This design comes from an exercise in tuning for small area on the open sky130 flow, not from production work. In this exercise RTL edits were held to simulation tests only and were not proved equivalent to the original. Not every run is shown, and edits may drop behaviour that the tests do not exercise. Power and IR drop assume default switching activity.

<file path="design/flow/run.sh">
#!/bin/bash
# synth_recipe.tcl (not shown) runs the flow's synth.tcl, then flattens the netlist and writes it again
# the make line also repeats each setting of config.mk as NAME=value (left out here)
make -C /OpenROAD-flow-scripts/flow DESIGN_CONFIG=/design/flow/config.mk WORK_HOME=/design/flow/orfs CLKGATE_MAP_FILE= SYNTH_SCRIPT=/design/flow/synth_recipe.tcl finish
</file>
<file path="design/flow/config.mk">
export PLATFORM = sky130hd
export DESIGN_NAME = cube_top
export DESIGN_NICKNAME = cube_top
export VERILOG_FILES = /design/flow/design.v
export SDC_FILE = /design/flow/constraint.sdc
export NUM_CORES = 8
export LEC_CHECK = 0
export CAP_MARGIN = 20
export CORE_MARGIN = 2
export CORE_UTILIZATION = 25
export SLEW_MARGIN = 20
</file>
<file path="design/flow/constraint.sdc">
create_clock -name core_clock -period 12.0 [get_ports {clk}]
set_input_delay 2.4000 -clock core_clock [delete_from_list [all_inputs] [get_ports {clk}]]
set_output_delay 2.4000 -clock core_clock [all_outputs]
set_load 0.01 [all_outputs]
</file>
<file path="design/flow/design.v">
`timescale 1ns / 1ps
module clk_divider(
	input wire clk,
	input wire rst,
	output wire segtick,
	output wire randclk
	);
	reg [9:0] s;
	reg [1:0] hi;
	wire z9 = (s[8:0] == 9'd0);
	wire fb = s[9] ^ s[6] ^ z9;
	always @(posedge clk)
		if (rst) begin s <= 0; hi <= 0; end
		else begin
			s <= {s[8:0], fb};
			if (segtick) hi <= hi + 1;
		end
	assign segtick = s[9] & z9;
	assign randclk = (hi == 2'd0) && (s == 10'd1);
endmodule
module seg_display(
	input clk,
	input rst,
	input segtick,
	input [1:0] state,
	input [15:0] bcd,
	output reg [7:0] seg,
	output [3:0] an
    );
	reg started;
	reg [1:0] cur;
	wire [1:0] digit = started ? cur + 2'd1 : 2'd0;
	reg [3:0] num;
	reg [7:0] nxt;
	function [7:0] seg_val;
		input [3:0] n;
		case (n)
			0: seg_val = 8'b11000000;
			1: seg_val = 8'b11111001;
			2: seg_val = 8'b10100100;
			3: seg_val = 8'b10110000;
			4: seg_val = 8'b10011001;
			5: seg_val = 8'b10010010;
			6: seg_val = 8'b10000010;
			7: seg_val = 8'b11111000;
			8: seg_val = 8'b10000000;
			default: seg_val = 8'b10010000;
		endcase
	endfunction
	always @* begin
		case (digit)
			2'd0: num = bcd[15:12];
			2'd1: num = bcd[11:8];
			2'd2: num = bcd[7:4];
			default: num = bcd[3:0];
		endcase
		case (state)
			2'd0: case (digit)
				2'd0: nxt = 8'b11000110;
				2'd1: nxt = 8'b11000001;
				2'd2: nxt = 8'b10000000;
				default: nxt = 8'b10000110;
			endcase
			2'd1: nxt = 8'b01111111;
			2'd2: nxt = seg_val(num);
			default: case (digit)
				2'd0: nxt = 8'b10100001;
				2'd1: nxt = 8'b11000000;
				2'd2: nxt = 8'b11001000;
				default: nxt = 8'b10000110;
			endcase
		endcase
	end
	always @(posedge clk)
		if (rst) begin
			started <= 0;
			cur <= 0;
			seg <= 8'hff;
		end
		else if (segtick) begin
			started <= 1;
			cur <= digit;
			seg <= nxt;
		end
	assign an = started ? ~(4'b1000 >> cur) : 4'b1111;
endmodule
`timescale 1ns / 1ps
module debouncing(
	input clk,
	input rst,
	input btn,
	output press
    );
	reg [4:0] r;
	reg fb;
	always @* begin
		case ({r[4], r[3], r[2], r[0]})
			4'd0: fb = 1'b1;   4'd1: fb = 1'b0;   4'd2: fb = 1'b1;   4'd3: fb = 1'b0;
			4'd4: fb = 1'b1;   4'd5: fb = 1'b0;   4'd6: fb = 1'b1;   4'd7: fb = 1'b1;
			4'd8: fb = 1'b0;   4'd9: fb = 1'b1;   4'd10: fb = 1'b0;  4'd11: fb = 1'b1;
			4'd12: fb = 1'b0;  4'd13: fb = 1'b1;  4'd14: fb = 1'b1;  default: fb = 1'b1;
		endcase
	end
	always @(posedge clk)
		if (rst || !btn) r <= 5'b00000;
		else r <= {r[3:0], fb};
	assign press = ~r[4] & r[3] & r[2] & r[0];
endmodule
module lfsr    (
	input clk,
	input rst,
	output [3:0] out
	);
	reg [3:0] sr;
	wire linear_feedback = ~(sr[3] ^ sr[2]);
	always @(posedge clk)
		if (rst) sr <= 0;
		else sr <= {sr[2:0], linear_feedback};
	assign out = (sr[3] & sr[2]) ? {3'b011, sr[1] | sr[0]} : sr;
endmodule
`timescale 1ns / 1ps
module logic_and_vga(
	input clk,
	input rst,
	input randclk,
	input [7:0] sw,
	input btn_reset,
	input cw_press,
	input ccw_press,
	input hrot_press,
	input vrot_press,
	input [3:0] rand_num,
	output reg [1:0] state,		 
	output reg [15:0] bcd,
	output hsync,
	output vsync,
	output [2:0] red,
	output [2:0] green,
	output [1:0] blue
    );
	reg [2:0] hg, vg;
	reg [6:0] hw, vw;
	wire line_end = (hg == 3'd7) && (hw == 7'd15);
	wire frame_end = (vg == 3'd4) && (vw == 7'd89);
	always @(posedge clk)
		if (rst) begin
			hg <= 0; hw <= 56; vg <= 0; vw <= 49;
		end
		else if (line_end) begin
			hg <= 0; hw <= 56;
			if (frame_end) begin vg <= 0; vw <= 49; end
			else if (vw == 7'd119) begin vg <= vg + 1; vw <= 0; end
			else vw <= vw + 1;
		end
		else if (hw == 7'd119) begin hg <= hg + 1; hw <= 0; end
		else hw <= hw + 1;
	assign hsync = ~(hg == 0 || (hg == 1 && hw < 32));	 
	assign vsync = ~(vg == 0 && vw < 51);			 
	wire clr = rst | btn_reset;
	wire scramble = sw[0] & randclk;
	wire turn = cw_press | ccw_press;
	wire onehot = (sw[7:2] == 6'b100000) | (sw[7:2] == 6'b010000) | (sw[7:2] == 6'b001000) |
	              (sw[7:2] == 6'b000100) | (sw[7:2] == 6'b000010) | (sw[7:2] == 6'b000001);
	wire [5:0] face_sel = {sw[2], sw[3], sw[4], sw[5], sw[6], sw[7]};	 
	reg [11:0] tsel;
	integer k;
	always @* begin
		tsel = 12'b0;
		if (clr) tsel = 12'b0;
		else if (scramble) begin
			for (k = 0; k < 12; k = k + 1)
				tsel[k] = (rand_num == k);
		end
		else if (cw_press) begin
			if (onehot) tsel[5:0] = face_sel;
		end
		else if (ccw_press) begin
			if (onehot) tsel[11:6] = face_sel;
		end
	end
	wire [143:0] stk;
	wire [8:0] cul;
	wire [17:0] ctr;
	wire solved;
	cube_state cube_state(
		.clk(clk), .clr(clr), .hrot(hrot_press), .vrot(vrot_press),
		.tsel(tsel), .stk(stk), .cul(cul), .ctr(ctr));
	solved_check solved_check(.stk(stk), .ctr(ctr), .solved(solved));
	reg [1:0] st_q;
	always @* state = (st_q == 2 && solved) ? 2'd3 : st_q;
	always @(posedge clk)
		if (clr) st_q <= 0;
		else if (scramble) st_q <= 1;
		else if (turn && state == 1) st_q <= 2;
		else st_q <= state;
	wire counted = ~clr & ~scramble & turn & onehot;
	wire [3:0] d0 = bcd[3:0], d1 = bcd[7:4], d2 = bcd[11:8], d3 = bcd[15:12];
	wire wrap = (bcd == 16'h8191);
	wire c0 = (d0 == 9), c1 = c0 & (d1 == 9), c2 = c1 & (d2 == 9);
	always @(posedge clk) begin
		if (clr | scramble | (counted & wrap)) bcd <= 0;
		else if (counted) begin
			bcd[3:0] <= c0 ? 4'd0 : d0 + 1;
			bcd[7:4] <= c0 ? (c1 ? 4'd0 : d1 + 1) : d1;
			bcd[11:8] <= c1 ? (c2 ? 4'd0 : d2 + 1) : d2;
			bcd[15:12] <= c2 ? d3 + 1 : d3;
		end
	end
	wire [2:0] hcell = {hw >= 70 && hw < 100, hw >= 35 && hw < 65, hw < 30};
	wire [2:0] vcell = {vw >= 70 && vw < 100, vw >= 35 && vw < 65, vw < 30};
	wire [5:0] lcol;
	assign lcol[0] = hg == 5 && hw >= 60 && hw < 70;
	assign lcol[1] = hg == 5 && hw >= 80 && hw < 90;
	assign lcol[2] = hg == 5 && hw >= 100 && hw < 110;
	assign lcol[3] = hg == 6 && hw < 10;
	assign lcol[4] = hg == 6 && hw >= 20 && hw < 30;
	assign lcol[5] = hg == 6 && hw >= 40 && hw < 50;
	wire [11:0] ch;
	wire [9:0] rh;
	genvar g, c;
	generate for (g = 0; g < 4; g = g + 1) begin: cg
		for (c = 0; c < 3; c = c + 1) begin: cc
			assign ch[3*g+c] = (hg == g+2 && hcell[c]);
		end
	end endgenerate
	generate for (g = 0; g < 3; g = g + 1) begin: rg
		for (c = 0; c < 3; c = c + 1) begin: rc
			assign rh[3*g+c] = (vg == g+1 && vcell[c]);
		end
	end endgenerate
	assign rh[9] = vg == 4 && vw >= 20 && vw < 30;
	wire [2:0] scol;
	sticker_pick sticker_pick(.rh(rh), .ch(ch), .lcol(lcol), .stk(stk), .ctr(ctr), .color(scol));
	reg [2:0] pix;
	always @(posedge clk)
		if (rst) pix <= 3'b000;
		else pix <= scol;
	reg [7:0] rgb;
	always @* begin
		case (pix)
			3'b001: rgb = 8'b111_111_11;	 
			3'b010: rgb = 8'b111_100_00;	 
			3'b011: rgb = 8'b000_111_00;	 
			3'b100: rgb = 8'b001_001_11;	 
			3'b101: rgb = 8'b111_000_00;	 
			3'b110: rgb = 8'b111_111_00;	 
			default: rgb = 8'b000_000_00;	 
		endcase
	end
	assign {red, green, blue} = rgb;
endmodule
module cube_state(
	input clk,
	input clr,             
	input hrot,            
	input vrot,            
	input [11:0] tsel,     
	output reg [143:0] stk,
	output reg [8:0] cul,   
	output [17:0] ctr       
	);
	assign ctr = {~cul[2:0], ~cul[8:6], ~cul[5:3], cul};
	wire [143:0] r1, r2, nx;
	assign r1[2:0] = hrot ? stk[17:15] : stk[2:0];
	assign r1[5:3] = hrot ? stk[11:9] : stk[5:3];
	assign r1[8:6] = hrot ? stk[2:0] : stk[8:6];
	assign r1[11:9] = hrot ? stk[20:18] : stk[11:9];
	assign r1[14:12] = hrot ? stk[5:3] : stk[14:12];
	assign r1[17:15] = hrot ? stk[23:21] : stk[17:15];
	assign r1[20:18] = hrot ? stk[14:12] : stk[20:18];
	assign r1[23:21] = hrot ? stk[8:6] : stk[23:21];
	assign r1[26:24] = hrot ? stk[50:48] : stk[26:24];
	assign r1[29:27] = hrot ? stk[53:51] : stk[29:27];
	assign r1[32:30] = hrot ? stk[56:54] : stk[32:30];
	assign r1[35:33] = hrot ? stk[59:57] : stk[35:33];
	assign r1[38:36] = hrot ? stk[62:60] : stk[38:36];
	assign r1[41:39] = hrot ? stk[65:63] : stk[41:39];
	assign r1[44:42] = hrot ? stk[68:66] : stk[44:42];
	assign r1[47:45] = hrot ? stk[71:69] : stk[47:45];
	assign r1[50:48] = hrot ? stk[74:72] : stk[50:48];
	assign r1[53:51] = hrot ? stk[77:75] : stk[53:51];
	assign r1[56:54] = hrot ? stk[80:78] : stk[56:54];
	assign r1[59:57] = hrot ? stk[83:81] : stk[59:57];
	assign r1[62:60] = hrot ? stk[86:84] : stk[62:60];
	assign r1[65:63] = hrot ? stk[89:87] : stk[65:63];
	assign r1[68:66] = hrot ? stk[92:90] : stk[68:66];
	assign r1[71:69] = hrot ? stk[95:93] : stk[71:69];
	assign r1[74:72] = hrot ? stk[98:96] : stk[74:72];
	assign r1[77:75] = hrot ? stk[101:99] : stk[77:75];
	assign r1[80:78] = hrot ? stk[104:102] : stk[80:78];
	assign r1[83:81] = hrot ? stk[107:105] : stk[83:81];
	assign r1[86:84] = hrot ? stk[110:108] : stk[86:84];
	assign r1[89:87] = hrot ? stk[113:111] : stk[89:87];
	assign r1[92:90] = hrot ? stk[116:114] : stk[92:90];
	assign r1[95:93] = hrot ? stk[119:117] : stk[95:93];
	assign r1[98:96] = hrot ? stk[26:24] : stk[98:96];
	assign r1[101:99] = hrot ? stk[29:27] : stk[101:99];
	assign r1[104:102] = hrot ? stk[32:30] : stk[104:102];
	assign r1[107:105] = hrot ? stk[35:33] : stk[107:105];
	assign r1[110:108] = hrot ? stk[38:36] : stk[110:108];
	assign r1[113:111] = hrot ? stk[41:39] : stk[113:111];
	assign r1[116:114] = hrot ? stk[44:42] : stk[116:114];
	assign r1[119:117] = hrot ? stk[47:45] : stk[119:117];
	assign r1[122:120] = hrot ? stk[128:126] : stk[122:120];
	assign r1[125:123] = hrot ? stk[134:132] : stk[125:123];
	assign r1[128:126] = hrot ? stk[143:141] : stk[128:126];
	assign r1[131:129] = hrot ? stk[125:123] : stk[131:129];
	assign r1[134:132] = hrot ? stk[140:138] : stk[134:132];
	assign r1[137:135] = hrot ? stk[122:120] : stk[137:135];
	assign r1[140:138] = hrot ? stk[131:129] : stk[140:138];
	assign r1[143:141] = hrot ? stk[137:135] : stk[143:141];
	assign r2[2:0] = vrot ? r1[50:48] : r1[2:0];
	assign r2[5:3] = vrot ? r1[53:51] : r1[5:3];
	assign r2[8:6] = vrot ? r1[56:54] : r1[8:6];
	assign r2[11:9] = vrot ? r1[59:57] : r1[11:9];
	assign r2[14:12] = vrot ? r1[62:60] : r1[14:12];
	assign r2[17:15] = vrot ? r1[65:63] : r1[17:15];
	assign r2[20:18] = vrot ? r1[68:66] : r1[20:18];
	assign r2[23:21] = vrot ? r1[71:69] : r1[23:21];
	assign r2[26:24] = vrot ? r1[32:30] : r1[26:24];
	assign r2[29:27] = vrot ? r1[38:36] : r1[29:27];
	assign r2[32:30] = vrot ? r1[47:45] : r1[32:30];
	assign r2[35:33] = vrot ? r1[29:27] : r1[35:33];
	assign r2[38:36] = vrot ? r1[44:42] : r1[38:36];
	assign r2[41:39] = vrot ? r1[26:24] : r1[41:39];
	assign r2[44:42] = vrot ? r1[35:33] : r1[44:42];
	assign r2[47:45] = vrot ? r1[41:39] : r1[47:45];
	assign r2[50:48] = vrot ? r1[122:120] : r1[50:48];
	assign r2[53:51] = vrot ? r1[125:123] : r1[53:51];
	assign r2[56:54] = vrot ? r1[128:126] : r1[56:54];
	assign r2[59:57] = vrot ? r1[131:129] : r1[59:57];
	assign r2[62:60] = vrot ? r1[134:132] : r1[62:60];
	assign r2[65:63] = vrot ? r1[137:135] : r1[65:63];
	assign r2[68:66] = vrot ? r1[140:138] : r1[68:66];
	assign r2[71:69] = vrot ? r1[143:141] : r1[71:69];
	assign r2[74:72] = vrot ? r1[89:87] : r1[74:72];
	assign r2[77:75] = vrot ? r1[83:81] : r1[77:75];
	assign r2[80:78] = vrot ? r1[74:72] : r1[80:78];
	assign r2[83:81] = vrot ? r1[92:90] : r1[83:81];
	assign r2[86:84] = vrot ? r1[77:75] : r1[86:84];
	assign r2[89:87] = vrot ? r1[95:93] : r1[89:87];
	assign r2[92:90] = vrot ? r1[86:84] : r1[92:90];
	assign r2[95:93] = vrot ? r1[80:78] : r1[95:93];
	assign r2[98:96] = vrot ? r1[2:0] : r1[98:96];
	assign r2[101:99] = vrot ? r1[5:3] : r1[101:99];
	assign r2[104:102] = vrot ? r1[8:6] : r1[104:102];
	assign r2[107:105] = vrot ? r1[11:9] : r1[107:105];
	assign r2[110:108] = vrot ? r1[14:12] : r1[110:108];
	assign r2[113:111] = vrot ? r1[17:15] : r1[113:111];
	assign r2[116:114] = vrot ? r1[20:18] : r1[116:114];
	assign r2[119:117] = vrot ? r1[23:21] : r1[119:117];
	assign r2[122:120] = vrot ? r1[98:96] : r1[122:120];
	assign r2[125:123] = vrot ? r1[101:99] : r1[125:123];
	assign r2[128:126] = vrot ? r1[104:102] : r1[128:126];
	assign r2[131:129] = vrot ? r1[107:105] : r1[131:129];
	assign r2[134:132] = vrot ? r1[110:108] : r1[134:132];
	assign r2[137:135] = vrot ? r1[113:111] : r1[137:135];
	assign r2[140:138] = vrot ? r1[116:114] : r1[140:138];
	assign r2[143:141] = vrot ? r1[119:117] : r1[143:141];
	assign nx[2:0] = ({3{tsel[6]}} & r2[8:6]) | ({3{tsel[0]}} & r2[17:15]) | ({3{tsel[10]}} & r2[41:39]) | ({3{tsel[7]}} & r2[50:48]) | ({3{tsel[4]}} & r2[80:78]) | ({3{tsel[1]}} & r2[119:117]) | ({3{~(clr | tsel[0] | tsel[1] | tsel[4] | tsel[6] | tsel[7] | tsel[10])}} & r2[2:0]);
	assign nx[5:3] = ({3{tsel[0]}} & r2[11:9]) | ({3{tsel[6]}} & r2[14:12]) | ({3{tsel[10]}} & r2[35:33]) | ({3{tsel[4]}} & r2[86:84]) | ({3{~(clr | tsel[0] | tsel[4] | tsel[6] | tsel[10])}} & r2[5:3]);
	assign nx[8:6] = ({3{tsel[0]}} & r2[2:0]) | ({3{tsel[6]}} & r2[23:21]) | ({3{tsel[10]}} & r2[26:24]) | ({3{tsel[3]}} & r2[56:54]) | ({3{tsel[4]}} & r2[95:93]) | ({3{tsel[9]}} & r2[113:111]) | ({3{~(clr | tsel[0] | tsel[3] | tsel[4] | tsel[6] | tsel[9] | tsel[10])}} & r2[8:6]);
	assign nx[11:9] = ({3{tsel[6]}} & r2[5:3]) | ({3{tsel[0]}} & r2[20:18]) | ({3{tsel[7]}} & r2[59:57]) | ({3{tsel[1]}} & r2[110:108]) | ({3{~(clr | tsel[0] | tsel[1] | tsel[6] | tsel[7])}} & r2[11:9]);
	assign nx[14:12] = ({3{tsel[0]}} & r2[5:3]) | ({3{tsel[6]}} & r2[20:18]) | ({3{tsel[3]}} & r2[62:60]) | ({3{tsel[9]}} & r2[107:105]) | ({3{~(clr | tsel[0] | tsel[3] | tsel[6] | tsel[9])}} & r2[14:12]);
	assign nx[17:15] = ({3{tsel[6]}} & r2[2:0]) | ({3{tsel[0]}} & r2[23:21]) | ({3{tsel[2]}} & r2[47:45]) | ({3{tsel[7]}} & r2[65:63]) | ({3{tsel[8]}} & r2[74:72]) | ({3{tsel[1]}} & r2[104:102]) | ({3{~(clr | tsel[0] | tsel[1] | tsel[2] | tsel[6] | tsel[7] | tsel[8])}} & r2[17:15]);
	assign nx[20:18] = ({3{tsel[6]}} & r2[11:9]) | ({3{tsel[0]}} & r2[14:12]) | ({3{tsel[2]}} & r2[38:36]) | ({3{tsel[8]}} & r2[83:81]) | ({3{~(clr | tsel[0] | tsel[2] | tsel[6] | tsel[8])}} & r2[20:18]);
	assign nx[23:21] = ({3{tsel[0]}} & r2[8:6]) | ({3{tsel[6]}} & r2[17:15]) | ({3{tsel[2]}} & r2[32:30]) | ({3{tsel[3]}} & r2[71:69]) | ({3{tsel[8]}} & r2[89:87]) | ({3{tsel[9]}} & r2[98:96]) | ({3{~(clr | tsel[0] | tsel[2] | tsel[3] | tsel[6] | tsel[8] | tsel[9])}} & r2[23:21]);
	assign nx[26:24] = ({3{tsel[4]}} & r2[8:6]) | ({3{tsel[7]}} & r2[32:30]) | ({3{tsel[1]}} & r2[41:39]) | ({3{tsel[0]}} & r2[50:48]) | ({3{tsel[6]}} & r2[98:96]) | ({3{tsel[10]}} & r2[137:135]) | ({3{~(clr | tsel[0] | tsel[1] | tsel[4] | tsel[6] | tsel[7] | tsel[10])}} & r2[26:24]);
	assign nx[29:27] = ({3{tsel[1]}} & r2[35:33]) | ({3{tsel[7]}} & r2[38:36]) | ({3{tsel[0]}} & r2[53:51]) | ({3{tsel[6]}} & r2[101:99]) | ({3{~(clr | tsel[0] | tsel[1] | tsel[6] | tsel[7])}} & r2[29:27]);
	assign nx[32:30] = ({3{tsel[8]}} & r2[23:21]) | ({3{tsel[1]}} & r2[26:24]) | ({3{tsel[7]}} & r2[47:45]) | ({3{tsel[0]}} & r2[56:54]) | ({3{tsel[6]}} & r2[104:102]) | ({3{tsel[2]}} & r2[122:120]) | ({3{~(clr | tsel[0] | tsel[1] | tsel[2] | tsel[6] | tsel[7] | tsel[8])}} & r2[32:30]);
	assign nx[35:33] = ({3{tsel[4]}} & r2[5:3]) | ({3{tsel[7]}} & r2[29:27]) | ({3{tsel[1]}} & r2[44:42]) | ({3{tsel[10]}} & r2[140:138]) | ({3{~(clr | tsel[1] | tsel[4] | tsel[7] | tsel[10])}} & r2[35:33]);
	assign nx[38:36] = ({3{tsel[8]}} & r2[20:18]) | ({3{tsel[1]}} & r2[29:27]) | ({3{tsel[7]}} & r2[44:42]) | ({3{tsel[2]}} & r2[125:123]) | ({3{~(clr | tsel[1] | tsel[2] | tsel[7] | tsel[8])}} & r2[38:36]);
	assign nx[41:39] = ({3{tsel[4]}} & r2[2:0]) | ({3{tsel[7]}} & r2[26:24]) | ({3{tsel[1]}} & r2[47:45]) | ({3{tsel[11]}} & r2[65:63]) | ({3{tsel[5]}} & r2[113:111]) | ({3{tsel[10]}} & r2[143:141]) | ({3{~(clr | tsel[1] | tsel[4] | tsel[5] | tsel[7] | tsel[10] | tsel[11])}} & r2[41:39]);
	assign nx[44:42] = ({3{tsel[7]}} & r2[35:33]) | ({3{tsel[1]}} & r2[38:36]) | ({3{tsel[11]}} & r2[68:66]) | ({3{tsel[5]}} & r2[116:114]) | ({3{~(clr | tsel[1] | tsel[5] | tsel[7] | tsel[11])}} & r2[44:42]);
	assign nx[47:45] = ({3{tsel[8]}} & r2[17:15]) | ({3{tsel[1]}} & r2[32:30]) | ({3{tsel[7]}} & r2[41:39]) | ({3{tsel[11]}} & r2[71:69]) | ({3{tsel[5]}} & r2[119:117]) | ({3{tsel[2]}} & r2[128:126]) | ({3{~(clr | tsel[1] | tsel[2] | tsel[5] | tsel[7] | tsel[8] | tsel[11])}} & r2[47:45]);
	assign nx[50:48] = ({3{tsel[1]}} & r2[2:0]) | ({3{tsel[6]}} & r2[26:24]) | ({3{tsel[8]}} & r2[56:54]) | ({3{tsel[2]}} & r2[65:63]) | ({3{tsel[0]}} & r2[74:72]) | ({3{tsel[7]}} & r2[122:120]) | ({3{~(clr | tsel[0] | tsel[1] | tsel[2] | tsel[6] | tsel[7] | tsel[8])}} & r2[50:48]);
	assign nx[53:51] = ({3{tsel[6]}} & r2[29:27]) | ({3{tsel[2]}} & r2[59:57]) | ({3{tsel[8]}} & r2[62:60]) | ({3{tsel[0]}} & r2[77:75]) | ({3{~(clr | tsel[0] | tsel[2] | tsel[6] | tsel[8])}} & r2[53:51]);
	assign nx[56:54] = ({3{tsel[9]}} & r2[8:6]) | ({3{tsel[6]}} & r2[32:30]) | ({3{tsel[2]}} & r2[50:48]) | ({3{tsel[8]}} & r2[71:69]) | ({3{tsel[0]}} & r2[80:78]) | ({3{tsel[3]}} & r2[128:126]) | ({3{~(clr | tsel[0] | tsel[2] | tsel[3] | tsel[6] | tsel[8] | tsel[9])}} & r2[56:54]);
	assign nx[59:57] = ({3{tsel[1]}} & r2[11:9]) | ({3{tsel[8]}} & r2[53:51]) | ({3{tsel[2]}} & r2[68:66]) | ({3{tsel[7]}} & r2[131:129]) | ({3{~(clr | tsel[1] | tsel[2] | tsel[7] | tsel[8])}} & r2[59:57]);
	assign nx[62:60] = ({3{tsel[9]}} & r2[14:12]) | ({3{tsel[2]}} & r2[53:51]) | ({3{tsel[8]}} & r2[68:66]) | ({3{tsel[3]}} & r2[134:132]) | ({3{~(clr | tsel[2] | tsel[3] | tsel[8] | tsel[9])}} & r2[62:60]);
	assign nx[65:63] = ({3{tsel[1]}} & r2[17:15]) | ({3{tsel[5]}} & r2[41:39]) | ({3{tsel[8]}} & r2[50:48]) | ({3{tsel[2]}} & r2[71:69]) | ({3{tsel[11]}} & r2[89:87]) | ({3{tsel[7]}} & r2[137:135]) | ({3{~(clr | tsel[1] | tsel[2] | tsel[5] | tsel[7] | tsel[8] | tsel[11])}} & r2[65:63]);
	assign nx[68:66] = ({3{tsel[5]}} & r2[44:42]) | ({3{tsel[8]}} & r2[59:57]) | ({3{tsel[2]}} & r2[62:60]) | ({3{tsel[11]}} & r2[92:90]) | ({3{~(clr | tsel[2] | tsel[5] | tsel[8] | tsel[11])}} & r2[68:66]);
	assign nx[71:69] = ({3{tsel[9]}} & r2[23:21]) | ({3{tsel[5]}} & r2[47:45]) | ({3{tsel[2]}} & r2[56:54]) | ({3{tsel[8]}} & r2[65:63]) | ({3{tsel[11]}} & r2[95:93]) | ({3{tsel[3]}} & r2[143:141]) | ({3{~(clr | tsel[2] | tsel[3] | tsel[5] | tsel[8] | tsel[9] | tsel[11])}} & r2[71:69]);
	assign nx[74:72] = ({3{tsel[2]}} & r2[17:15]) | ({3{tsel[6]}} & r2[50:48]) | ({3{tsel[9]}} & r2[80:78]) | ({3{tsel[3]}} & r2[89:87]) | ({3{tsel[0]}} & r2[98:96]) | ({3{tsel[8]}} & r2[128:126]) | ({3{~(clr | tsel[0] | tsel[2] | tsel[3] | tsel[6] | tsel[8] | tsel[9])}} & r2[74:72]);
	assign nx[77:75] = ({3{tsel[6]}} & r2[53:51]) | ({3{tsel[3]}} & r2[83:81]) | ({3{tsel[9]}} & r2[86:84]) | ({3{tsel[0]}} & r2[101:99]) | ({3{~(clr | tsel[0] | tsel[3] | tsel[6] | tsel[9])}} & r2[77:75]);
	assign nx[80:78] = ({3{tsel[10]}} & r2[2:0]) | ({3{tsel[6]}} & r2[56:54]) | ({3{tsel[3]}} & r2[74:72]) | ({3{tsel[9]}} & r2[95:93]) | ({3{tsel[0]}} & r2[104:102]) | ({3{tsel[4]}} & r2[143:141]) | ({3{~(clr | tsel[0] | tsel[3] | tsel[4] | tsel[6] | tsel[9] | tsel[10])}} & r2[80:78]);
	assign nx[83:81] = ({3{tsel[2]}} & r2[20:18]) | ({3{tsel[9]}} & r2[77:75]) | ({3{tsel[3]}} & r2[92:90]) | ({3{tsel[8]}} & r2[125:123]) | ({3{~(clr | tsel[2] | tsel[3] | tsel[8] | tsel[9])}} & r2[83:81]);
	assign nx[86:84] = ({3{tsel[10]}} & r2[5:3]) | ({3{tsel[3]}} & r2[77:75]) | ({3{tsel[9]}} & r2[92:90]) | ({3{tsel[4]}} & r2[140:138]) | ({3{~(clr | tsel[3] | tsel[4] | tsel[9] | tsel[10])}} & r2[86:84]);
	assign nx[89:87] = ({3{tsel[2]}} & r2[23:21]) | ({3{tsel[5]}} & r2[65:63]) | ({3{tsel[9]}} & r2[74:72]) | ({3{tsel[3]}} & r2[95:93]) | ({3{tsel[11]}} & r2[113:111]) | ({3{tsel[8]}} & r2[122:120]) | ({3{~(clr | tsel[2] | tsel[3] | tsel[5] | tsel[8] | tsel[9] | tsel[11])}} & r2[89:87]);
	assign nx[92:90] = ({3{tsel[5]}} & r2[68:66]) | ({3{tsel[9]}} & r2[83:81]) | ({3{tsel[3]}} & r2[86:84]) | ({3{tsel[11]}} & r2[116:114]) | ({3{~(clr | tsel[3] | tsel[5] | tsel[9] | tsel[11])}} & r2[92:90]);
	assign nx[95:93] = ({3{tsel[10]}} & r2[8:6]) | ({3{tsel[5]}} & r2[71:69]) | ({3{tsel[3]}} & r2[80:78]) | ({3{tsel[9]}} & r2[89:87]) | ({3{tsel[11]}} & r2[119:117]) | ({3{tsel[4]}} & r2[137:135]) | ({3{~(clr | tsel[3] | tsel[4] | tsel[5] | tsel[9] | tsel[10] | tsel[11])}} & r2[95:93]);
	assign nx[98:96] = ({3{tsel[3]}} & r2[23:21]) | ({3{tsel[0]}} & r2[26:24]) | ({3{tsel[6]}} & r2[74:72]) | ({3{tsel[10]}} & r2[104:102]) | ({3{tsel[4]}} & r2[113:111]) | ({3{tsel[9]}} & r2[143:141]) | ({3{~(clr | tsel[0] | tsel[3] | tsel[4] | tsel[6] | tsel[9] | tsel[10])}} & r2[98:96]);
	assign nx[101:99] = ({3{tsel[0]}} & r2[29:27]) | ({3{tsel[6]}} & r2[77:75]) | ({3{tsel[4]}} & r2[107:105]) | ({3{tsel[10]}} & r2[110:108]) | ({3{~(clr | tsel[0] | tsel[4] | tsel[6] | tsel[10])}} & r2[101:99]);
	assign nx[104:102] = ({3{tsel[7]}} & r2[17:15]) | ({3{tsel[0]}} & r2[32:30]) | ({3{tsel[6]}} & r2[80:78]) | ({3{tsel[4]}} & r2[98:96]) | ({3{tsel[10]}} & r2[119:117]) | ({3{tsel[1]}} & r2[137:135]) | ({3{~(clr | tsel[0] | tsel[1] | tsel[4] | tsel[6] | tsel[7] | tsel[10])}} & r2[104:102]);
	assign nx[107:105] = ({3{tsel[3]}} & r2[14:12]) | ({3{tsel[10]}} & r2[101:99]) | ({3{tsel[4]}} & r2[116:114]) | ({3{tsel[9]}} & r2[134:132]) | ({3{~(clr | tsel[3] | tsel[4] | tsel[9] | tsel[10])}} & r2[107:105]);
	assign nx[110:108] = ({3{tsel[7]}} & r2[11:9]) | ({3{tsel[4]}} & r2[101:99]) | ({3{tsel[10]}} & r2[116:114]) | ({3{tsel[1]}} & r2[131:129]) | ({3{~(clr | tsel[1] | tsel[4] | tsel[7] | tsel[10])}} & r2[110:108]);
	assign nx[113:111] = ({3{tsel[3]}} & r2[8:6]) | ({3{tsel[11]}} & r2[41:39]) | ({3{tsel[5]}} & r2[89:87]) | ({3{tsel[10]}} & r2[98:96]) | ({3{tsel[4]}} & r2[119:117]) | ({3{tsel[9]}} & r2[128:126]) | ({3{~(clr | tsel[3] | tsel[4] | tsel[5] | tsel[9] | tsel[10] | tsel[11])}} & r2[113:111]);
	assign nx[116:114] = ({3{tsel[11]}} & r2[44:42]) | ({3{tsel[5]}} & r2[92:90]) | ({3{tsel[10]}} & r2[107:105]) | ({3{tsel[4]}} & r2[110:108]) | ({3{~(clr | tsel[4] | tsel[5] | tsel[10] | tsel[11])}} & r2[116:114]);
	assign nx[119:117] = ({3{tsel[7]}} & r2[2:0]) | ({3{tsel[11]}} & r2[47:45]) | ({3{tsel[5]}} & r2[95:93]) | ({3{tsel[4]}} & r2[104:102]) | ({3{tsel[10]}} & r2[113:111]) | ({3{tsel[1]}} & r2[122:120]) | ({3{~(clr | tsel[1] | tsel[4] | tsel[5] | tsel[7] | tsel[10] | tsel[11])}} & r2[119:117]);
	assign nx[122:120] = ({3{tsel[8]}} & r2[32:30]) | ({3{tsel[1]}} & r2[50:48]) | ({3{tsel[2]}} & r2[89:87]) | ({3{tsel[7]}} & r2[119:117]) | ({3{tsel[11]}} & r2[128:126]) | ({3{tsel[5]}} & r2[137:135]) | ({3{~(clr | tsel[1] | tsel[2] | tsel[5] | tsel[7] | tsel[8] | tsel[11])}} & r2[122:120]);
	assign nx[125:123] = ({3{tsel[8]}} & r2[38:36]) | ({3{tsel[2]}} & r2[83:81]) | ({3{tsel[5]}} & r2[131:129]) | ({3{tsel[11]}} & r2[134:132]) | ({3{~(clr | tsel[2] | tsel[5] | tsel[8] | tsel[11])}} & r2[125:123]);
	assign nx[128:126] = ({3{tsel[8]}} & r2[47:45]) | ({3{tsel[9]}} & r2[56:54]) | ({3{tsel[2]}} & r2[74:72]) | ({3{tsel[3]}} & r2[113:111]) | ({3{tsel[5]}} & r2[122:120]) | ({3{tsel[11]}} & r2[143:141]) | ({3{~(clr | tsel[2] | tsel[3] | tsel[5] | tsel[8] | tsel[9] | tsel[11])}} & r2[128:126]);
	assign nx[131:129] = ({3{tsel[1]}} & r2[59:57]) | ({3{tsel[7]}} & r2[110:108]) | ({3{tsel[11]}} & r2[125:123]) | ({3{tsel[5]}} & r2[140:138]) | ({3{~(clr | tsel[1] | tsel[5] | tsel[7] | tsel[11])}} & r2[131:129]);
	assign nx[134:132] = ({3{tsel[9]}} & r2[62:60]) | ({3{tsel[3]}} & r2[107:105]) | ({3{tsel[5]}} & r2[125:123]) | ({3{tsel[11]}} & r2[140:138]) | ({3{~(clr | tsel[3] | tsel[5] | tsel[9] | tsel[11])}} & r2[134:132]);
	assign nx[137:135] = ({3{tsel[4]}} & r2[26:24]) | ({3{tsel[1]}} & r2[65:63]) | ({3{tsel[10]}} & r2[95:93]) | ({3{tsel[7]}} & r2[104:102]) | ({3{tsel[11]}} & r2[122:120]) | ({3{tsel[5]}} & r2[143:141]) | ({3{~(clr | tsel[1] | tsel[4] | tsel[5] | tsel[7] | tsel[10] | tsel[11])}} & r2[137:135]);
	assign nx[140:138] = ({3{tsel[4]}} & r2[35:33]) | ({3{tsel[10]}} & r2[86:84]) | ({3{tsel[11]}} & r2[131:129]) | ({3{tsel[5]}} & r2[134:132]) | ({3{~(clr | tsel[4] | tsel[5] | tsel[10] | tsel[11])}} & r2[140:138]);
	assign nx[143:141] = ({3{tsel[4]}} & r2[41:39]) | ({3{tsel[9]}} & r2[71:69]) | ({3{tsel[10]}} & r2[80:78]) | ({3{tsel[3]}} & r2[98:96]) | ({3{tsel[5]}} & r2[128:126]) | ({3{tsel[11]}} & r2[137:135]) | ({3{~(clr | tsel[3] | tsel[4] | tsel[5] | tsel[9] | tsel[10] | tsel[11])}} & r2[143:141]);
	wire [8:0] c1, c2;
	assign c1[2:0] = hrot ? cul[2:0] : cul[2:0];
	assign c1[5:3] = hrot ? cul[8:6] : cul[5:3];
	assign c1[8:6] = hrot ? ~cul[5:3] : cul[8:6];
	assign c2[2:0] = vrot ? c1[8:6] : c1[2:0];
	assign c2[5:3] = vrot ? c1[5:3] : c1[5:3];
	assign c2[8:6] = vrot ? ~c1[2:0] : c1[8:6];
	always @(posedge clk)
		if (clr) begin
			stk <= nx | 144'b110110110110110110110110100100100100100100100100101101101101101101101101011011011011011011011011010010010010010010010010001001001001001001001001;
			cul <= 9'b011010001;
		end
		else begin
			stk <= nx;
			cul <= c2;
		end
endmodule
module solved_check(
	input [143:0] stk,
	input [17:0] ctr,
	output solved
	);
	wire u0_0 = ctr[0] ? (&{stk[0], stk[3], stk[6], stk[9], stk[12], stk[15], stk[18], stk[21]}) : ~(|{stk[0], stk[3], stk[6], stk[9], stk[12], stk[15], stk[18], stk[21]});
	wire u0_1 = ctr[1] ? (&{stk[1], stk[4], stk[7], stk[10], stk[13], stk[16], stk[19], stk[22]}) : ~(|{stk[1], stk[4], stk[7], stk[10], stk[13], stk[16], stk[19], stk[22]});
	wire u0_2 = ctr[2] ? (&{stk[2], stk[5], stk[8], stk[11], stk[14], stk[17], stk[20], stk[23]}) : ~(|{stk[2], stk[5], stk[8], stk[11], stk[14], stk[17], stk[20], stk[23]});
	wire u1_0 = ctr[3] ? (&{stk[24], stk[27], stk[30], stk[33], stk[36], stk[39], stk[42], stk[45]}) : ~(|{stk[24], stk[27], stk[30], stk[33], stk[36], stk[39], stk[42], stk[45]});
	wire u1_1 = ctr[4] ? (&{stk[25], stk[28], stk[31], stk[34], stk[37], stk[40], stk[43], stk[46]}) : ~(|{stk[25], stk[28], stk[31], stk[34], stk[37], stk[40], stk[43], stk[46]});
	wire u1_2 = ctr[5] ? (&{stk[26], stk[29], stk[32], stk[35], stk[38], stk[41], stk[44], stk[47]}) : ~(|{stk[26], stk[29], stk[32], stk[35], stk[38], stk[41], stk[44], stk[47]});
	wire u2_0 = ctr[6] ? (&{stk[48], stk[51], stk[54], stk[57], stk[60], stk[63], stk[66], stk[69]}) : ~(|{stk[48], stk[51], stk[54], stk[57], stk[60], stk[63], stk[66], stk[69]});
	wire u2_1 = ctr[7] ? (&{stk[49], stk[52], stk[55], stk[58], stk[61], stk[64], stk[67], stk[70]}) : ~(|{stk[49], stk[52], stk[55], stk[58], stk[61], stk[64], stk[67], stk[70]});
	wire u2_2 = ctr[8] ? (&{stk[50], stk[53], stk[56], stk[59], stk[62], stk[65], stk[68], stk[71]}) : ~(|{stk[50], stk[53], stk[56], stk[59], stk[62], stk[65], stk[68], stk[71]});
	wire u3_0 = ctr[9] ? (&{stk[72], stk[75], stk[78], stk[81], stk[84], stk[87], stk[90], stk[93]}) : ~(|{stk[72], stk[75], stk[78], stk[81], stk[84], stk[87], stk[90], stk[93]});
	wire u3_1 = ctr[10] ? (&{stk[73], stk[76], stk[79], stk[82], stk[85], stk[88], stk[91], stk[94]}) : ~(|{stk[73], stk[76], stk[79], stk[82], stk[85], stk[88], stk[91], stk[94]});
	wire u3_2 = ctr[11] ? (&{stk[74], stk[77], stk[80], stk[83], stk[86], stk[89], stk[92], stk[95]}) : ~(|{stk[74], stk[77], stk[80], stk[83], stk[86], stk[89], stk[92], stk[95]});
	wire u4_0 = ctr[12] ? (&{stk[96], stk[99], stk[102], stk[105], stk[108], stk[111], stk[114], stk[117]}) : ~(|{stk[96], stk[99], stk[102], stk[105], stk[108], stk[111], stk[114], stk[117]});
	wire u4_1 = ctr[13] ? (&{stk[97], stk[100], stk[103], stk[106], stk[109], stk[112], stk[115], stk[118]}) : ~(|{stk[97], stk[100], stk[103], stk[106], stk[109], stk[112], stk[115], stk[118]});
	wire u4_2 = ctr[14] ? (&{stk[98], stk[101], stk[104], stk[107], stk[110], stk[113], stk[116], stk[119]}) : ~(|{stk[98], stk[101], stk[104], stk[107], stk[110], stk[113], stk[116], stk[119]});
	assign solved = u0_0 & u0_1 & u0_2 & u1_0 & u1_1 & u1_2 & u2_0 & u2_1 & u2_2 & u3_0 & u3_1 & u3_2 & u4_0 & u4_1 & u4_2;
endmodule
module sticker_pick(
	input [9:0] rh,
	input [11:0] ch,
	input [5:0] lcol,
	input [143:0] stk,
	input [17:0] ctr,
	output [2:0] color
	);
	wire [2:0] rv0 = ({3{ch[3]}} & stk[2:0]) | ({3{ch[4]}} & stk[5:3]) | ({3{ch[5]}} & stk[8:6]);
	wire [2:0] rv1 = ({3{ch[3]}} & stk[11:9]) | ({3{ch[4]}} & ctr[2:0]) | ({3{ch[5]}} & stk[14:12]);
	wire [2:0] rv2 = ({3{ch[3]}} & stk[17:15]) | ({3{ch[4]}} & stk[20:18]) | ({3{ch[5]}} & stk[23:21]);
	wire [2:0] rv3 = ({3{ch[0]}} & stk[26:24]) | ({3{ch[1]}} & stk[29:27]) | ({3{ch[2]}} & stk[32:30]) | ({3{ch[3]}} & stk[50:48]) | ({3{ch[4]}} & stk[53:51]) | ({3{ch[5]}} & stk[56:54]) | ({3{ch[6]}} & stk[74:72]) | ({3{ch[7]}} & stk[77:75]) | ({3{ch[8]}} & stk[80:78]) | ({3{ch[9]}} & stk[98:96]) | ({3{ch[10]}} & stk[101:99]) | ({3{ch[11]}} & stk[104:102]);
	wire [2:0] rv4 = ({3{ch[0]}} & stk[35:33]) | ({3{ch[1]}} & ctr[5:3]) | ({3{ch[2]}} & stk[38:36]) | ({3{ch[3]}} & stk[59:57]) | ({3{ch[4]}} & ctr[8:6]) | ({3{ch[5]}} & stk[62:60]) | ({3{ch[6]}} & stk[83:81]) | ({3{ch[7]}} & ctr[11:9]) | ({3{ch[8]}} & stk[86:84]) | ({3{ch[9]}} & stk[107:105]) | ({3{ch[10]}} & ctr[14:12]) | ({3{ch[11]}} & stk[110:108]);
	wire [2:0] rv5 = ({3{ch[0]}} & stk[41:39]) | ({3{ch[1]}} & stk[44:42]) | ({3{ch[2]}} & stk[47:45]) | ({3{ch[3]}} & stk[65:63]) | ({3{ch[4]}} & stk[68:66]) | ({3{ch[5]}} & stk[71:69]) | ({3{ch[6]}} & stk[89:87]) | ({3{ch[7]}} & stk[92:90]) | ({3{ch[8]}} & stk[95:93]) | ({3{ch[9]}} & stk[113:111]) | ({3{ch[10]}} & stk[116:114]) | ({3{ch[11]}} & stk[119:117]);
	wire [2:0] rv6 = ({3{ch[3]}} & stk[122:120]) | ({3{ch[4]}} & stk[125:123]) | ({3{ch[5]}} & stk[128:126]);
	wire [2:0] rv7 = ({3{ch[3]}} & stk[131:129]) | ({3{ch[4]}} & ctr[17:15]) | ({3{ch[5]}} & stk[134:132]);
	wire [2:0] rv8 = ({3{ch[3]}} & stk[137:135]) | ({3{ch[4]}} & stk[140:138]) | ({3{ch[5]}} & stk[143:141]);
	wire [2:0] rv9 = ({3{lcol[0]}} & ctr[2:0]) | ({3{lcol[1]}} & ctr[5:3]) | ({3{lcol[2]}} & ctr[8:6]) | ({3{lcol[3]}} & ctr[11:9]) | ({3{lcol[4]}} & ctr[14:12]) | ({3{lcol[5]}} & ctr[17:15]);
	assign color = ({3{rh[0]}} & rv0) | ({3{rh[1]}} & rv1) | ({3{rh[2]}} & rv2) | ({3{rh[3]}} & rv3) | ({3{rh[4]}} & rv4) | ({3{rh[5]}} & rv5) | ({3{rh[6]}} & rv6) | ({3{rh[7]}} & rv7) | ({3{rh[8]}} & rv8) | ({3{rh[9]}} & rv9);
endmodule
`timescale 1ns / 1ps
module cube_top( 
	input clk, 
	input rst,
	input [7:0] sw, 
	input btn_reset, 
	input btn_ccw, 
	input btn_cw,
	input btn_hrot, 
	input btn_vrot,
	output [7:0] seg, 
	output [3:0] an,
	output hsync,			 
	output vsync,			 
	output [2:0] red,		 
	output [2:0] green,	 
	output [1:0] blue		 
    );
	wire segtick;
	wire randclk;
	wire cw_press, ccw_press, hrot_press, vrot_press;
	wire [1:0] state;	 
	wire [15:0] bcd;	 
	wire [3:0] rand_num;	 
	clk_divider clk_divider(.clk(clk), .rst(rst), .segtick(segtick), .randclk(randclk));
	seg_display seg_display(.clk(clk), .rst(rst), .segtick(segtick), .state(state),
		.bcd(bcd), .seg(seg), .an(an));
	debouncing d1(.clk(clk), .rst(rst), .btn(btn_cw), .press(cw_press));
	debouncing d2(.clk(clk), .rst(rst), .btn(btn_ccw), .press(ccw_press));
	debouncing d3(.clk(clk), .rst(rst), .btn(btn_hrot), .press(hrot_press));
	debouncing d4(.clk(clk), .rst(rst), .btn(btn_vrot), .press(vrot_press));
	lfsr lfsr(.clk(clk), .rst(rst), .out(rand_num));
	logic_and_vga logic_and_vga(
		.clk(clk), .rst(rst), .randclk(randclk), .sw(sw), .btn_reset(btn_reset),
		.cw_press(cw_press), .ccw_press(ccw_press),
		.hrot_press(hrot_press), .vrot_press(vrot_press),
		.rand_num(rand_num), .state(state), .bcd(bcd),
		.hsync(hsync), .vsync(vsync), .red(red), .green(green), .blue(blue));
endmodule
</file>
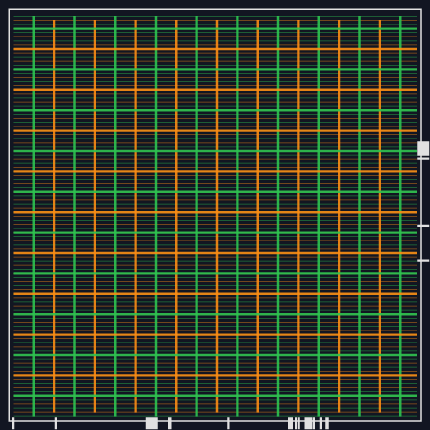
(run_1/floorplan.png)
Drawn at 1.5 px/um. Pins as bars on the die edge.
Key: green = VSS; orange = VDD
99 met1 rails follow the rows. 19 straps on met4. The core has 98 rows.
Placeable Area: 71,700 um2
IR Drop Worst-Case VDD: 0.102 mV
die span in x: 274 um

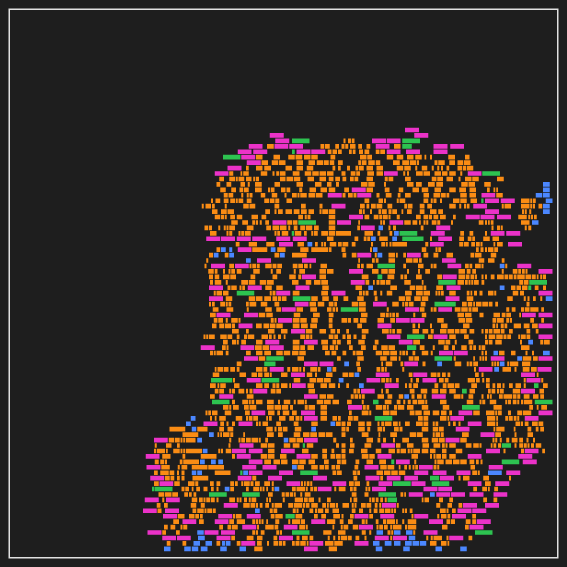
(run_1/class_map.png)
Drawn at 2 px/um.
Key: blue = remaining buffers and delay cells [cells 86, share of their area 3.9%]; orange = remaining logic cells [cells 1,779, share of their area 66%]; magenta = registers [cells 241, share of their area 25%]; green = clock drivers and dummy loads [cells 52, share of their area 5.2%]
design area: 20,400 um2
count of standard-cell rows: 98
Seq area share: 0.237

==> flow_results.xml, run 1 <==
<?xml version="1.0" encoding="UTF-8"?>
<metrics>
  <group name="critical_path">
    <metric name="crit_fanout" unit="">36</metric>
    <metric name="cp_num_buf_inv" unit="">5</metric>
    <metric name="timing.critical_path.slowest_cell_delay" unit="ps">770</metric>
    <metric name="critical_r2r_launch" unit="">clk_divider.s[4]</metric>
    <metric name="startpoint_type" unit="">primary input</metric>
    <metric name="timing.reg2reg.worst_path_depth" unit="">11</metric>
  </group>
  <group name="yosys">
    <metric name="post_synth_inst_count" unit="">2210</metric>
    <metric name="postSynthAreaPerCell" unit="um2">8.22</metric>
  </group>
  <group name="timing">
    <metric name="worst_pin_slew" unit="ps">1170</metric>
    <metric name="rsz0062_at_grt" unit="">false</metric>
  </group>
  <group name="clock_tree">
    <metric name="holdBufCountCts" unit="">0</metric>
    <metric name="post-cts-setup-buffer-count" unit="">0</metric>
    <metric name="cts.sinks" unit="">241</metric>
  </group>
  <group name="layout">
    <metric name="number_of_fillers_in_the_final_layout" unit="">7685</metric>
    <metric name="non_clock_buffer_area_share" unit="">0.0363</metric>
    <metric name="insertedDiodeCount" unit="">0</metric>
  </group>
  <group name="job">
    <metric name="drv.max_cap_violation_count" unit="">0</metric>
  </group>
  <group name="grt">
    <metric name="grt_max_degree" unit="">152</metric>
  </group>
  <group name="route">
    <metric name="remaining_drc_errors" unit="">0</metric>
    <metric name="antenna_violating_nets_post_route" unit="">0</metric>
  </group>
  <group name="outcome">
    <metric name="status" unit="">finished clean</metric>
  </group>
  <group name="hold_path">
    <metric name="hold_end" unit="">d2.r[2]</metric>
    <metric name="hold_class" unit="">flip-flop to flip-flop</metric>
  </group>
  <group name="die">
    <metric name="boundaryPins" unit="">37</metric>
    <metric name="die_area" unit="um2">74800</metric>
  </group>
  <group name="placed_design">
    <metric name="place_inst" unit="">3056</metric>
  </group>
</metrics>
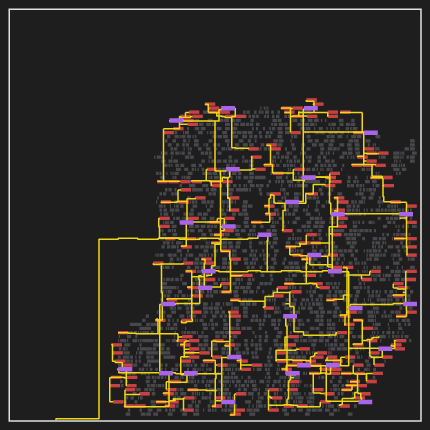
(run_1/clock_wires.png)
Drawn at 1.5 px/um.
Key: red = flip-flops [count 241]; purple = clock-net drivers [count 30]; yellow = clock wires [length 3,820 um]
There are 31 routed clock nets.
share of total power in the clock network: 0.475
latest clock arrival within the worst-skew pair: 600 ps
clk_skew: 32.7 ps
clock network power consumption: 938 uW

-- run 1: kinds of logic (layout without fill, tap and decap cells) --
| kind of cell | count (synthesis) | after routing | share of synthesized area |
|---|---|---|---|
| xor gates and xnor gates | 21 | 21 | 0.0101 |
| adders and majority gates | 39 | 39 | 0.0267 |
| AOI/OAI and AO/OA | 585 | 585 | 0.247 |
| and+or+nand+nor | 778 | 778 | 0.219 |
| muxes | 317 | 317 | 0.178 |
| DFF | 241 | 241 | 0.266 |
| buffers and inverters | 229 | 177 | 0.0533 |
-- run 1: placed cells by master (no fill, tap or decap), drive strengths merged, types with 5 or more instances in the layout --
cell,count
a211oi,10
a21boi,6
a21o,9
a21oi,83
a221o,10
a221oi,62
a222oi,88
a22o,21
a22oi,184
a31oi,12
and2,33
and3,15
buf,52
clkbuf,41
clkdlybuf4s50,34
clkinv,5
dfxtp,241
ha,38
inv,39
mux2i,313
nand2,261
nand2b,8
nand3,136
nand4,70
nand4b,10
nor2,88
nor2b,32
nor3,32
nor4,39
nor4b,6
o211ai,5
o21a,5
o21ai,32
o221ai,5
o22ai,13
o31ai,6
or3,14
or4,19
xnor2,10
xor2,11
-- run 1: cells in the mapped netlist (4+ instances only) --
cell      instances
nand2_1         261
buf_2            49
nor4_4            4
buf_1            31
a221oi_1         62
dfxtp_1         241
and3_1           15
o21a_1            5
nor3_1           32
inv_1            39
ha_1             38
o22ai_1          13
a211oi_1         10
a21oi_1          83
o221ai_1          5
nor4_2            5
o211ai_1          5
nand4_1          70
nor2_1           88
xnor2_1          10
nor4b_1           5
a31oi_1          12
nand2b_1          8
nor3b_1           4
a22o_1           21
nor2b_1          32
buf_4             6
or3_1            14
a22oi_1         184
nor4_1           30
mux2i_1         307
a21boi_0          5
or4_1            19
nand4b_1         10
a222oi_1         88
o21ai_0          32
clkbuf_1        100
a221o_1          10
xor2_1           11
nand3_1         136
o31ai_1           6
a21o_1            9
and2_1           30
-- run 1: power breakdown --
| group | switching (uW) | internal (uW) | leakage [uW] |
|---|---|---|---|
| Sequential | 34.6 | 821 | 0.00196 |
| Combinational | 125 | 56.2 | 0.00585 |
| Clock | 380 | 557 | 0.000484 |
-- run 1: routing by layer --
metal / vias up / routed length [um] / global-route usage
met5: - / 0 / 0
met4: 0 / 5020 / 0.111
met3: 424 / 10800 / 0.0646
met2: 1609 / 31500 / 0.287
met1: 9183 / 29700 / 0.253
li1: 8493 / - / -
==> run 2: a larger rewrite; changed files in full <==
==> design/flow/design.v <==
`timescale 1ns / 1ps
module clk_divider(
	input wire clk,
	input wire rst,
	output wire segtick,
	output wire randclk,
	output reg [1:0] hi	 
	);
	reg [9:0] s;
	wire z9 = (s[8:0] == 9'd0);
	wire fb = s[9] ^ s[6] ^ z9;
	always @(posedge clk)
		if (rst) begin s <= 0; hi <= 0; end
		else begin
			s <= {s[8:0], fb};
			if (segtick) hi <= hi + 1;
		end
	assign segtick = s[9] & z9;
	assign randclk = (hi == 2'd0) && (s == 10'd1);
endmodule
`timescale 1ns / 1ps
module seg_display(
	input clk,
	input rst,
	input segtick,
	input [1:0] digit,		 
	input [1:0] state,
	input [15:0] bcd,
	output reg [7:0] seg,
	output [3:0] an
    );
	reg started;			 
	wire [1:0] cur = digit - 2'd1;	 
	reg [3:0] num;
	reg [7:0] nxt;
	function [7:0] seg_val;
		input [3:0] n;
		case (n)
			0: seg_val = 8'b11000000;
			1: seg_val = 8'b11111001;
			2: seg_val = 8'b10100100;
			3: seg_val = 8'b10110000;
			4: seg_val = 8'b10011001;
			5: seg_val = 8'b10010010;
			6: seg_val = 8'b10000010;
			7: seg_val = 8'b11111000;
			8: seg_val = 8'b10000000;
			default: seg_val = 8'b10010000;
		endcase
	endfunction
	always @* begin
		case (digit)
			2'd0: num = bcd[15:12];
			2'd1: num = bcd[11:8];
			2'd2: num = bcd[7:4];
			default: num = bcd[3:0];
		endcase
		case (state)
			2'd0: case (digit)
				2'd0: nxt = 8'b11000110;
				2'd1: nxt = 8'b11000001;
				2'd2: nxt = 8'b10000000;
				default: nxt = 8'b10000110;
			endcase
			2'd1: nxt = 8'b01111111;
			2'd2: nxt = seg_val(num);
			default: case (digit)
				2'd0: nxt = 8'b10100001;
				2'd1: nxt = 8'b11000000;
				2'd2: nxt = 8'b11001000;
				default: nxt = 8'b10000110;
			endcase
		endcase
	end
	always @(posedge clk)
		if (rst) begin
			started <= 0;
			seg <= 8'hff;
		end
		else if (segtick) begin
			started <= 1;
			seg <= nxt;
		end
	assign an = started ? ~(4'b1000 >> cur) : 4'b1111;
endmodule
`timescale 1ns / 1ps
module debouncing(
	input clk,
	input rst,
	input btn,
	output press
    );
	reg [4:0] r;
	reg fb;
	always @* begin
		case ({r[4], r[3], r[2], r[0]})
			4'd0: fb = 1'b1;   4'd1: fb = 1'b0;   4'd2: fb = 1'b1;   4'd3: fb = 1'b0;
			4'd4: fb = 1'b1;   4'd5: fb = 1'b0;   4'd6: fb = 1'b1;   4'd7: fb = 1'b1;
			4'd8: fb = 1'b0;   4'd9: fb = 1'b1;   4'd10: fb = 1'b0;  4'd11: fb = 1'b1;
			4'd12: fb = 1'b0;  4'd13: fb = 1'b1;  4'd14: fb = 1'b1;  default: fb = 1'b1;
		endcase
	end
	always @(posedge clk)
		if (rst || !btn) r <= 5'b00000;
		else r <= {r[3:0], fb};
	assign press = ~r[4] & r[3] & r[2] & r[0];
endmodule
module lfsr    (
	input clk,
	input rst,
	output [3:0] out
	);
	reg [3:0] sr;
	wire linear_feedback = ~(sr[3] ^ sr[2]);
	always @(posedge clk)
		if (rst) sr <= 0;
		else sr <= {sr[2:0], linear_feedback};
	assign out = (sr[3] & sr[2]) ? {3'b011, sr[1] | sr[0]} : sr;
endmodule
`timescale 1ns / 1ps
module logic_and_vga(
	input clk,
	input rst,
	input randclk,
	input [7:0] sw,
	input btn_reset,
	input cw_press,
	input ccw_press,
	input hrot_press,
	input vrot_press,
	input [3:0] rand_num,
	output reg [1:0] state,		 
	output reg [15:0] bcd,
	output hsync,
	output vsync,
	output [2:0] red,
	output [2:0] green,
	output [1:0] blue
    );
	reg [2:0] hg, vg;
	reg [6:0] hw, vw;
	wire line_end = (hg == 3'd7) && (hw == 7'd15);
	wire frame_end = (vg == 3'd4) && (vw == 7'd89);
	always @(posedge clk)
		if (rst) begin
			hg <= 0; hw <= 56; vg <= 0; vw <= 49;
		end
		else if (line_end) begin
			hg <= 0; hw <= 56;
			if (frame_end) begin vg <= 0; vw <= 49; end
			else if (vw == 7'd119) begin vg <= vg + 1; vw <= 0; end
			else vw <= vw + 1;
		end
		else if (hw == 7'd119) begin hg <= hg + 1; hw <= 0; end
		else hw <= hw + 1;
	assign hsync = ~(hg == 0 || (hg == 1 && hw < 32));	 
	assign vsync = ~(vg == 0 && vw < 51);			 
	wire clr = rst | btn_reset;
	wire scramble = sw[0] & randclk;
	wire turn = cw_press | ccw_press;
	wire onehot = (sw[7:2] == 6'b100000) | (sw[7:2] == 6'b010000) | (sw[7:2] == 6'b001000) |
	              (sw[7:2] == 6'b000100) | (sw[7:2] == 6'b000010) | (sw[7:2] == 6'b000001);
	reg [2:0] tface;
	reg tccw, tvalid;
	always @* begin
		tface = sw[7] ? 3'd0 : sw[6] ? 3'd1 : sw[5] ? 3'd2 : sw[4] ? 3'd3 : sw[3] ? 3'd4 : 3'd5;
		tccw = ccw_press & ~cw_press;
		tvalid = ~clr & (cw_press | ccw_press) & onehot;
		if (scramble) begin
			tface = (rand_num < 6) ? rand_num[2:0] : rand_num[2:0] - 3'd6;
			tccw = (rand_num >= 6);
			tvalid = ~clr;
		end
	end
	reg [9-1:0] p;
	wire [9-1:0] pn;
	wire [5:0] spin, tstore, dstore;
	wire [1:0] drot;
	wire [2:0] dface;
	orient orient(.p(p), .hrot(hrot_press), .vrot(vrot_press), .tface(tface), .dface(dface),
		.pn(pn), .spin(spin), .tstore(tstore), .dstore(dstore), .drot(drot));
	always @(posedge clk)
		if (clr) p <= 9'd209;
		else p <= pn;
	wire [11:0] ut = tvalid ? (tccw ? {tstore, 6'b0} : {6'b0, tstore}) : 12'b0;
	wire [143:0] stk;
	wire solved;
	cube_state cube_state(.clk(clk), .clr(clr), .spin(spin), .ut(ut), .stk(stk));
	solved_check solved_check(.stk(stk), .solved(solved));
	reg [1:0] st_q;
	always @* state = (st_q == 2 && solved) ? 2'd3 : st_q;
	always @(posedge clk)
		if (clr) st_q <= 0;
		else if (scramble) st_q <= 1;
		else if (turn && state == 1) st_q <= 2;
		else st_q <= state;
	wire counted = ~clr & ~scramble & turn & onehot;
	wire [3:0] d0 = bcd[3:0], d1 = bcd[7:4], d2 = bcd[11:8], d3 = bcd[15:12];
	wire wrap = (bcd == 16'h8191);
	wire c0 = (d0 == 9), c1 = c0 & (d1 == 9), c2 = c1 & (d2 == 9);
	always @(posedge clk) begin
		if (clr | scramble | (counted & wrap)) bcd <= 0;
		else if (counted) begin
			bcd[3:0] <= c0 ? 4'd0 : d0 + 1;
			bcd[7:4] <= c0 ? (c1 ? 4'd0 : d1 + 1) : d1;
			bcd[11:8] <= c1 ? (c2 ? 4'd0 : d2 + 1) : d2;
			bcd[15:12] <= c2 ? d3 + 1 : d3;
		end
	end
	wire [2:0] hcell = {hw >= 70 && hw < 100, hw >= 35 && hw < 65, hw < 30};
	wire [2:0] vcell = {vw >= 70 && vw < 100, vw >= 35 && vw < 65, vw < 30};
	wire [5:0] lcol;
	assign lcol[0] = hg == 5 && hw >= 60 && hw < 70;
	assign lcol[1] = hg == 5 && hw >= 80 && hw < 90;
	assign lcol[2] = hg == 5 && hw >= 100 && hw < 110;
	assign lcol[3] = hg == 6 && hw < 10;
	assign lcol[4] = hg == 6 && hw >= 20 && hw < 30;
	assign lcol[5] = hg == 6 && hw >= 40 && hw < 50;
	wire [2:0] hgrp = (hg == 2) ? 3'd0 : (hg == 3) ? 3'd1 : (hg == 4) ? 3'd2 : (hg == 5) ? 3'd3 : 3'd7;
	wire hin = |hcell && hgrp != 7;
	wire vin = |vcell && vg >= 1 && vg <= 3;
	wire legend = (vg == 4 && vw >= 20 && vw < 30) && |lcol;
	reg [2:0] face;
	always @* begin
		face = 3'd6;
		if (legend)
			face = lcol[0] ? 3'd0 : lcol[1] ? 3'd1 : lcol[2] ? 3'd2 : lcol[3] ? 3'd3 : lcol[4] ? 3'd4 : 3'd5;
		else if (hin && vin) begin
			if (vg == 2) face = hgrp + 3'd1;
			else if (hgrp == 1) face = (vg == 1) ? 3'd0 : 3'd5;
		end
	end
	assign dface = face;
	wire [2:0] dr = legend ? 3'b010 : vcell;
	wire [2:0] dc = legend ? 3'b010 : hcell;
	wire [2:0] sr, sc;
	face_rot face_rot(.n(drot), .r(dr), .c(dc), .rs(sr), .cs(sc));
	wire [2:0] scol;
	sticker_pick sticker_pick(.u(dstore), .r(sr), .c(sc), .stk(stk), .color(scol));
	reg [2:0] pix;
	always @(posedge clk)
		if (rst) pix <= 3'b000;
		else pix <= scol;
	reg [7:0] rgb;
	always @* begin
		case (pix)
			3'b001: rgb = 8'b111_111_11;	 
			3'b010: rgb = 8'b111_100_00;	 
			3'b011: rgb = 8'b000_111_00;	 
			3'b100: rgb = 8'b001_001_11;	 
			3'b101: rgb = 8'b111_000_00;	 
			3'b110: rgb = 8'b111_111_00;	 
			default: rgb = 8'b000_000_00;	 
		endcase
	end
	assign {red, green, blue} = rgb;
endmodule
module orient(
	input [8:0] p,
	input hrot,
	input vrot,
	input [2:0] tface,       
	input [2:0] dface,       
	output [8:0] pn,         
	output [5:0] spin,       
	output [5:0] tstore,     
	output [5:0] dstore,     
	output reg [1:0] drot    
	);
	wire [8:0] p1;
	assign p1[2:0] = hrot ? p[2:0] : p[2:0];
	assign p1[5:3] = hrot ? p[8:6] : p[5:3];
	assign p1[8:6] = hrot ? ~p[5:3] : p[8:6];
	assign pn[2:0] = vrot ? p1[8:6] : p1[2:0];
	assign pn[5:3] = vrot ? p1[5:3] : p1[5:3];
	assign pn[8:6] = vrot ? ~p1[2:0] : p1[8:6];
	wire [2:0] sv0 = p1[2:0], sv1 = ~p1[8:6];
	assign spin = vrot ? ({(sv0 == 3'b110), (sv0 == 3'b100), (sv0 == 3'b101), (sv0 == 3'b011), (sv0 == 3'b010), (sv0 == 3'b001)} | {(sv1 == 3'b110), (sv1 == 3'b100), (sv1 == 3'b101), (sv1 == 3'b011), (sv1 == 3'b010), (sv1 == 3'b001)}) : 6'b0;
	reg [2:0] tc, dc;
	always @* begin
		case (tface)
			3'd0: tc = pn[2:0];
			3'd1: tc = pn[5:3];
			3'd2: tc = pn[8:6];
			3'd3: tc = ~pn[5:3];
			3'd4: tc = ~pn[8:6];
			default: tc = ~pn[2:0];
		endcase
		case (dface)
			3'd0: dc = p[2:0];
			3'd1: dc = p[5:3];
			3'd2: dc = p[8:6];
			3'd3: dc = ~p[5:3];
			3'd4: dc = ~p[8:6];
			3'd5: dc = ~p[2:0];
			default: dc = 3'b000;
		endcase
	end
	assign tstore = {(tc == 3'b110), (tc == 3'b100), (tc == 3'b101), (tc == 3'b011), (tc == 3'b010), (tc == 3'b001)};
	assign dstore = {(dc == 3'b110), (dc == 3'b100), (dc == 3'b101), (dc == 3'b011), (dc == 3'b010), (dc == 3'b001)};
	reg [2:0] nc;
	always @* begin
		case (dface)
			3'd0: nc = ~p[8:6];
			3'd1: nc = p[2:0];
			3'd2: nc = p[2:0];
			3'd3: nc = p[2:0];
			3'd4: nc = p[2:0];
			3'd5: nc = p[8:6];
			default: nc = 3'b000;
		endcase
		case ({dc, nc})
			6'b001010: drot = 2'd3;
			6'b001011: drot = 2'd2;
			6'b001101: drot = 2'd1;
			6'b001100: drot = 2'd0;
			6'b010001: drot = 2'd0;
			6'b010011: drot = 2'd1;
			6'b010100: drot = 2'd3;
			6'b010110: drot = 2'd2;
			6'b011001: drot = 2'd0;
			6'b011010: drot = 2'd3;
			6'b011101: drot = 2'd1;
			6'b011110: drot = 2'd2;
			6'b101001: drot = 2'd0;
			6'b101011: drot = 2'd3;
			6'b101100: drot = 2'd1;
			6'b101110: drot = 2'd2;
			6'b100001: drot = 2'd0;
			6'b100010: drot = 2'd1;
			6'b100101: drot = 2'd3;
			6'b100110: drot = 2'd2;
			6'b110010: drot = 2'd3;
			6'b110011: drot = 2'd0;
			6'b110101: drot = 2'd1;
			6'b110100: drot = 2'd2;
			default: drot = 2'd0;
		endcase
	end
endmodule
module cube_state(
	input clk,
	input clr,              
	input [5:0] spin,       
	input [11:0] ut,        
	output reg [143:0] stk
	);
	wire [143:0] r, nx;
	assign r[2:0] = spin[0] ? stk[23:21] : stk[2:0];
	assign r[5:3] = spin[0] ? stk[20:18] : stk[5:3];
	assign r[8:6] = spin[0] ? stk[17:15] : stk[8:6];
	assign r[11:9] = spin[0] ? stk[14:12] : stk[11:9];
	assign r[14:12] = spin[0] ? stk[11:9] : stk[14:12];
	assign r[17:15] = spin[0] ? stk[8:6] : stk[17:15];
	assign r[20:18] = spin[0] ? stk[5:3] : stk[20:18];
	assign r[23:21] = spin[0] ? stk[2:0] : stk[23:21];
	assign r[26:24] = spin[1] ? stk[47:45] : stk[26:24];
	assign r[29:27] = spin[1] ? stk[44:42] : stk[29:27];
	assign r[32:30] = spin[1] ? stk[41:39] : stk[32:30];
	assign r[35:33] = spin[1] ? stk[38:36] : stk[35:33];
	assign r[38:36] = spin[1] ? stk[35:33] : stk[38:36];
	assign r[41:39] = spin[1] ? stk[32:30] : stk[41:39];
	assign r[44:42] = spin[1] ? stk[29:27] : stk[44:42];
	assign r[47:45] = spin[1] ? stk[26:24] : stk[47:45];
	assign r[50:48] = spin[2] ? stk[71:69] : stk[50:48];
	assign r[53:51] = spin[2] ? stk[68:66] : stk[53:51];
	assign r[56:54] = spin[2] ? stk[65:63] : stk[56:54];
	assign r[59:57] = spin[2] ? stk[62:60] : stk[59:57];
	assign r[62:60] = spin[2] ? stk[59:57] : stk[62:60];
	assign r[65:63] = spin[2] ? stk[56:54] : stk[65:63];
	assign r[68:66] = spin[2] ? stk[53:51] : stk[68:66];
	assign r[71:69] = spin[2] ? stk[50:48] : stk[71:69];
	assign r[74:72] = spin[3] ? stk[95:93] : stk[74:72];
	assign r[77:75] = spin[3] ? stk[92:90] : stk[77:75];
	assign r[80:78] = spin[3] ? stk[89:87] : stk[80:78];
	assign r[83:81] = spin[3] ? stk[86:84] : stk[83:81];
	assign r[86:84] = spin[3] ? stk[83:81] : stk[86:84];
	assign r[89:87] = spin[3] ? stk[80:78] : stk[89:87];
	assign r[92:90] = spin[3] ? stk[77:75] : stk[92:90];
	assign r[95:93] = spin[3] ? stk[74:72] : stk[95:93];
	assign r[98:96] = spin[4] ? stk[119:117] : stk[98:96];
	assign r[101:99] = spin[4] ? stk[116:114] : stk[101:99];
	assign r[104:102] = spin[4] ? stk[113:111] : stk[104:102];
	assign r[107:105] = spin[4] ? stk[110:108] : stk[107:105];
	assign r[110:108] = spin[4] ? stk[107:105] : stk[110:108];
	assign r[113:111] = spin[4] ? stk[104:102] : stk[113:111];
	assign r[116:114] = spin[4] ? stk[101:99] : stk[116:114];
	assign r[119:117] = spin[4] ? stk[98:96] : stk[119:117];
	assign r[122:120] = spin[5] ? stk[143:141] : stk[122:120];
	assign r[125:123] = spin[5] ? stk[140:138] : stk[125:123];
	assign r[128:126] = spin[5] ? stk[137:135] : stk[128:126];
	assign r[131:129] = spin[5] ? stk[134:132] : stk[131:129];
	assign r[134:132] = spin[5] ? stk[131:129] : stk[134:132];
	assign r[137:135] = spin[5] ? stk[128:126] : stk[137:135];
	assign r[140:138] = spin[5] ? stk[125:123] : stk[140:138];
	assign r[143:141] = spin[5] ? stk[122:120] : stk[143:141];
	assign nx[2:0] = ({3{ut[6]}} & r[8:6]) | ({3{ut[0]}} & r[17:15]) | ({3{ut[10]}} & r[41:39]) | ({3{ut[7]}} & r[50:48]) | ({3{ut[4]}} & r[80:78]) | ({3{ut[1]}} & r[119:117]) | ({3{~(clr | ut[0] | ut[1] | ut[4] | ut[6] | ut[7] | ut[10])}} & r[2:0]);
	assign nx[5:3] = ({3{ut[0]}} & r[11:9]) | ({3{ut[6]}} & r[14:12]) | ({3{ut[10]}} & r[35:33]) | ({3{ut[4]}} & r[86:84]) | ({3{~(clr | ut[0] | ut[4] | ut[6] | ut[10])}} & r[5:3]);
	assign nx[8:6] = ({3{ut[0]}} & r[2:0]) | ({3{ut[6]}} & r[23:21]) | ({3{ut[10]}} & r[26:24]) | ({3{ut[3]}} & r[56:54]) | ({3{ut[4]}} & r[95:93]) | ({3{ut[9]}} & r[113:111]) | ({3{~(clr | ut[0] | ut[3] | ut[4] | ut[6] | ut[9] | ut[10])}} & r[8:6]);
	assign nx[11:9] = ({3{ut[6]}} & r[5:3]) | ({3{ut[0]}} & r[20:18]) | ({3{ut[7]}} & r[59:57]) | ({3{ut[1]}} & r[110:108]) | ({3{~(clr | ut[0] | ut[1] | ut[6] | ut[7])}} & r[11:9]);
	assign nx[14:12] = ({3{ut[0]}} & r[5:3]) | ({3{ut[6]}} & r[20:18]) | ({3{ut[3]}} & r[62:60]) | ({3{ut[9]}} & r[107:105]) | ({3{~(clr | ut[0] | ut[3] | ut[6] | ut[9])}} & r[14:12]);
	assign nx[17:15] = ({3{ut[6]}} & r[2:0]) | ({3{ut[0]}} & r[23:21]) | ({3{ut[2]}} & r[47:45]) | ({3{ut[7]}} & r[65:63]) | ({3{ut[8]}} & r[74:72]) | ({3{ut[1]}} & r[104:102]) | ({3{~(clr | ut[0] | ut[1] | ut[2] | ut[6] | ut[7] | ut[8])}} & r[17:15]);
	assign nx[20:18] = ({3{ut[6]}} & r[11:9]) | ({3{ut[0]}} & r[14:12]) | ({3{ut[2]}} & r[38:36]) | ({3{ut[8]}} & r[83:81]) | ({3{~(clr | ut[0] | ut[2] | ut[6] | ut[8])}} & r[20:18]);
	assign nx[23:21] = ({3{ut[0]}} & r[8:6]) | ({3{ut[6]}} & r[17:15]) | ({3{ut[2]}} & r[32:30]) | ({3{ut[3]}} & r[71:69]) | ({3{ut[8]}} & r[89:87]) | ({3{ut[9]}} & r[98:96]) | ({3{~(clr | ut[0] | ut[2] | ut[3] | ut[6] | ut[8] | ut[9])}} & r[23:21]);
	assign nx[26:24] = ({3{ut[4]}} & r[8:6]) | ({3{ut[7]}} & r[32:30]) | ({3{ut[1]}} & r[41:39]) | ({3{ut[0]}} & r[50:48]) | ({3{ut[6]}} & r[98:96]) | ({3{ut[10]}} & r[137:135]) | ({3{~(clr | ut[0] | ut[1] | ut[4] | ut[6] | ut[7] | ut[10])}} & r[26:24]);
	assign nx[29:27] = ({3{ut[1]}} & r[35:33]) | ({3{ut[7]}} & r[38:36]) | ({3{ut[0]}} & r[53:51]) | ({3{ut[6]}} & r[101:99]) | ({3{~(clr | ut[0] | ut[1] | ut[6] | ut[7])}} & r[29:27]);
	assign nx[32:30] = ({3{ut[8]}} & r[23:21]) | ({3{ut[1]}} & r[26:24]) | ({3{ut[7]}} & r[47:45]) | ({3{ut[0]}} & r[56:54]) | ({3{ut[6]}} & r[104:102]) | ({3{ut[2]}} & r[122:120]) | ({3{~(clr | ut[0] | ut[1] | ut[2] | ut[6] | ut[7] | ut[8])}} & r[32:30]);
	assign nx[35:33] = ({3{ut[4]}} & r[5:3]) | ({3{ut[7]}} & r[29:27]) | ({3{ut[1]}} & r[44:42]) | ({3{ut[10]}} & r[140:138]) | ({3{~(clr | ut[1] | ut[4] | ut[7] | ut[10])}} & r[35:33]);
	assign nx[38:36] = ({3{ut[8]}} & r[20:18]) | ({3{ut[1]}} & r[29:27]) | ({3{ut[7]}} & r[44:42]) | ({3{ut[2]}} & r[125:123]) | ({3{~(clr | ut[1] | ut[2] | ut[7] | ut[8])}} & r[38:36]);
	assign nx[41:39] = ({3{ut[4]}} & r[2:0]) | ({3{ut[7]}} & r[26:24]) | ({3{ut[1]}} & r[47:45]) | ({3{ut[11]}} & r[65:63]) | ({3{ut[5]}} & r[113:111]) | ({3{ut[10]}} & r[143:141]) | ({3{~(clr | ut[1] | ut[4] | ut[5] | ut[7] | ut[10] | ut[11])}} & r[41:39]);
	assign nx[44:42] = ({3{ut[7]}} & r[35:33]) | ({3{ut[1]}} & r[38:36]) | ({3{ut[11]}} & r[68:66]) | ({3{ut[5]}} & r[116:114]) | ({3{~(clr | ut[1] | ut[5] | ut[7] | ut[11])}} & r[44:42]);
	assign nx[47:45] = ({3{ut[8]}} & r[17:15]) | ({3{ut[1]}} & r[32:30]) | ({3{ut[7]}} & r[41:39]) | ({3{ut[11]}} & r[71:69]) | ({3{ut[5]}} & r[119:117]) | ({3{ut[2]}} & r[128:126]) | ({3{~(clr | ut[1] | ut[2] | ut[5] | ut[7] | ut[8] | ut[11])}} & r[47:45]);
	assign nx[50:48] = ({3{ut[1]}} & r[2:0]) | ({3{ut[6]}} & r[26:24]) | ({3{ut[8]}} & r[56:54]) | ({3{ut[2]}} & r[65:63]) | ({3{ut[0]}} & r[74:72]) | ({3{ut[7]}} & r[122:120]) | ({3{~(clr | ut[0] | ut[1] | ut[2] | ut[6] | ut[7] | ut[8])}} & r[50:48]);
	assign nx[53:51] = ({3{ut[6]}} & r[29:27]) | ({3{ut[2]}} & r[59:57]) | ({3{ut[8]}} & r[62:60]) | ({3{ut[0]}} & r[77:75]) | ({3{~(clr | ut[0] | ut[2] | ut[6] | ut[8])}} & r[53:51]);
	assign nx[56:54] = ({3{ut[9]}} & r[8:6]) | ({3{ut[6]}} & r[32:30]) | ({3{ut[2]}} & r[50:48]) | ({3{ut[8]}} & r[71:69]) | ({3{ut[0]}} & r[80:78]) | ({3{ut[3]}} & r[128:126]) | ({3{~(clr | ut[0] | ut[2] | ut[3] | ut[6] | ut[8] | ut[9])}} & r[56:54]);
	assign nx[59:57] = ({3{ut[1]}} & r[11:9]) | ({3{ut[8]}} & r[53:51]) | ({3{ut[2]}} & r[68:66]) | ({3{ut[7]}} & r[131:129]) | ({3{~(clr | ut[1] | ut[2] | ut[7] | ut[8])}} & r[59:57]);
	assign nx[62:60] = ({3{ut[9]}} & r[14:12]) | ({3{ut[2]}} & r[53:51]) | ({3{ut[8]}} & r[68:66]) | ({3{ut[3]}} & r[134:132]) | ({3{~(clr | ut[2] | ut[3] | ut[8] | ut[9])}} & r[62:60]);
	assign nx[65:63] = ({3{ut[1]}} & r[17:15]) | ({3{ut[5]}} & r[41:39]) | ({3{ut[8]}} & r[50:48]) | ({3{ut[2]}} & r[71:69]) | ({3{ut[11]}} & r[89:87]) | ({3{ut[7]}} & r[137:135]) | ({3{~(clr | ut[1] | ut[2] | ut[5] | ut[7] | ut[8] | ut[11])}} & r[65:63]);
	assign nx[68:66] = ({3{ut[5]}} & r[44:42]) | ({3{ut[8]}} & r[59:57]) | ({3{ut[2]}} & r[62:60]) | ({3{ut[11]}} & r[92:90]) | ({3{~(clr | ut[2] | ut[5] | ut[8] | ut[11])}} & r[68:66]);
	assign nx[71:69] = ({3{ut[9]}} & r[23:21]) | ({3{ut[5]}} & r[47:45]) | ({3{ut[2]}} & r[56:54]) | ({3{ut[8]}} & r[65:63]) | ({3{ut[11]}} & r[95:93]) | ({3{ut[3]}} & r[143:141]) | ({3{~(clr | ut[2] | ut[3] | ut[5] | ut[8] | ut[9] | ut[11])}} & r[71:69]);
	assign nx[74:72] = ({3{ut[2]}} & r[17:15]) | ({3{ut[6]}} & r[50:48]) | ({3{ut[9]}} & r[80:78]) | ({3{ut[3]}} & r[89:87]) | ({3{ut[0]}} & r[98:96]) | ({3{ut[8]}} & r[128:126]) | ({3{~(clr | ut[0] | ut[2] | ut[3] | ut[6] | ut[8] | ut[9])}} & r[74:72]);
	assign nx[77:75] = ({3{ut[6]}} & r[53:51]) | ({3{ut[3]}} & r[83:81]) | ({3{ut[9]}} & r[86:84]) | ({3{ut[0]}} & r[101:99]) | ({3{~(clr | ut[0] | ut[3] | ut[6] | ut[9])}} & r[77:75]);
	assign nx[80:78] = ({3{ut[10]}} & r[2:0]) | ({3{ut[6]}} & r[56:54]) | ({3{ut[3]}} & r[74:72]) | ({3{ut[9]}} & r[95:93]) | ({3{ut[0]}} & r[104:102]) | ({3{ut[4]}} & r[143:141]) | ({3{~(clr | ut[0] | ut[3] | ut[4] | ut[6] | ut[9] | ut[10])}} & r[80:78]);
	assign nx[83:81] = ({3{ut[2]}} & r[20:18]) | ({3{ut[9]}} & r[77:75]) | ({3{ut[3]}} & r[92:90]) | ({3{ut[8]}} & r[125:123]) | ({3{~(clr | ut[2] | ut[3] | ut[8] | ut[9])}} & r[83:81]);
	assign nx[86:84] = ({3{ut[10]}} & r[5:3]) | ({3{ut[3]}} & r[77:75]) | ({3{ut[9]}} & r[92:90]) | ({3{ut[4]}} & r[140:138]) | ({3{~(clr | ut[3] | ut[4] | ut[9] | ut[10])}} & r[86:84]);
	assign nx[89:87] = ({3{ut[2]}} & r[23:21]) | ({3{ut[5]}} & r[65:63]) | ({3{ut[9]}} & r[74:72]) | ({3{ut[3]}} & r[95:93]) | ({3{ut[11]}} & r[113:111]) | ({3{ut[8]}} & r[122:120]) | ({3{~(clr | ut[2] | ut[3] | ut[5] | ut[8] | ut[9] | ut[11])}} & r[89:87]);
	assign nx[92:90] = ({3{ut[5]}} & r[68:66]) | ({3{ut[9]}} & r[83:81]) | ({3{ut[3]}} & r[86:84]) | ({3{ut[11]}} & r[116:114]) | ({3{~(clr | ut[3] | ut[5] | ut[9] | ut[11])}} & r[92:90]);
	assign nx[95:93] = ({3{ut[10]}} & r[8:6]) | ({3{ut[5]}} & r[71:69]) | ({3{ut[3]}} & r[80:78]) | ({3{ut[9]}} & r[89:87]) | ({3{ut[11]}} & r[119:117]) | ({3{ut[4]}} & r[137:135]) | ({3{~(clr | ut[3] | ut[4] | ut[5] | ut[9] | ut[10] | ut[11])}} & r[95:93]);
	assign nx[98:96] = ({3{ut[3]}} & r[23:21]) | ({3{ut[0]}} & r[26:24]) | ({3{ut[6]}} & r[74:72]) | ({3{ut[10]}} & r[104:102]) | ({3{ut[4]}} & r[113:111]) | ({3{ut[9]}} & r[143:141]) | ({3{~(clr | ut[0] | ut[3] | ut[4] | ut[6] | ut[9] | ut[10])}} & r[98:96]);
	assign nx[101:99] = ({3{ut[0]}} & r[29:27]) | ({3{ut[6]}} & r[77:75]) | ({3{ut[4]}} & r[107:105]) | ({3{ut[10]}} & r[110:108]) | ({3{~(clr | ut[0] | ut[4] | ut[6] | ut[10])}} & r[101:99]);
	assign nx[104:102] = ({3{ut[7]}} & r[17:15]) | ({3{ut[0]}} & r[32:30]) | ({3{ut[6]}} & r[80:78]) | ({3{ut[4]}} & r[98:96]) | ({3{ut[10]}} & r[119:117]) | ({3{ut[1]}} & r[137:135]) | ({3{~(clr | ut[0] | ut[1] | ut[4] | ut[6] | ut[7] | ut[10])}} & r[104:102]);
	assign nx[107:105] = ({3{ut[3]}} & r[14:12]) | ({3{ut[10]}} & r[101:99]) | ({3{ut[4]}} & r[116:114]) | ({3{ut[9]}} & r[134:132]) | ({3{~(clr | ut[3] | ut[4] | ut[9] | ut[10])}} & r[107:105]);
	assign nx[110:108] = ({3{ut[7]}} & r[11:9]) | ({3{ut[4]}} & r[101:99]) | ({3{ut[10]}} & r[116:114]) | ({3{ut[1]}} & r[131:129]) | ({3{~(clr | ut[1] | ut[4] | ut[7] | ut[10])}} & r[110:108]);
	assign nx[113:111] = ({3{ut[3]}} & r[8:6]) | ({3{ut[11]}} & r[41:39]) | ({3{ut[5]}} & r[89:87]) | ({3{ut[10]}} & r[98:96]) | ({3{ut[4]}} & r[119:117]) | ({3{ut[9]}} & r[128:126]) | ({3{~(clr | ut[3] | ut[4] | ut[5] | ut[9] | ut[10] | ut[11])}} & r[113:111]);
	assign nx[116:114] = ({3{ut[11]}} & r[44:42]) | ({3{ut[5]}} & r[92:90]) | ({3{ut[10]}} & r[107:105]) | ({3{ut[4]}} & r[110:108]) | ({3{~(clr | ut[4] | ut[5] | ut[10] | ut[11])}} & r[116:114]);
	assign nx[119:117] = ({3{ut[7]}} & r[2:0]) | ({3{ut[11]}} & r[47:45]) | ({3{ut[5]}} & r[95:93]) | ({3{ut[4]}} & r[104:102]) | ({3{ut[10]}} & r[113:111]) | ({3{ut[1]}} & r[122:120]) | ({3{~(clr | ut[1] | ut[4] | ut[5] | ut[7] | ut[10] | ut[11])}} & r[119:117]);
	assign nx[122:120] = ({3{ut[8]}} & r[32:30]) | ({3{ut[1]}} & r[50:48]) | ({3{ut[2]}} & r[89:87]) | ({3{ut[7]}} & r[119:117]) | ({3{ut[11]}} & r[128:126]) | ({3{ut[5]}} & r[137:135]) | ({3{~(clr | ut[1] | ut[2] | ut[5] | ut[7] | ut[8] | ut[11])}} & r[122:120]);
	assign nx[125:123] = ({3{ut[8]}} & r[38:36]) | ({3{ut[2]}} & r[83:81]) | ({3{ut[5]}} & r[131:129]) | ({3{ut[11]}} & r[134:132]) | ({3{~(clr | ut[2] | ut[5] | ut[8] | ut[11])}} & r[125:123]);
	assign nx[128:126] = ({3{ut[8]}} & r[47:45]) | ({3{ut[9]}} & r[56:54]) | ({3{ut[2]}} & r[74:72]) | ({3{ut[3]}} & r[113:111]) | ({3{ut[5]}} & r[122:120]) | ({3{ut[11]}} & r[143:141]) | ({3{~(clr | ut[2] | ut[3] | ut[5] | ut[8] | ut[9] | ut[11])}} & r[128:126]);
	assign nx[131:129] = ({3{ut[1]}} & r[59:57]) | ({3{ut[7]}} & r[110:108]) | ({3{ut[11]}} & r[125:123]) | ({3{ut[5]}} & r[140:138]) | ({3{~(clr | ut[1] | ut[5] | ut[7] | ut[11])}} & r[131:129]);
	assign nx[134:132] = ({3{ut[9]}} & r[62:60]) | ({3{ut[3]}} & r[107:105]) | ({3{ut[5]}} & r[125:123]) | ({3{ut[11]}} & r[140:138]) | ({3{~(clr | ut[3] | ut[5] | ut[9] | ut[11])}} & r[134:132]);
	assign nx[137:135] = ({3{ut[4]}} & r[26:24]) | ({3{ut[1]}} & r[65:63]) | ({3{ut[10]}} & r[95:93]) | ({3{ut[7]}} & r[104:102]) | ({3{ut[11]}} & r[122:120]) | ({3{ut[5]}} & r[143:141]) | ({3{~(clr | ut[1] | ut[4] | ut[5] | ut[7] | ut[10] | ut[11])}} & r[137:135]);
	assign nx[140:138] = ({3{ut[4]}} & r[35:33]) | ({3{ut[10]}} & r[86:84]) | ({3{ut[11]}} & r[131:129]) | ({3{ut[5]}} & r[134:132]) | ({3{~(clr | ut[4] | ut[5] | ut[10] | ut[11])}} & r[140:138]);
	assign nx[143:141] = ({3{ut[4]}} & r[41:39]) | ({3{ut[9]}} & r[71:69]) | ({3{ut[10]}} & r[80:78]) | ({3{ut[3]}} & r[98:96]) | ({3{ut[5]}} & r[128:126]) | ({3{ut[11]}} & r[137:135]) | ({3{~(clr | ut[3] | ut[4] | ut[5] | ut[9] | ut[10] | ut[11])}} & r[143:141]);
	always @(posedge clk)
		if (clr) stk <= nx | 144'b110110110110110110110110100100100100100100100100101101101101101101101101011011011011011011011011010010010010010010010010001001001001001001001001;
		else stk <= nx;
endmodule
module solved_check(
	input [143:0] stk,
	output solved
	);
	assign solved = (stk[2:0] == 3'b001) &&
		(stk[5:3] == 3'b001) &&
		(stk[8:6] == 3'b001) &&
		(stk[11:9] == 3'b001) &&
		(stk[14:12] == 3'b001) &&
		(stk[17:15] == 3'b001) &&
		(stk[20:18] == 3'b001) &&
		(stk[23:21] == 3'b001) &&
		(stk[26:24] == 3'b010) &&
		(stk[29:27] == 3'b010) &&
		(stk[32:30] == 3'b010) &&
		(stk[35:33] == 3'b010) &&
		(stk[38:36] == 3'b010) &&
		(stk[41:39] == 3'b010) &&
		(stk[44:42] == 3'b010) &&
		(stk[47:45] == 3'b010) &&
		(stk[50:48] == 3'b011) &&
		(stk[53:51] == 3'b011) &&
		(stk[56:54] == 3'b011) &&
		(stk[59:57] == 3'b011) &&
		(stk[62:60] == 3'b011) &&
		(stk[65:63] == 3'b011) &&
		(stk[68:66] == 3'b011) &&
		(stk[71:69] == 3'b011) &&
		(stk[74:72] == 3'b101) &&
		(stk[77:75] == 3'b101) &&
		(stk[80:78] == 3'b101) &&
		(stk[83:81] == 3'b101) &&
		(stk[86:84] == 3'b101) &&
		(stk[89:87] == 3'b101) &&
		(stk[92:90] == 3'b101) &&
		(stk[95:93] == 3'b101) &&
		(stk[98:96] == 3'b100) &&
		(stk[101:99] == 3'b100) &&
		(stk[104:102] == 3'b100) &&
		(stk[107:105] == 3'b100) &&
		(stk[110:108] == 3'b100) &&
		(stk[113:111] == 3'b100) &&
		(stk[116:114] == 3'b100) &&
		(stk[119:117] == 3'b100);
endmodule
module sticker_pick(
	input [5:0] u,
	input [2:0] r,
	input [2:0] c,
	input [143:0] stk,
	output [2:0] color
	);
	wire [2:0] v0_0 = ({3{c[0]}} & stk[2:0]) | ({3{c[1]}} & stk[5:3]) | ({3{c[2]}} & stk[8:6]);
	wire [2:0] v0_1 = ({3{c[0]}} & stk[11:9]) | ({3{c[1]}} & 3'b001) | ({3{c[2]}} & stk[14:12]);
	wire [2:0] v0_2 = ({3{c[0]}} & stk[17:15]) | ({3{c[1]}} & stk[20:18]) | ({3{c[2]}} & stk[23:21]);
	wire [2:0] v1_0 = ({3{c[0]}} & stk[26:24]) | ({3{c[1]}} & stk[29:27]) | ({3{c[2]}} & stk[32:30]);
	wire [2:0] v1_1 = ({3{c[0]}} & stk[35:33]) | ({3{c[1]}} & 3'b010) | ({3{c[2]}} & stk[38:36]);
	wire [2:0] v1_2 = ({3{c[0]}} & stk[41:39]) | ({3{c[1]}} & stk[44:42]) | ({3{c[2]}} & stk[47:45]);
	wire [2:0] v2_0 = ({3{c[0]}} & stk[50:48]) | ({3{c[1]}} & stk[53:51]) | ({3{c[2]}} & stk[56:54]);
	wire [2:0] v2_1 = ({3{c[0]}} & stk[59:57]) | ({3{c[1]}} & 3'b011) | ({3{c[2]}} & stk[62:60]);
	wire [2:0] v2_2 = ({3{c[0]}} & stk[65:63]) | ({3{c[1]}} & stk[68:66]) | ({3{c[2]}} & stk[71:69]);
	wire [2:0] v3_0 = ({3{c[0]}} & stk[74:72]) | ({3{c[1]}} & stk[77:75]) | ({3{c[2]}} & stk[80:78]);
	wire [2:0] v3_1 = ({3{c[0]}} & stk[83:81]) | ({3{c[1]}} & 3'b101) | ({3{c[2]}} & stk[86:84]);
	wire [2:0] v3_2 = ({3{c[0]}} & stk[89:87]) | ({3{c[1]}} & stk[92:90]) | ({3{c[2]}} & stk[95:93]);
	wire [2:0] v4_0 = ({3{c[0]}} & stk[98:96]) | ({3{c[1]}} & stk[101:99]) | ({3{c[2]}} & stk[104:102]);
	wire [2:0] v4_1 = ({3{c[0]}} & stk[107:105]) | ({3{c[1]}} & 3'b100) | ({3{c[2]}} & stk[110:108]);
	wire [2:0] v4_2 = ({3{c[0]}} & stk[113:111]) | ({3{c[1]}} & stk[116:114]) | ({3{c[2]}} & stk[119:117]);
	wire [2:0] v5_0 = ({3{c[0]}} & stk[122:120]) | ({3{c[1]}} & stk[125:123]) | ({3{c[2]}} & stk[128:126]);
	wire [2:0] v5_1 = ({3{c[0]}} & stk[131:129]) | ({3{c[1]}} & 3'b110) | ({3{c[2]}} & stk[134:132]);
	wire [2:0] v5_2 = ({3{c[0]}} & stk[137:135]) | ({3{c[1]}} & stk[140:138]) | ({3{c[2]}} & stk[143:141]);
	assign color = ({3{u[0] & r[0]}} & v0_0) | ({3{u[0] & r[1]}} & v0_1) | ({3{u[0] & r[2]}} & v0_2) | ({3{u[1] & r[0]}} & v1_0) | ({3{u[1] & r[1]}} & v1_1) | ({3{u[1] & r[2]}} & v1_2) | ({3{u[2] & r[0]}} & v2_0) | ({3{u[2] & r[1]}} & v2_1) | ({3{u[2] & r[2]}} & v2_2) | ({3{u[3] & r[0]}} & v3_0) | ({3{u[3] & r[1]}} & v3_1) | ({3{u[3] & r[2]}} & v3_2) | ({3{u[4] & r[0]}} & v4_0) | ({3{u[4] & r[1]}} & v4_1) | ({3{u[4] & r[2]}} & v4_2) | ({3{u[5] & r[0]}} & v5_0) | ({3{u[5] & r[1]}} & v5_1) | ({3{u[5] & r[2]}} & v5_2);
endmodule
module face_rot(
	input [1:0] n,
	input [2:0] r,
	input [2:0] c,
	output reg [2:0] rs,
	output reg [2:0] cs
	);
	always @*
		case (n)
			2'd0: begin rs = {r[2], r[1], r[0]}; cs = {c[2], c[1], c[0]}; end
			2'd1: begin rs = {c[2], c[1], c[0]}; cs = {r[0], r[1], r[2]}; end
			2'd2: begin rs = {r[0], r[1], r[2]}; cs = {c[0], c[1], c[2]}; end
			2'd3: begin rs = {c[0], c[1], c[2]}; cs = {r[2], r[1], r[0]}; end
		endcase
endmodule
`timescale 1ns / 1ps
module cube_top( 
	input clk, 
	input rst,
	input [7:0] sw, 
	input btn_reset, 
	input btn_ccw, 
	input btn_cw,
	input btn_hrot, 
	input btn_vrot,
	output [7:0] seg, 
	output [3:0] an,
	output hsync,			 
	output vsync,			 
	output [2:0] red,		 
	output [2:0] green,	 
	output [1:0] blue		 
    );
	wire segtick;
	wire randclk;
	wire [1:0] digit;	 
	wire cw_press, ccw_press, hrot_press, vrot_press;
	wire [1:0] state;	 
	wire [15:0] bcd;	 
	wire [3:0] rand_num;	 
	clk_divider clk_divider(.clk(clk), .rst(rst), .segtick(segtick), .randclk(randclk), .hi(digit));
	seg_display seg_display(.clk(clk), .rst(rst), .segtick(segtick), .digit(digit), .state(state),
		.bcd(bcd), .seg(seg), .an(an));
	debouncing d1(.clk(clk), .rst(rst), .btn(btn_cw), .press(cw_press));
	debouncing d2(.clk(clk), .rst(rst), .btn(btn_ccw), .press(ccw_press));
	debouncing d3(.clk(clk), .rst(rst), .btn(btn_hrot), .press(hrot_press));
	debouncing d4(.clk(clk), .rst(rst), .btn(btn_vrot), .press(vrot_press));
	lfsr lfsr(.clk(clk), .rst(rst), .out(rand_num));
	logic_and_vga logic_and_vga(
		.clk(clk), .rst(rst), .randclk(randclk), .sw(sw), .btn_reset(btn_reset),
		.cw_press(cw_press), .ccw_press(ccw_press),
		.hrot_press(hrot_press), .vrot_press(vrot_press),
		.rand_num(rand_num), .state(state), .bcd(bcd),
		.hsync(hsync), .vsync(vsync), .red(red), .green(green), .blue(blue));
endmodule
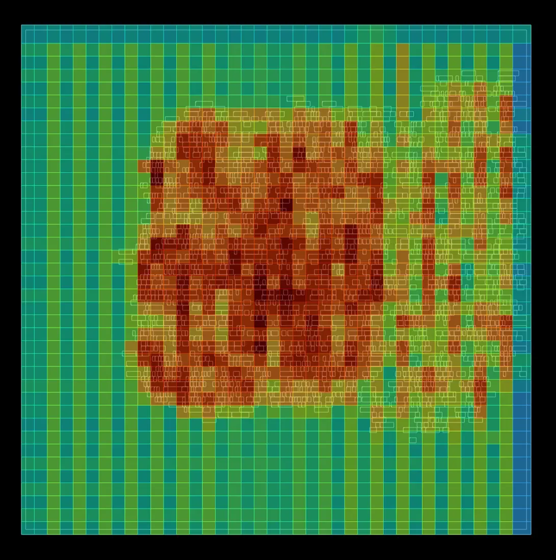
(run_2/congestion_map.png)
Avg WL per Cell: 22.3 um
met1 global-route usage: 0.249
met2 global-route usage: 0.279

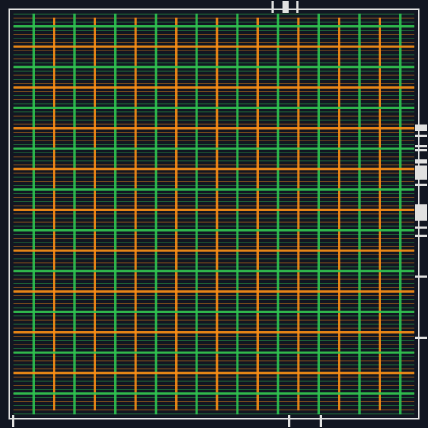
(run_2/floorplan.png)
Drawn at 1.5 px/um. Pins as bars on the die edge.
Key: green = VSS; orange = VDD
19 straps on met5. 99 met1 rails follow the rows.
Placeable Area: 71,200 um2
DIE HEIGHT: 272 um
IR Drop Worst-Case VDD: 0.127 mV

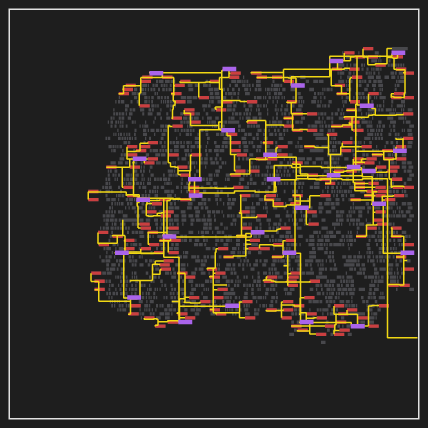
(run_2/clock_wires.png)
Drawn at 1.5 px/um.
Key: red = flip-flops [count 239]; yellow = clock wires [length 3,920 um]; purple = clock-net drivers [count 29]
There are 30 routed clock nets.
clock network power consumption: 986 uW
share of total power in the clock network: 0.488
clk_skew: 20.8 ps

==> run 2 against run 1 <==
  * Still clean
  * Die area down 1.1%
  * Setup slack got worse by 2400 ps
  * Hold slack gained 8.8 ps
  * Wire length is 4.6% lower
  * Combinational power rose by 9%
  * Critical endpoint is now logic_and_vga.cube_state.stk[81]
==> flow_results.xml, run 2 <==
<?xml version="1.0" encoding="UTF-8"?>
<metrics>
  <group name="clock_tree">
    <metric name="cts_tree" unit="">built</metric>
    <metric name="clkSlewWorstSetupHoldPaths" unit="ps">60</metric>
    <metric name="post-cts-setup-buffer-count" unit="">0</metric>
    <metric name="cts.sinks" unit="">239</metric>
    <metric name="clock_insertion_delay_worst_skew" unit="ps">600</metric>
  </group>
  <group name="outcome">
    <metric name="status" unit="">finished clean</metric>
  </group>
  <group name="layout">
    <metric name="final_cell_mix" unit="">341 x nand2_1, 239 x dfxtp_1, 186 x o21ai_0, 175 x mux2i_1, 166 x nor2_1</metric>
    <metric name="layout-area-overhead-vs-synth" unit="%">13.0</metric>
    <metric name="area.share.sequential" unit="">0.236</metric>
    <metric name="number_of_fillers_in_the_final_layout" unit="">7677</metric>
    <metric name="non_clock_buffer_area_share" unit="">0.0317</metric>
    <metric name="insertedDiodeCount" unit="">1</metric>
    <metric name="layout_commonest_cell" unit="">nand2_1</metric>
  </group>
  <group name="pwr">
    <metric name="cellInternalPower" unit="uW">1470</metric>
    <metric name="total_switching_power" unit="uW">549</metric>
    <metric name="power.sequential.fraction" unit="">0.414</metric>
    <metric name="power.combinational.fraction" unit="">0.098</metric>
  </group>
  <group name="die">
    <metric name="boundaryPins" unit="">37</metric>
    <metric name="count_of_standard_cell_rows" unit="">98</metric>
    <metric name="die_area" unit="um2">74000</metric>
    <metric name="die_width" unit="um">272</metric>
  </group>
  <group name="yosys">
    <metric name="post_synth_inst_count" unit="">2395</metric>
    <metric name="synthMostInstantiatedCell" unit="">nand2_1</metric>
    <metric name="synth.cells.most_frequent" unit="">341 x nand2_1, 239 x dfxtp_1, 187 x o21ai_0</metric>
    <metric name="synth.distinct_cells" unit="">94</metric>
  </group>
  <group name="critical_path">
    <metric name="crit_type" unit="">primary input to flip-flop</metric>
    <metric name="critPathCaptureType" unit="">flip-flop</metric>
    <metric name="crit_fanout" unit="">12</metric>
  </group>
  <group name="grt">
    <metric name="grt_max_degree" unit="">190</metric>
    <metric name="grt_pass1_vias" unit="">18400</metric>
  </group>
  <group name="route">
    <metric name="via_count" unit="">19800</metric>
    <metric name="remaining_drc_errors" unit="">0</metric>
    <metric name="antenna_violating_nets_post_route" unit="">0</metric>
  </group>
  <group name="timing">
    <metric name="number_of_hold_slack_violations_in_the_final_timing_report" unit="">0</metric>
    <metric name="worst_pin_slew" unit="ps">1200</metric>
    <metric name="rsz0062_at_grt" unit="">false</metric>
  </group>
  <group name="job">
    <metric name="drv.max_cap_violation_count" unit="">0</metric>
  </group>
</metrics>
==> run 2: cell types whose count changed in the layout (fill, tap and decap cells not counted), moves of 49 or more <==
cell and change:
a22oi_1 -175, o21ai_0 +154, mux2i_1 -128, o22ai_1 +82, nand2_1 +80, nor2_1 +79
nand4_1 -55, a222oi_1 -50, a221oi_1 -49
==> run 2: path summary, 6_finish.rpt <==
path / from / slack, ps / to / cells after the start
setup / recovery: sw[0] / 4010 / logic_and_vga.cube_state.stk[81] / 15
hold / removal: d4.r[1] / 430 / d4.r[2] / 1
setup reg to reg: logic_and_vga.hg[2] / 4940 / logic_and_vga.pix[2] / 21
hold reg to reg: d4.r[1] / 430 / d4.r[2] / 1
==> run 2: cells by family (layout without fill, tap and decap cells) <==
logic type,Yosys count,after routing,synth area share
flip-flops,239,239,0.267
multiplexers,202,202,0.116
XOR/XNOR,27,27,0.0132
adder cells (fa/ha/maj),49,49,0.0337
AO/OA/AOI/OAI,746,746,0.279
AND/OR/NAND/NOR,909,909,0.242
buffers and inverters,223,175,0.0498
other,0,1,0
==> run 2: metrics by stage <==
step	instance area (um2)	hold WS, ps	utilization	instances
after floorplan	18000	406	-	2395
after global placement	19200	408	0.270	3243
after detailed placement	19200	416	0.270	3243
after CTS	20300	431	0.285	3297
after global routing	20300	450	0.285	3297
final	20300	427	0.285	3298
==> run 2: power groups by stage <==
stage	Clock, uW	Sequential, uW	Combinational [uW]
CTS	994	833	189
floorplan	0	840	128
detailed placement	0	851	188
finish	986	835	197
global route	1020	837	208
global placement	0	851	189
==> run 2: worst max-delay path: stages <==
cell and delay [ps]:
clkdlybuf4s50_1 480, nand2_1 70, or4b_2 830, a21oi_1 680, nor2b_1 300, mux2_2 360, a21oi_1 540, nand3_1 500
nor2_1 340, buf_4 240, and2_1 660, nand2_1 560, o22ai_1 300, a21oi_1 60, o211ai_1 140
==> run 2: routing by layer <==
metal / up-vias / global-route usage / part of all wire
met2: 1353 / 0.279 / 0.41
met1: 9205 / 0.249 / 0.40
met4: 2 / 0.0999 / 0.057
met3: 313 / 0.0579 / 0.13
met5: - / 0 / 0.00012
li1: 8912 / - / -
==> run 3, diff against run 2 <==
==> design/flow/flow/run.sh (new file) <==
#!/bin/bash
# Own layout flow: the standard flow (standard.sh), with one change: the
# combinational cells of the standard synthesis are re-mapped by ABC with an
# area-oriented script before the layout. The flip-flops are kept exactly as
# the standard synthesis made them (same instances, names and cells). Each
# tool's output goes to a log file in this folder.
set -euo pipefail
W=$(pwd)
R=$W/orfs/results/${FLOW_PLATFORM:-sky130hd}/cube_top/base
FH=${FLOW_HOME:-/OpenROAD-flow-scripts/flow}
LIB=$FH/platforms/sky130hd/lib/sky130_fd_sc_hd__tt_025C_1v80.lib
YOSYS=$FH/../tools/install/yosys/bin/yosys
[ -x "$YOSYS" ] || YOSYS=yosys

# 1. the standard synthesis
bash standard.sh synth > $W/log_1_standard_synth.txt 2>&1
cp $R/1_2_yosys.v $W/standard_synth.v

# 2. re-map the combinational cells (flip-flops kept as black boxes)
DU=$(sed -n '/DONT_USE_CELLS +=/,/^$/p' $FH/platforms/sky130hd/config.mk | grep -o 'sky130_fd_sc_hd__[a-z0-9_]*' | sed 's/^/-dont_use /' | tr '\n' ' ')
sed -e "s|@LIB@|$LIB|g" -e "s|@DU@|$DU|g" -e "s|@IN@|$W/standard_synth.v|g" -e "s|@OUT@|$W/remapped.v|g" \
    -e "s|@ABC@|$W/flow/remap.abc|g" -e "s|@CONSTR@|$W/flow/abc.constr|g" $W/flow/remap.ys > $W/remap_run.ys
$YOSYS -s $W/remap_run.ys > $W/log_2_remap.txt 2>&1
cp $W/remapped.v $R/1_2_yosys.v
rm -f $R/1_synth.odb $R/1_synth.sdc

# 3. the rest of the standard flow, from the re-mapped netlist
bash standard.sh > $W/log_3_standard_finish.txt 2>&1
test -f $W/out/final.def
==> design/flow/flow/abc.constr (new file) <==
set_driving_cell sky130_fd_sc_hd__buf_1
set_load 5
==> design/flow/flow/remap.abc (new file) <==
&get -n
&st
&syn2
&dch -f
&nf -R 1000
&put
buffer -c
topo
stime -c
upsize -c
dnsize -c
==> design/flow/flow/remap.ys (new file) <==
# Re-map the standard synthesis netlist: the flip-flops (sky130_fd_sc_hd__dfxtp_1)
# stay black boxes; the rest is flattened to logic and mapped again by ABC.
read_liberty -ignore_miss_func @LIB@
read_verilog @IN@
hierarchy -top cube_top
setattr -mod -set blackbox 1 sky130_fd_sc_hd__dfxtp_1
flatten
opt_clean -purge
abc -liberty @LIB@ @DU@ -script @ABC@ -constr @CONSTR@ -D 12000
opt_clean -purge
setundef -zero
hilomap -singleton -hicell sky130_fd_sc_hd__conb_1 HI -locell sky130_fd_sc_hd__conb_1 LO
insbuf -buf sky130_fd_sc_hd__buf_4 A X
splitnets
opt_clean -purge
read_liberty -lib @LIB@
tee -o /dev/stdout stat -liberty @LIB@
check -assert -mapped
write_verilog -noattr -nohex -nodec @OUT@
==> design/flow/standard.sh (new file) <==
#!/bin/bash
# synth_recipe.tcl (not shown) runs the flow's synth.tcl, then flattens the netlist and writes it again
# the make line also repeats each setting of config.mk as NAME=value (left out here)
make -C /OpenROAD-flow-scripts/flow DESIGN_CONFIG=/design/flow/config.mk WORK_HOME=/design/flow/orfs CLKGATE_MAP_FILE= SYNTH_SCRIPT=/design/flow/synth_recipe.tcl "${@:-finish}"
removed: design/flow/run.sh
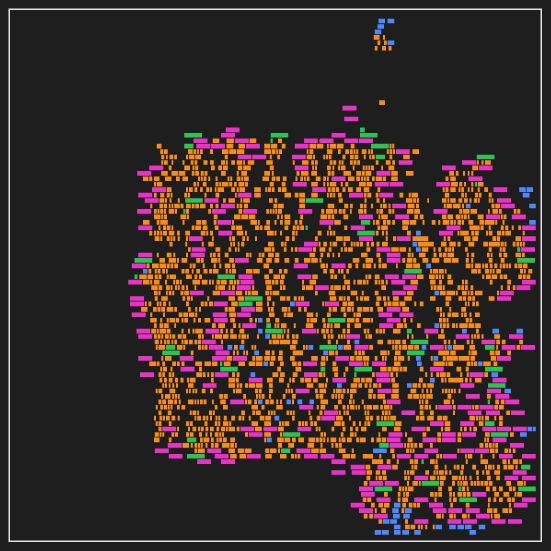
(run_3/class_map.png)
Drawn at 2 px/um.
Key: magenta = registers [cells 239, share of their area 26%]; green = clock drivers and dummy loads [cells 57, share of their area 5.6%]; blue = remaining buffers and delay cells [cells 74, share of their area 3.6%]; orange = remaining logic cells [cells 1,948, share of their area 64%]
Placeable Area: 67,400 um2
count of standard-cell rows: 95
design area: 19,200 um2

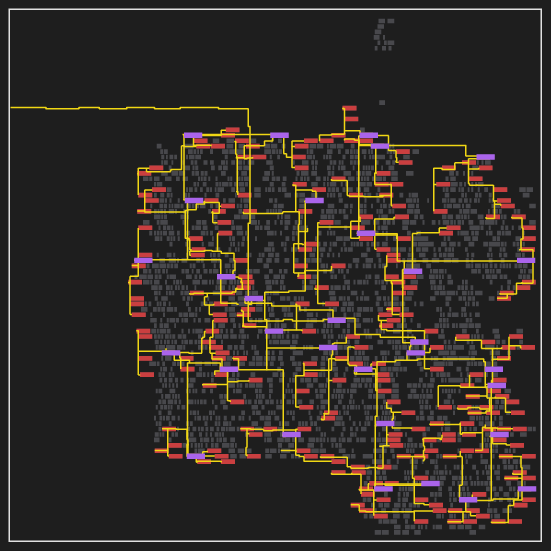
(run_3/clock_wires.png)
Drawn at 2 px/um.
Key: yellow = clock wires [length 3,980 um]; purple = clock-net drivers [count 31]; red = flip-flops [count 239]
There are 32 routed clock nets.
share of total power in the clock network: 0.476
latest clock arrival within the worst-skew pair: 610 ps

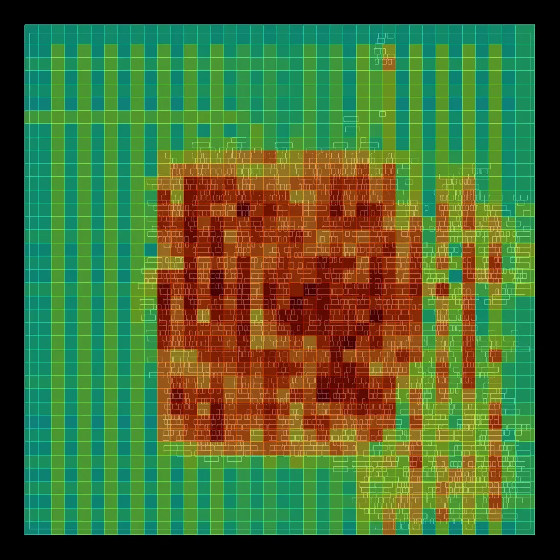
(run_3/congestion_map.png)
busiest layer in global routing: met2
All-Layer GR Usage: 0.199

==> run 3 against run 2 <==
  * Still clean on timing, DRC and antenna
  * Via count down 0.64%
  * Clock power fell by 5.8%
  * Utilization barely moved
  * Combinational power is 4% lower
  * Critical endpoint is now logic_and_vga.cube_state.stk[9]
  * Largest cell class unchanged
==> flow_results.xml, run 3 <==
<?xml version="1.0" encoding="UTF-8"?>
<metrics>
  <group name="timing">
    <metric name="worst_pin_slew" unit="ps">1220</metric>
    <metric name="number_of_hold_slack_violations_in_the_final_timing_report" unit="">0</metric>
    <metric name="max_freq" unit="MHz">124</metric>
    <metric name="finalSetupTns" unit="ps">0</metric>
    <metric name="final.setup_skew" unit="ps">14.5</metric>
    <metric name="rsz0062_at_grt" unit="">false</metric>
  </group>
  <group name="die">
    <metric name="die_width" unit="um">265</metric>
    <metric name="boundaryPins" unit="">37</metric>
    <metric name="die_area" unit="um2">70400</metric>
    <metric name="dieHeight" unit="um">265</metric>
  </group>
  <group name="clock_tree">
    <metric name="htreeDepth" unit="">1</metric>
    <metric name="cts_tree" unit="">built</metric>
    <metric name="tritoncts.num_buffers" unit="">31</metric>
    <metric name="cts.sinks" unit="">239</metric>
    <metric name="clock_path_buffers" unit="">3</metric>
    <metric name="post-cts-setup-buffer-count" unit="">0</metric>
    <metric name="clkSlewWorstSetupHoldPaths" unit="ps">60</metric>
    <metric name="clk_root_buffer_cell" unit="">clkbuf_16</metric>
  </group>
  <group name="route">
    <metric name="via_count" unit="">19700</metric>
    <metric name="post_drt_via_cell_ratio" unit="">6.16</metric>
    <metric name="drt_pre_antenna_iters" unit="">7</metric>
    <metric name="antenna_violating_nets_post_route" unit="">0</metric>
    <metric name="remaining_drc_errors" unit="">0</metric>
    <metric name="wl_per_cell" unit="um">23.0</metric>
  </group>
  <group name="layout">
    <metric name="insertedDiodeCount" unit="">0</metric>
    <metric name="number_of_fillers_in_the_final_layout" unit="">7265</metric>
    <metric name="final-instance-count-excl-fill" unit="">3191</metric>
    <metric name="largest_register_ffs" unit="">144</metric>
    <metric name="biggestRegsByFlops" unit="">logic_and_vga.cube_state.stk (144), logic_and_vga.bcd (16), clk_divider.s (10)</metric>
    <metric name="post_route_cells_drive_above_1_share" unit="">0.0751</metric>
    <metric name="layout_commonest_cell" unit="">nand2_1</metric>
    <metric name="layout-area-overhead-vs-synth" unit="%">12.6</metric>
    <metric name="final_cell_mix" unit="">344 x nand2_1, 239 x dfxtp_1, 230 x nor2_1, 211 x o21ai_0, 152 x mux2i_1</metric>
    <metric name="top_register" unit="">logic_and_vga.cube_state.stk</metric>
  </group>
  <group name="pwr">
    <metric name="power.sequential.fraction" unit="">0.428</metric>
    <metric name="cellInternalPower" unit="uW">1400</metric>
    <metric name="total_switching_power" unit="uW">550</metric>
    <metric name="power.combinational.fraction" unit="">0.097</metric>
    <metric name="peakVddDrop" unit="mV">0.118</metric>
  </group>
  <group name="critical_path">
    <metric name="critPathCaptureType" unit="">flip-flop</metric>
    <metric name="crit_type" unit="">primary input to flip-flop</metric>
    <metric name="crit_fanout" unit="">19</metric>
  </group>
  <group name="yosys">
    <metric name="synthesis.nets" unit="">2376</metric>
    <metric name="post_synth_inst_count" unit="">2361</metric>
  </group>
  <group name="grt">
    <metric name="grt_pass1_vias" unit="">17900</metric>
    <metric name="grt_max_degree" unit="">185</metric>
    <metric name="first_pass_grt_wire_length" unit="um">110000</metric>
  </group>
  <group name="job">
    <metric name="drv.max_cap_violation_count" unit="">0</metric>
  </group>
  <group name="outcome">
    <metric name="status" unit="">finished clean</metric>
  </group>
  <group name="placed_design">
    <metric name="place_inst" unit="">3134</metric>
    <metric name="io_buffer_count" unit="">35</metric>
  </group>
</metrics>
[run 3: per-layer routing]
metal,track usage,wire [um]
met5,0,51
met4,0.119,5260
met3,0.0617,10200
met2,0.287,29400
met1,0.259,28600
[run 3: layout make-up]
cell class | count | share of cell area
clock buffers | 49 | 0.0491
well taps | 873 | 0.0568
repair buffers | 74 | 0.0338
multi-input cells | 1926 | 0.604
clock inverters | 8 | 0.00338
inverters | 22 | 0.00430
flip-flops and latches | 239 | 0.249
[run 3: power groups by stage]
stage	clock network (uW)	registers (uW)	logic, uW
2_1_floorplan	0	840	116
3_3_place_gp	0	850	180
3_5_place_dp	0	850	178
4_1_cts	936	833	179
5_1_grt	971	836	198
6_report	929	835	189
[run 3: stage by stage]
| stage | util | setup WS, ps | area [um2] | hold slack [ps] |
|---|---|---|---|---|
| after detailed placement | 0.270 | 3680 | 18200 | 416 |
| after CTS | 0.285 | 4280 | 19200 | 431 |
| after global placement | 0.270 | 3670 | 18200 | 407 |
| after global routing | 0.285 | 3750 | 19200 | 449 |
| final | 0.285 | 3920 | 19200 | 424 |
| after floorplan | - | 6380 | 17100 | 406 |
[run 3: critical path: stages]
cell and delay [ps]:
clkdlybuf4s50_1 480, nand2_1 50, or4_1 660, o21ai_1 570
nand2b_1 280, mux2i_1 100, a22oi_1 450, nand3_1 350
inv_1 210, nand2_1 500, nor2_2 830, buf_4 470
nand2_1 600, o22ai_1 430, a211oi_1 80, o21ai_0 110
[run 3: final timing paths]
path                                endpoint                start  cells past startpoint  slack, ps
min                                  d4.r[2]              d4.r[1]                      1        420
max          logic_and_vga.cube_state.stk[9]                sw[0]                     16       3920
min reg2reg                          d4.r[2]              d4.r[1]                      1        420
max reg2reg             logic_and_vga.pix[2]  logic_and_vga.vw[3]                     24       4710

-- static timing again, ports no longer ideal --
The results above use ideal ports. As a check the final layouts listed here were re-extracted and re-timed, cells and wires unchanged.
Step 1, drivers: a clkbuf_16 drives clk and a buf_2 each remaining input, both assumed.
Step 2 adds t to the input delays and takes it off the output delays; t is the mean of the earliest and latest rising clock arrival at the registers after step 1. Input paths then give back, and output paths get back, about the clock's delay inside the block.
Slacks: no drivers / after step 1 / after step 2; pairs: no drivers / after step 1.
run	shift t [ns]	setup WS [ns]	hold WS [ns]
run 1	0.645	6.369 / 6.407 / 5.763	0.418 / 0.418 / 0.418
run 2	0.641	4.008 / 4.033 / 3.392	0.427 / 0.427 / 0.427
run 3	0.667	3.915 / 3.940 / 3.274	0.424 / 0.424 / 0.424
After both steps setup and hold are still met in every run listed. For run 3, which loses most, drivers alone change the setup slack by +0.025 ns; drivers and shift together by -0.641 ns.
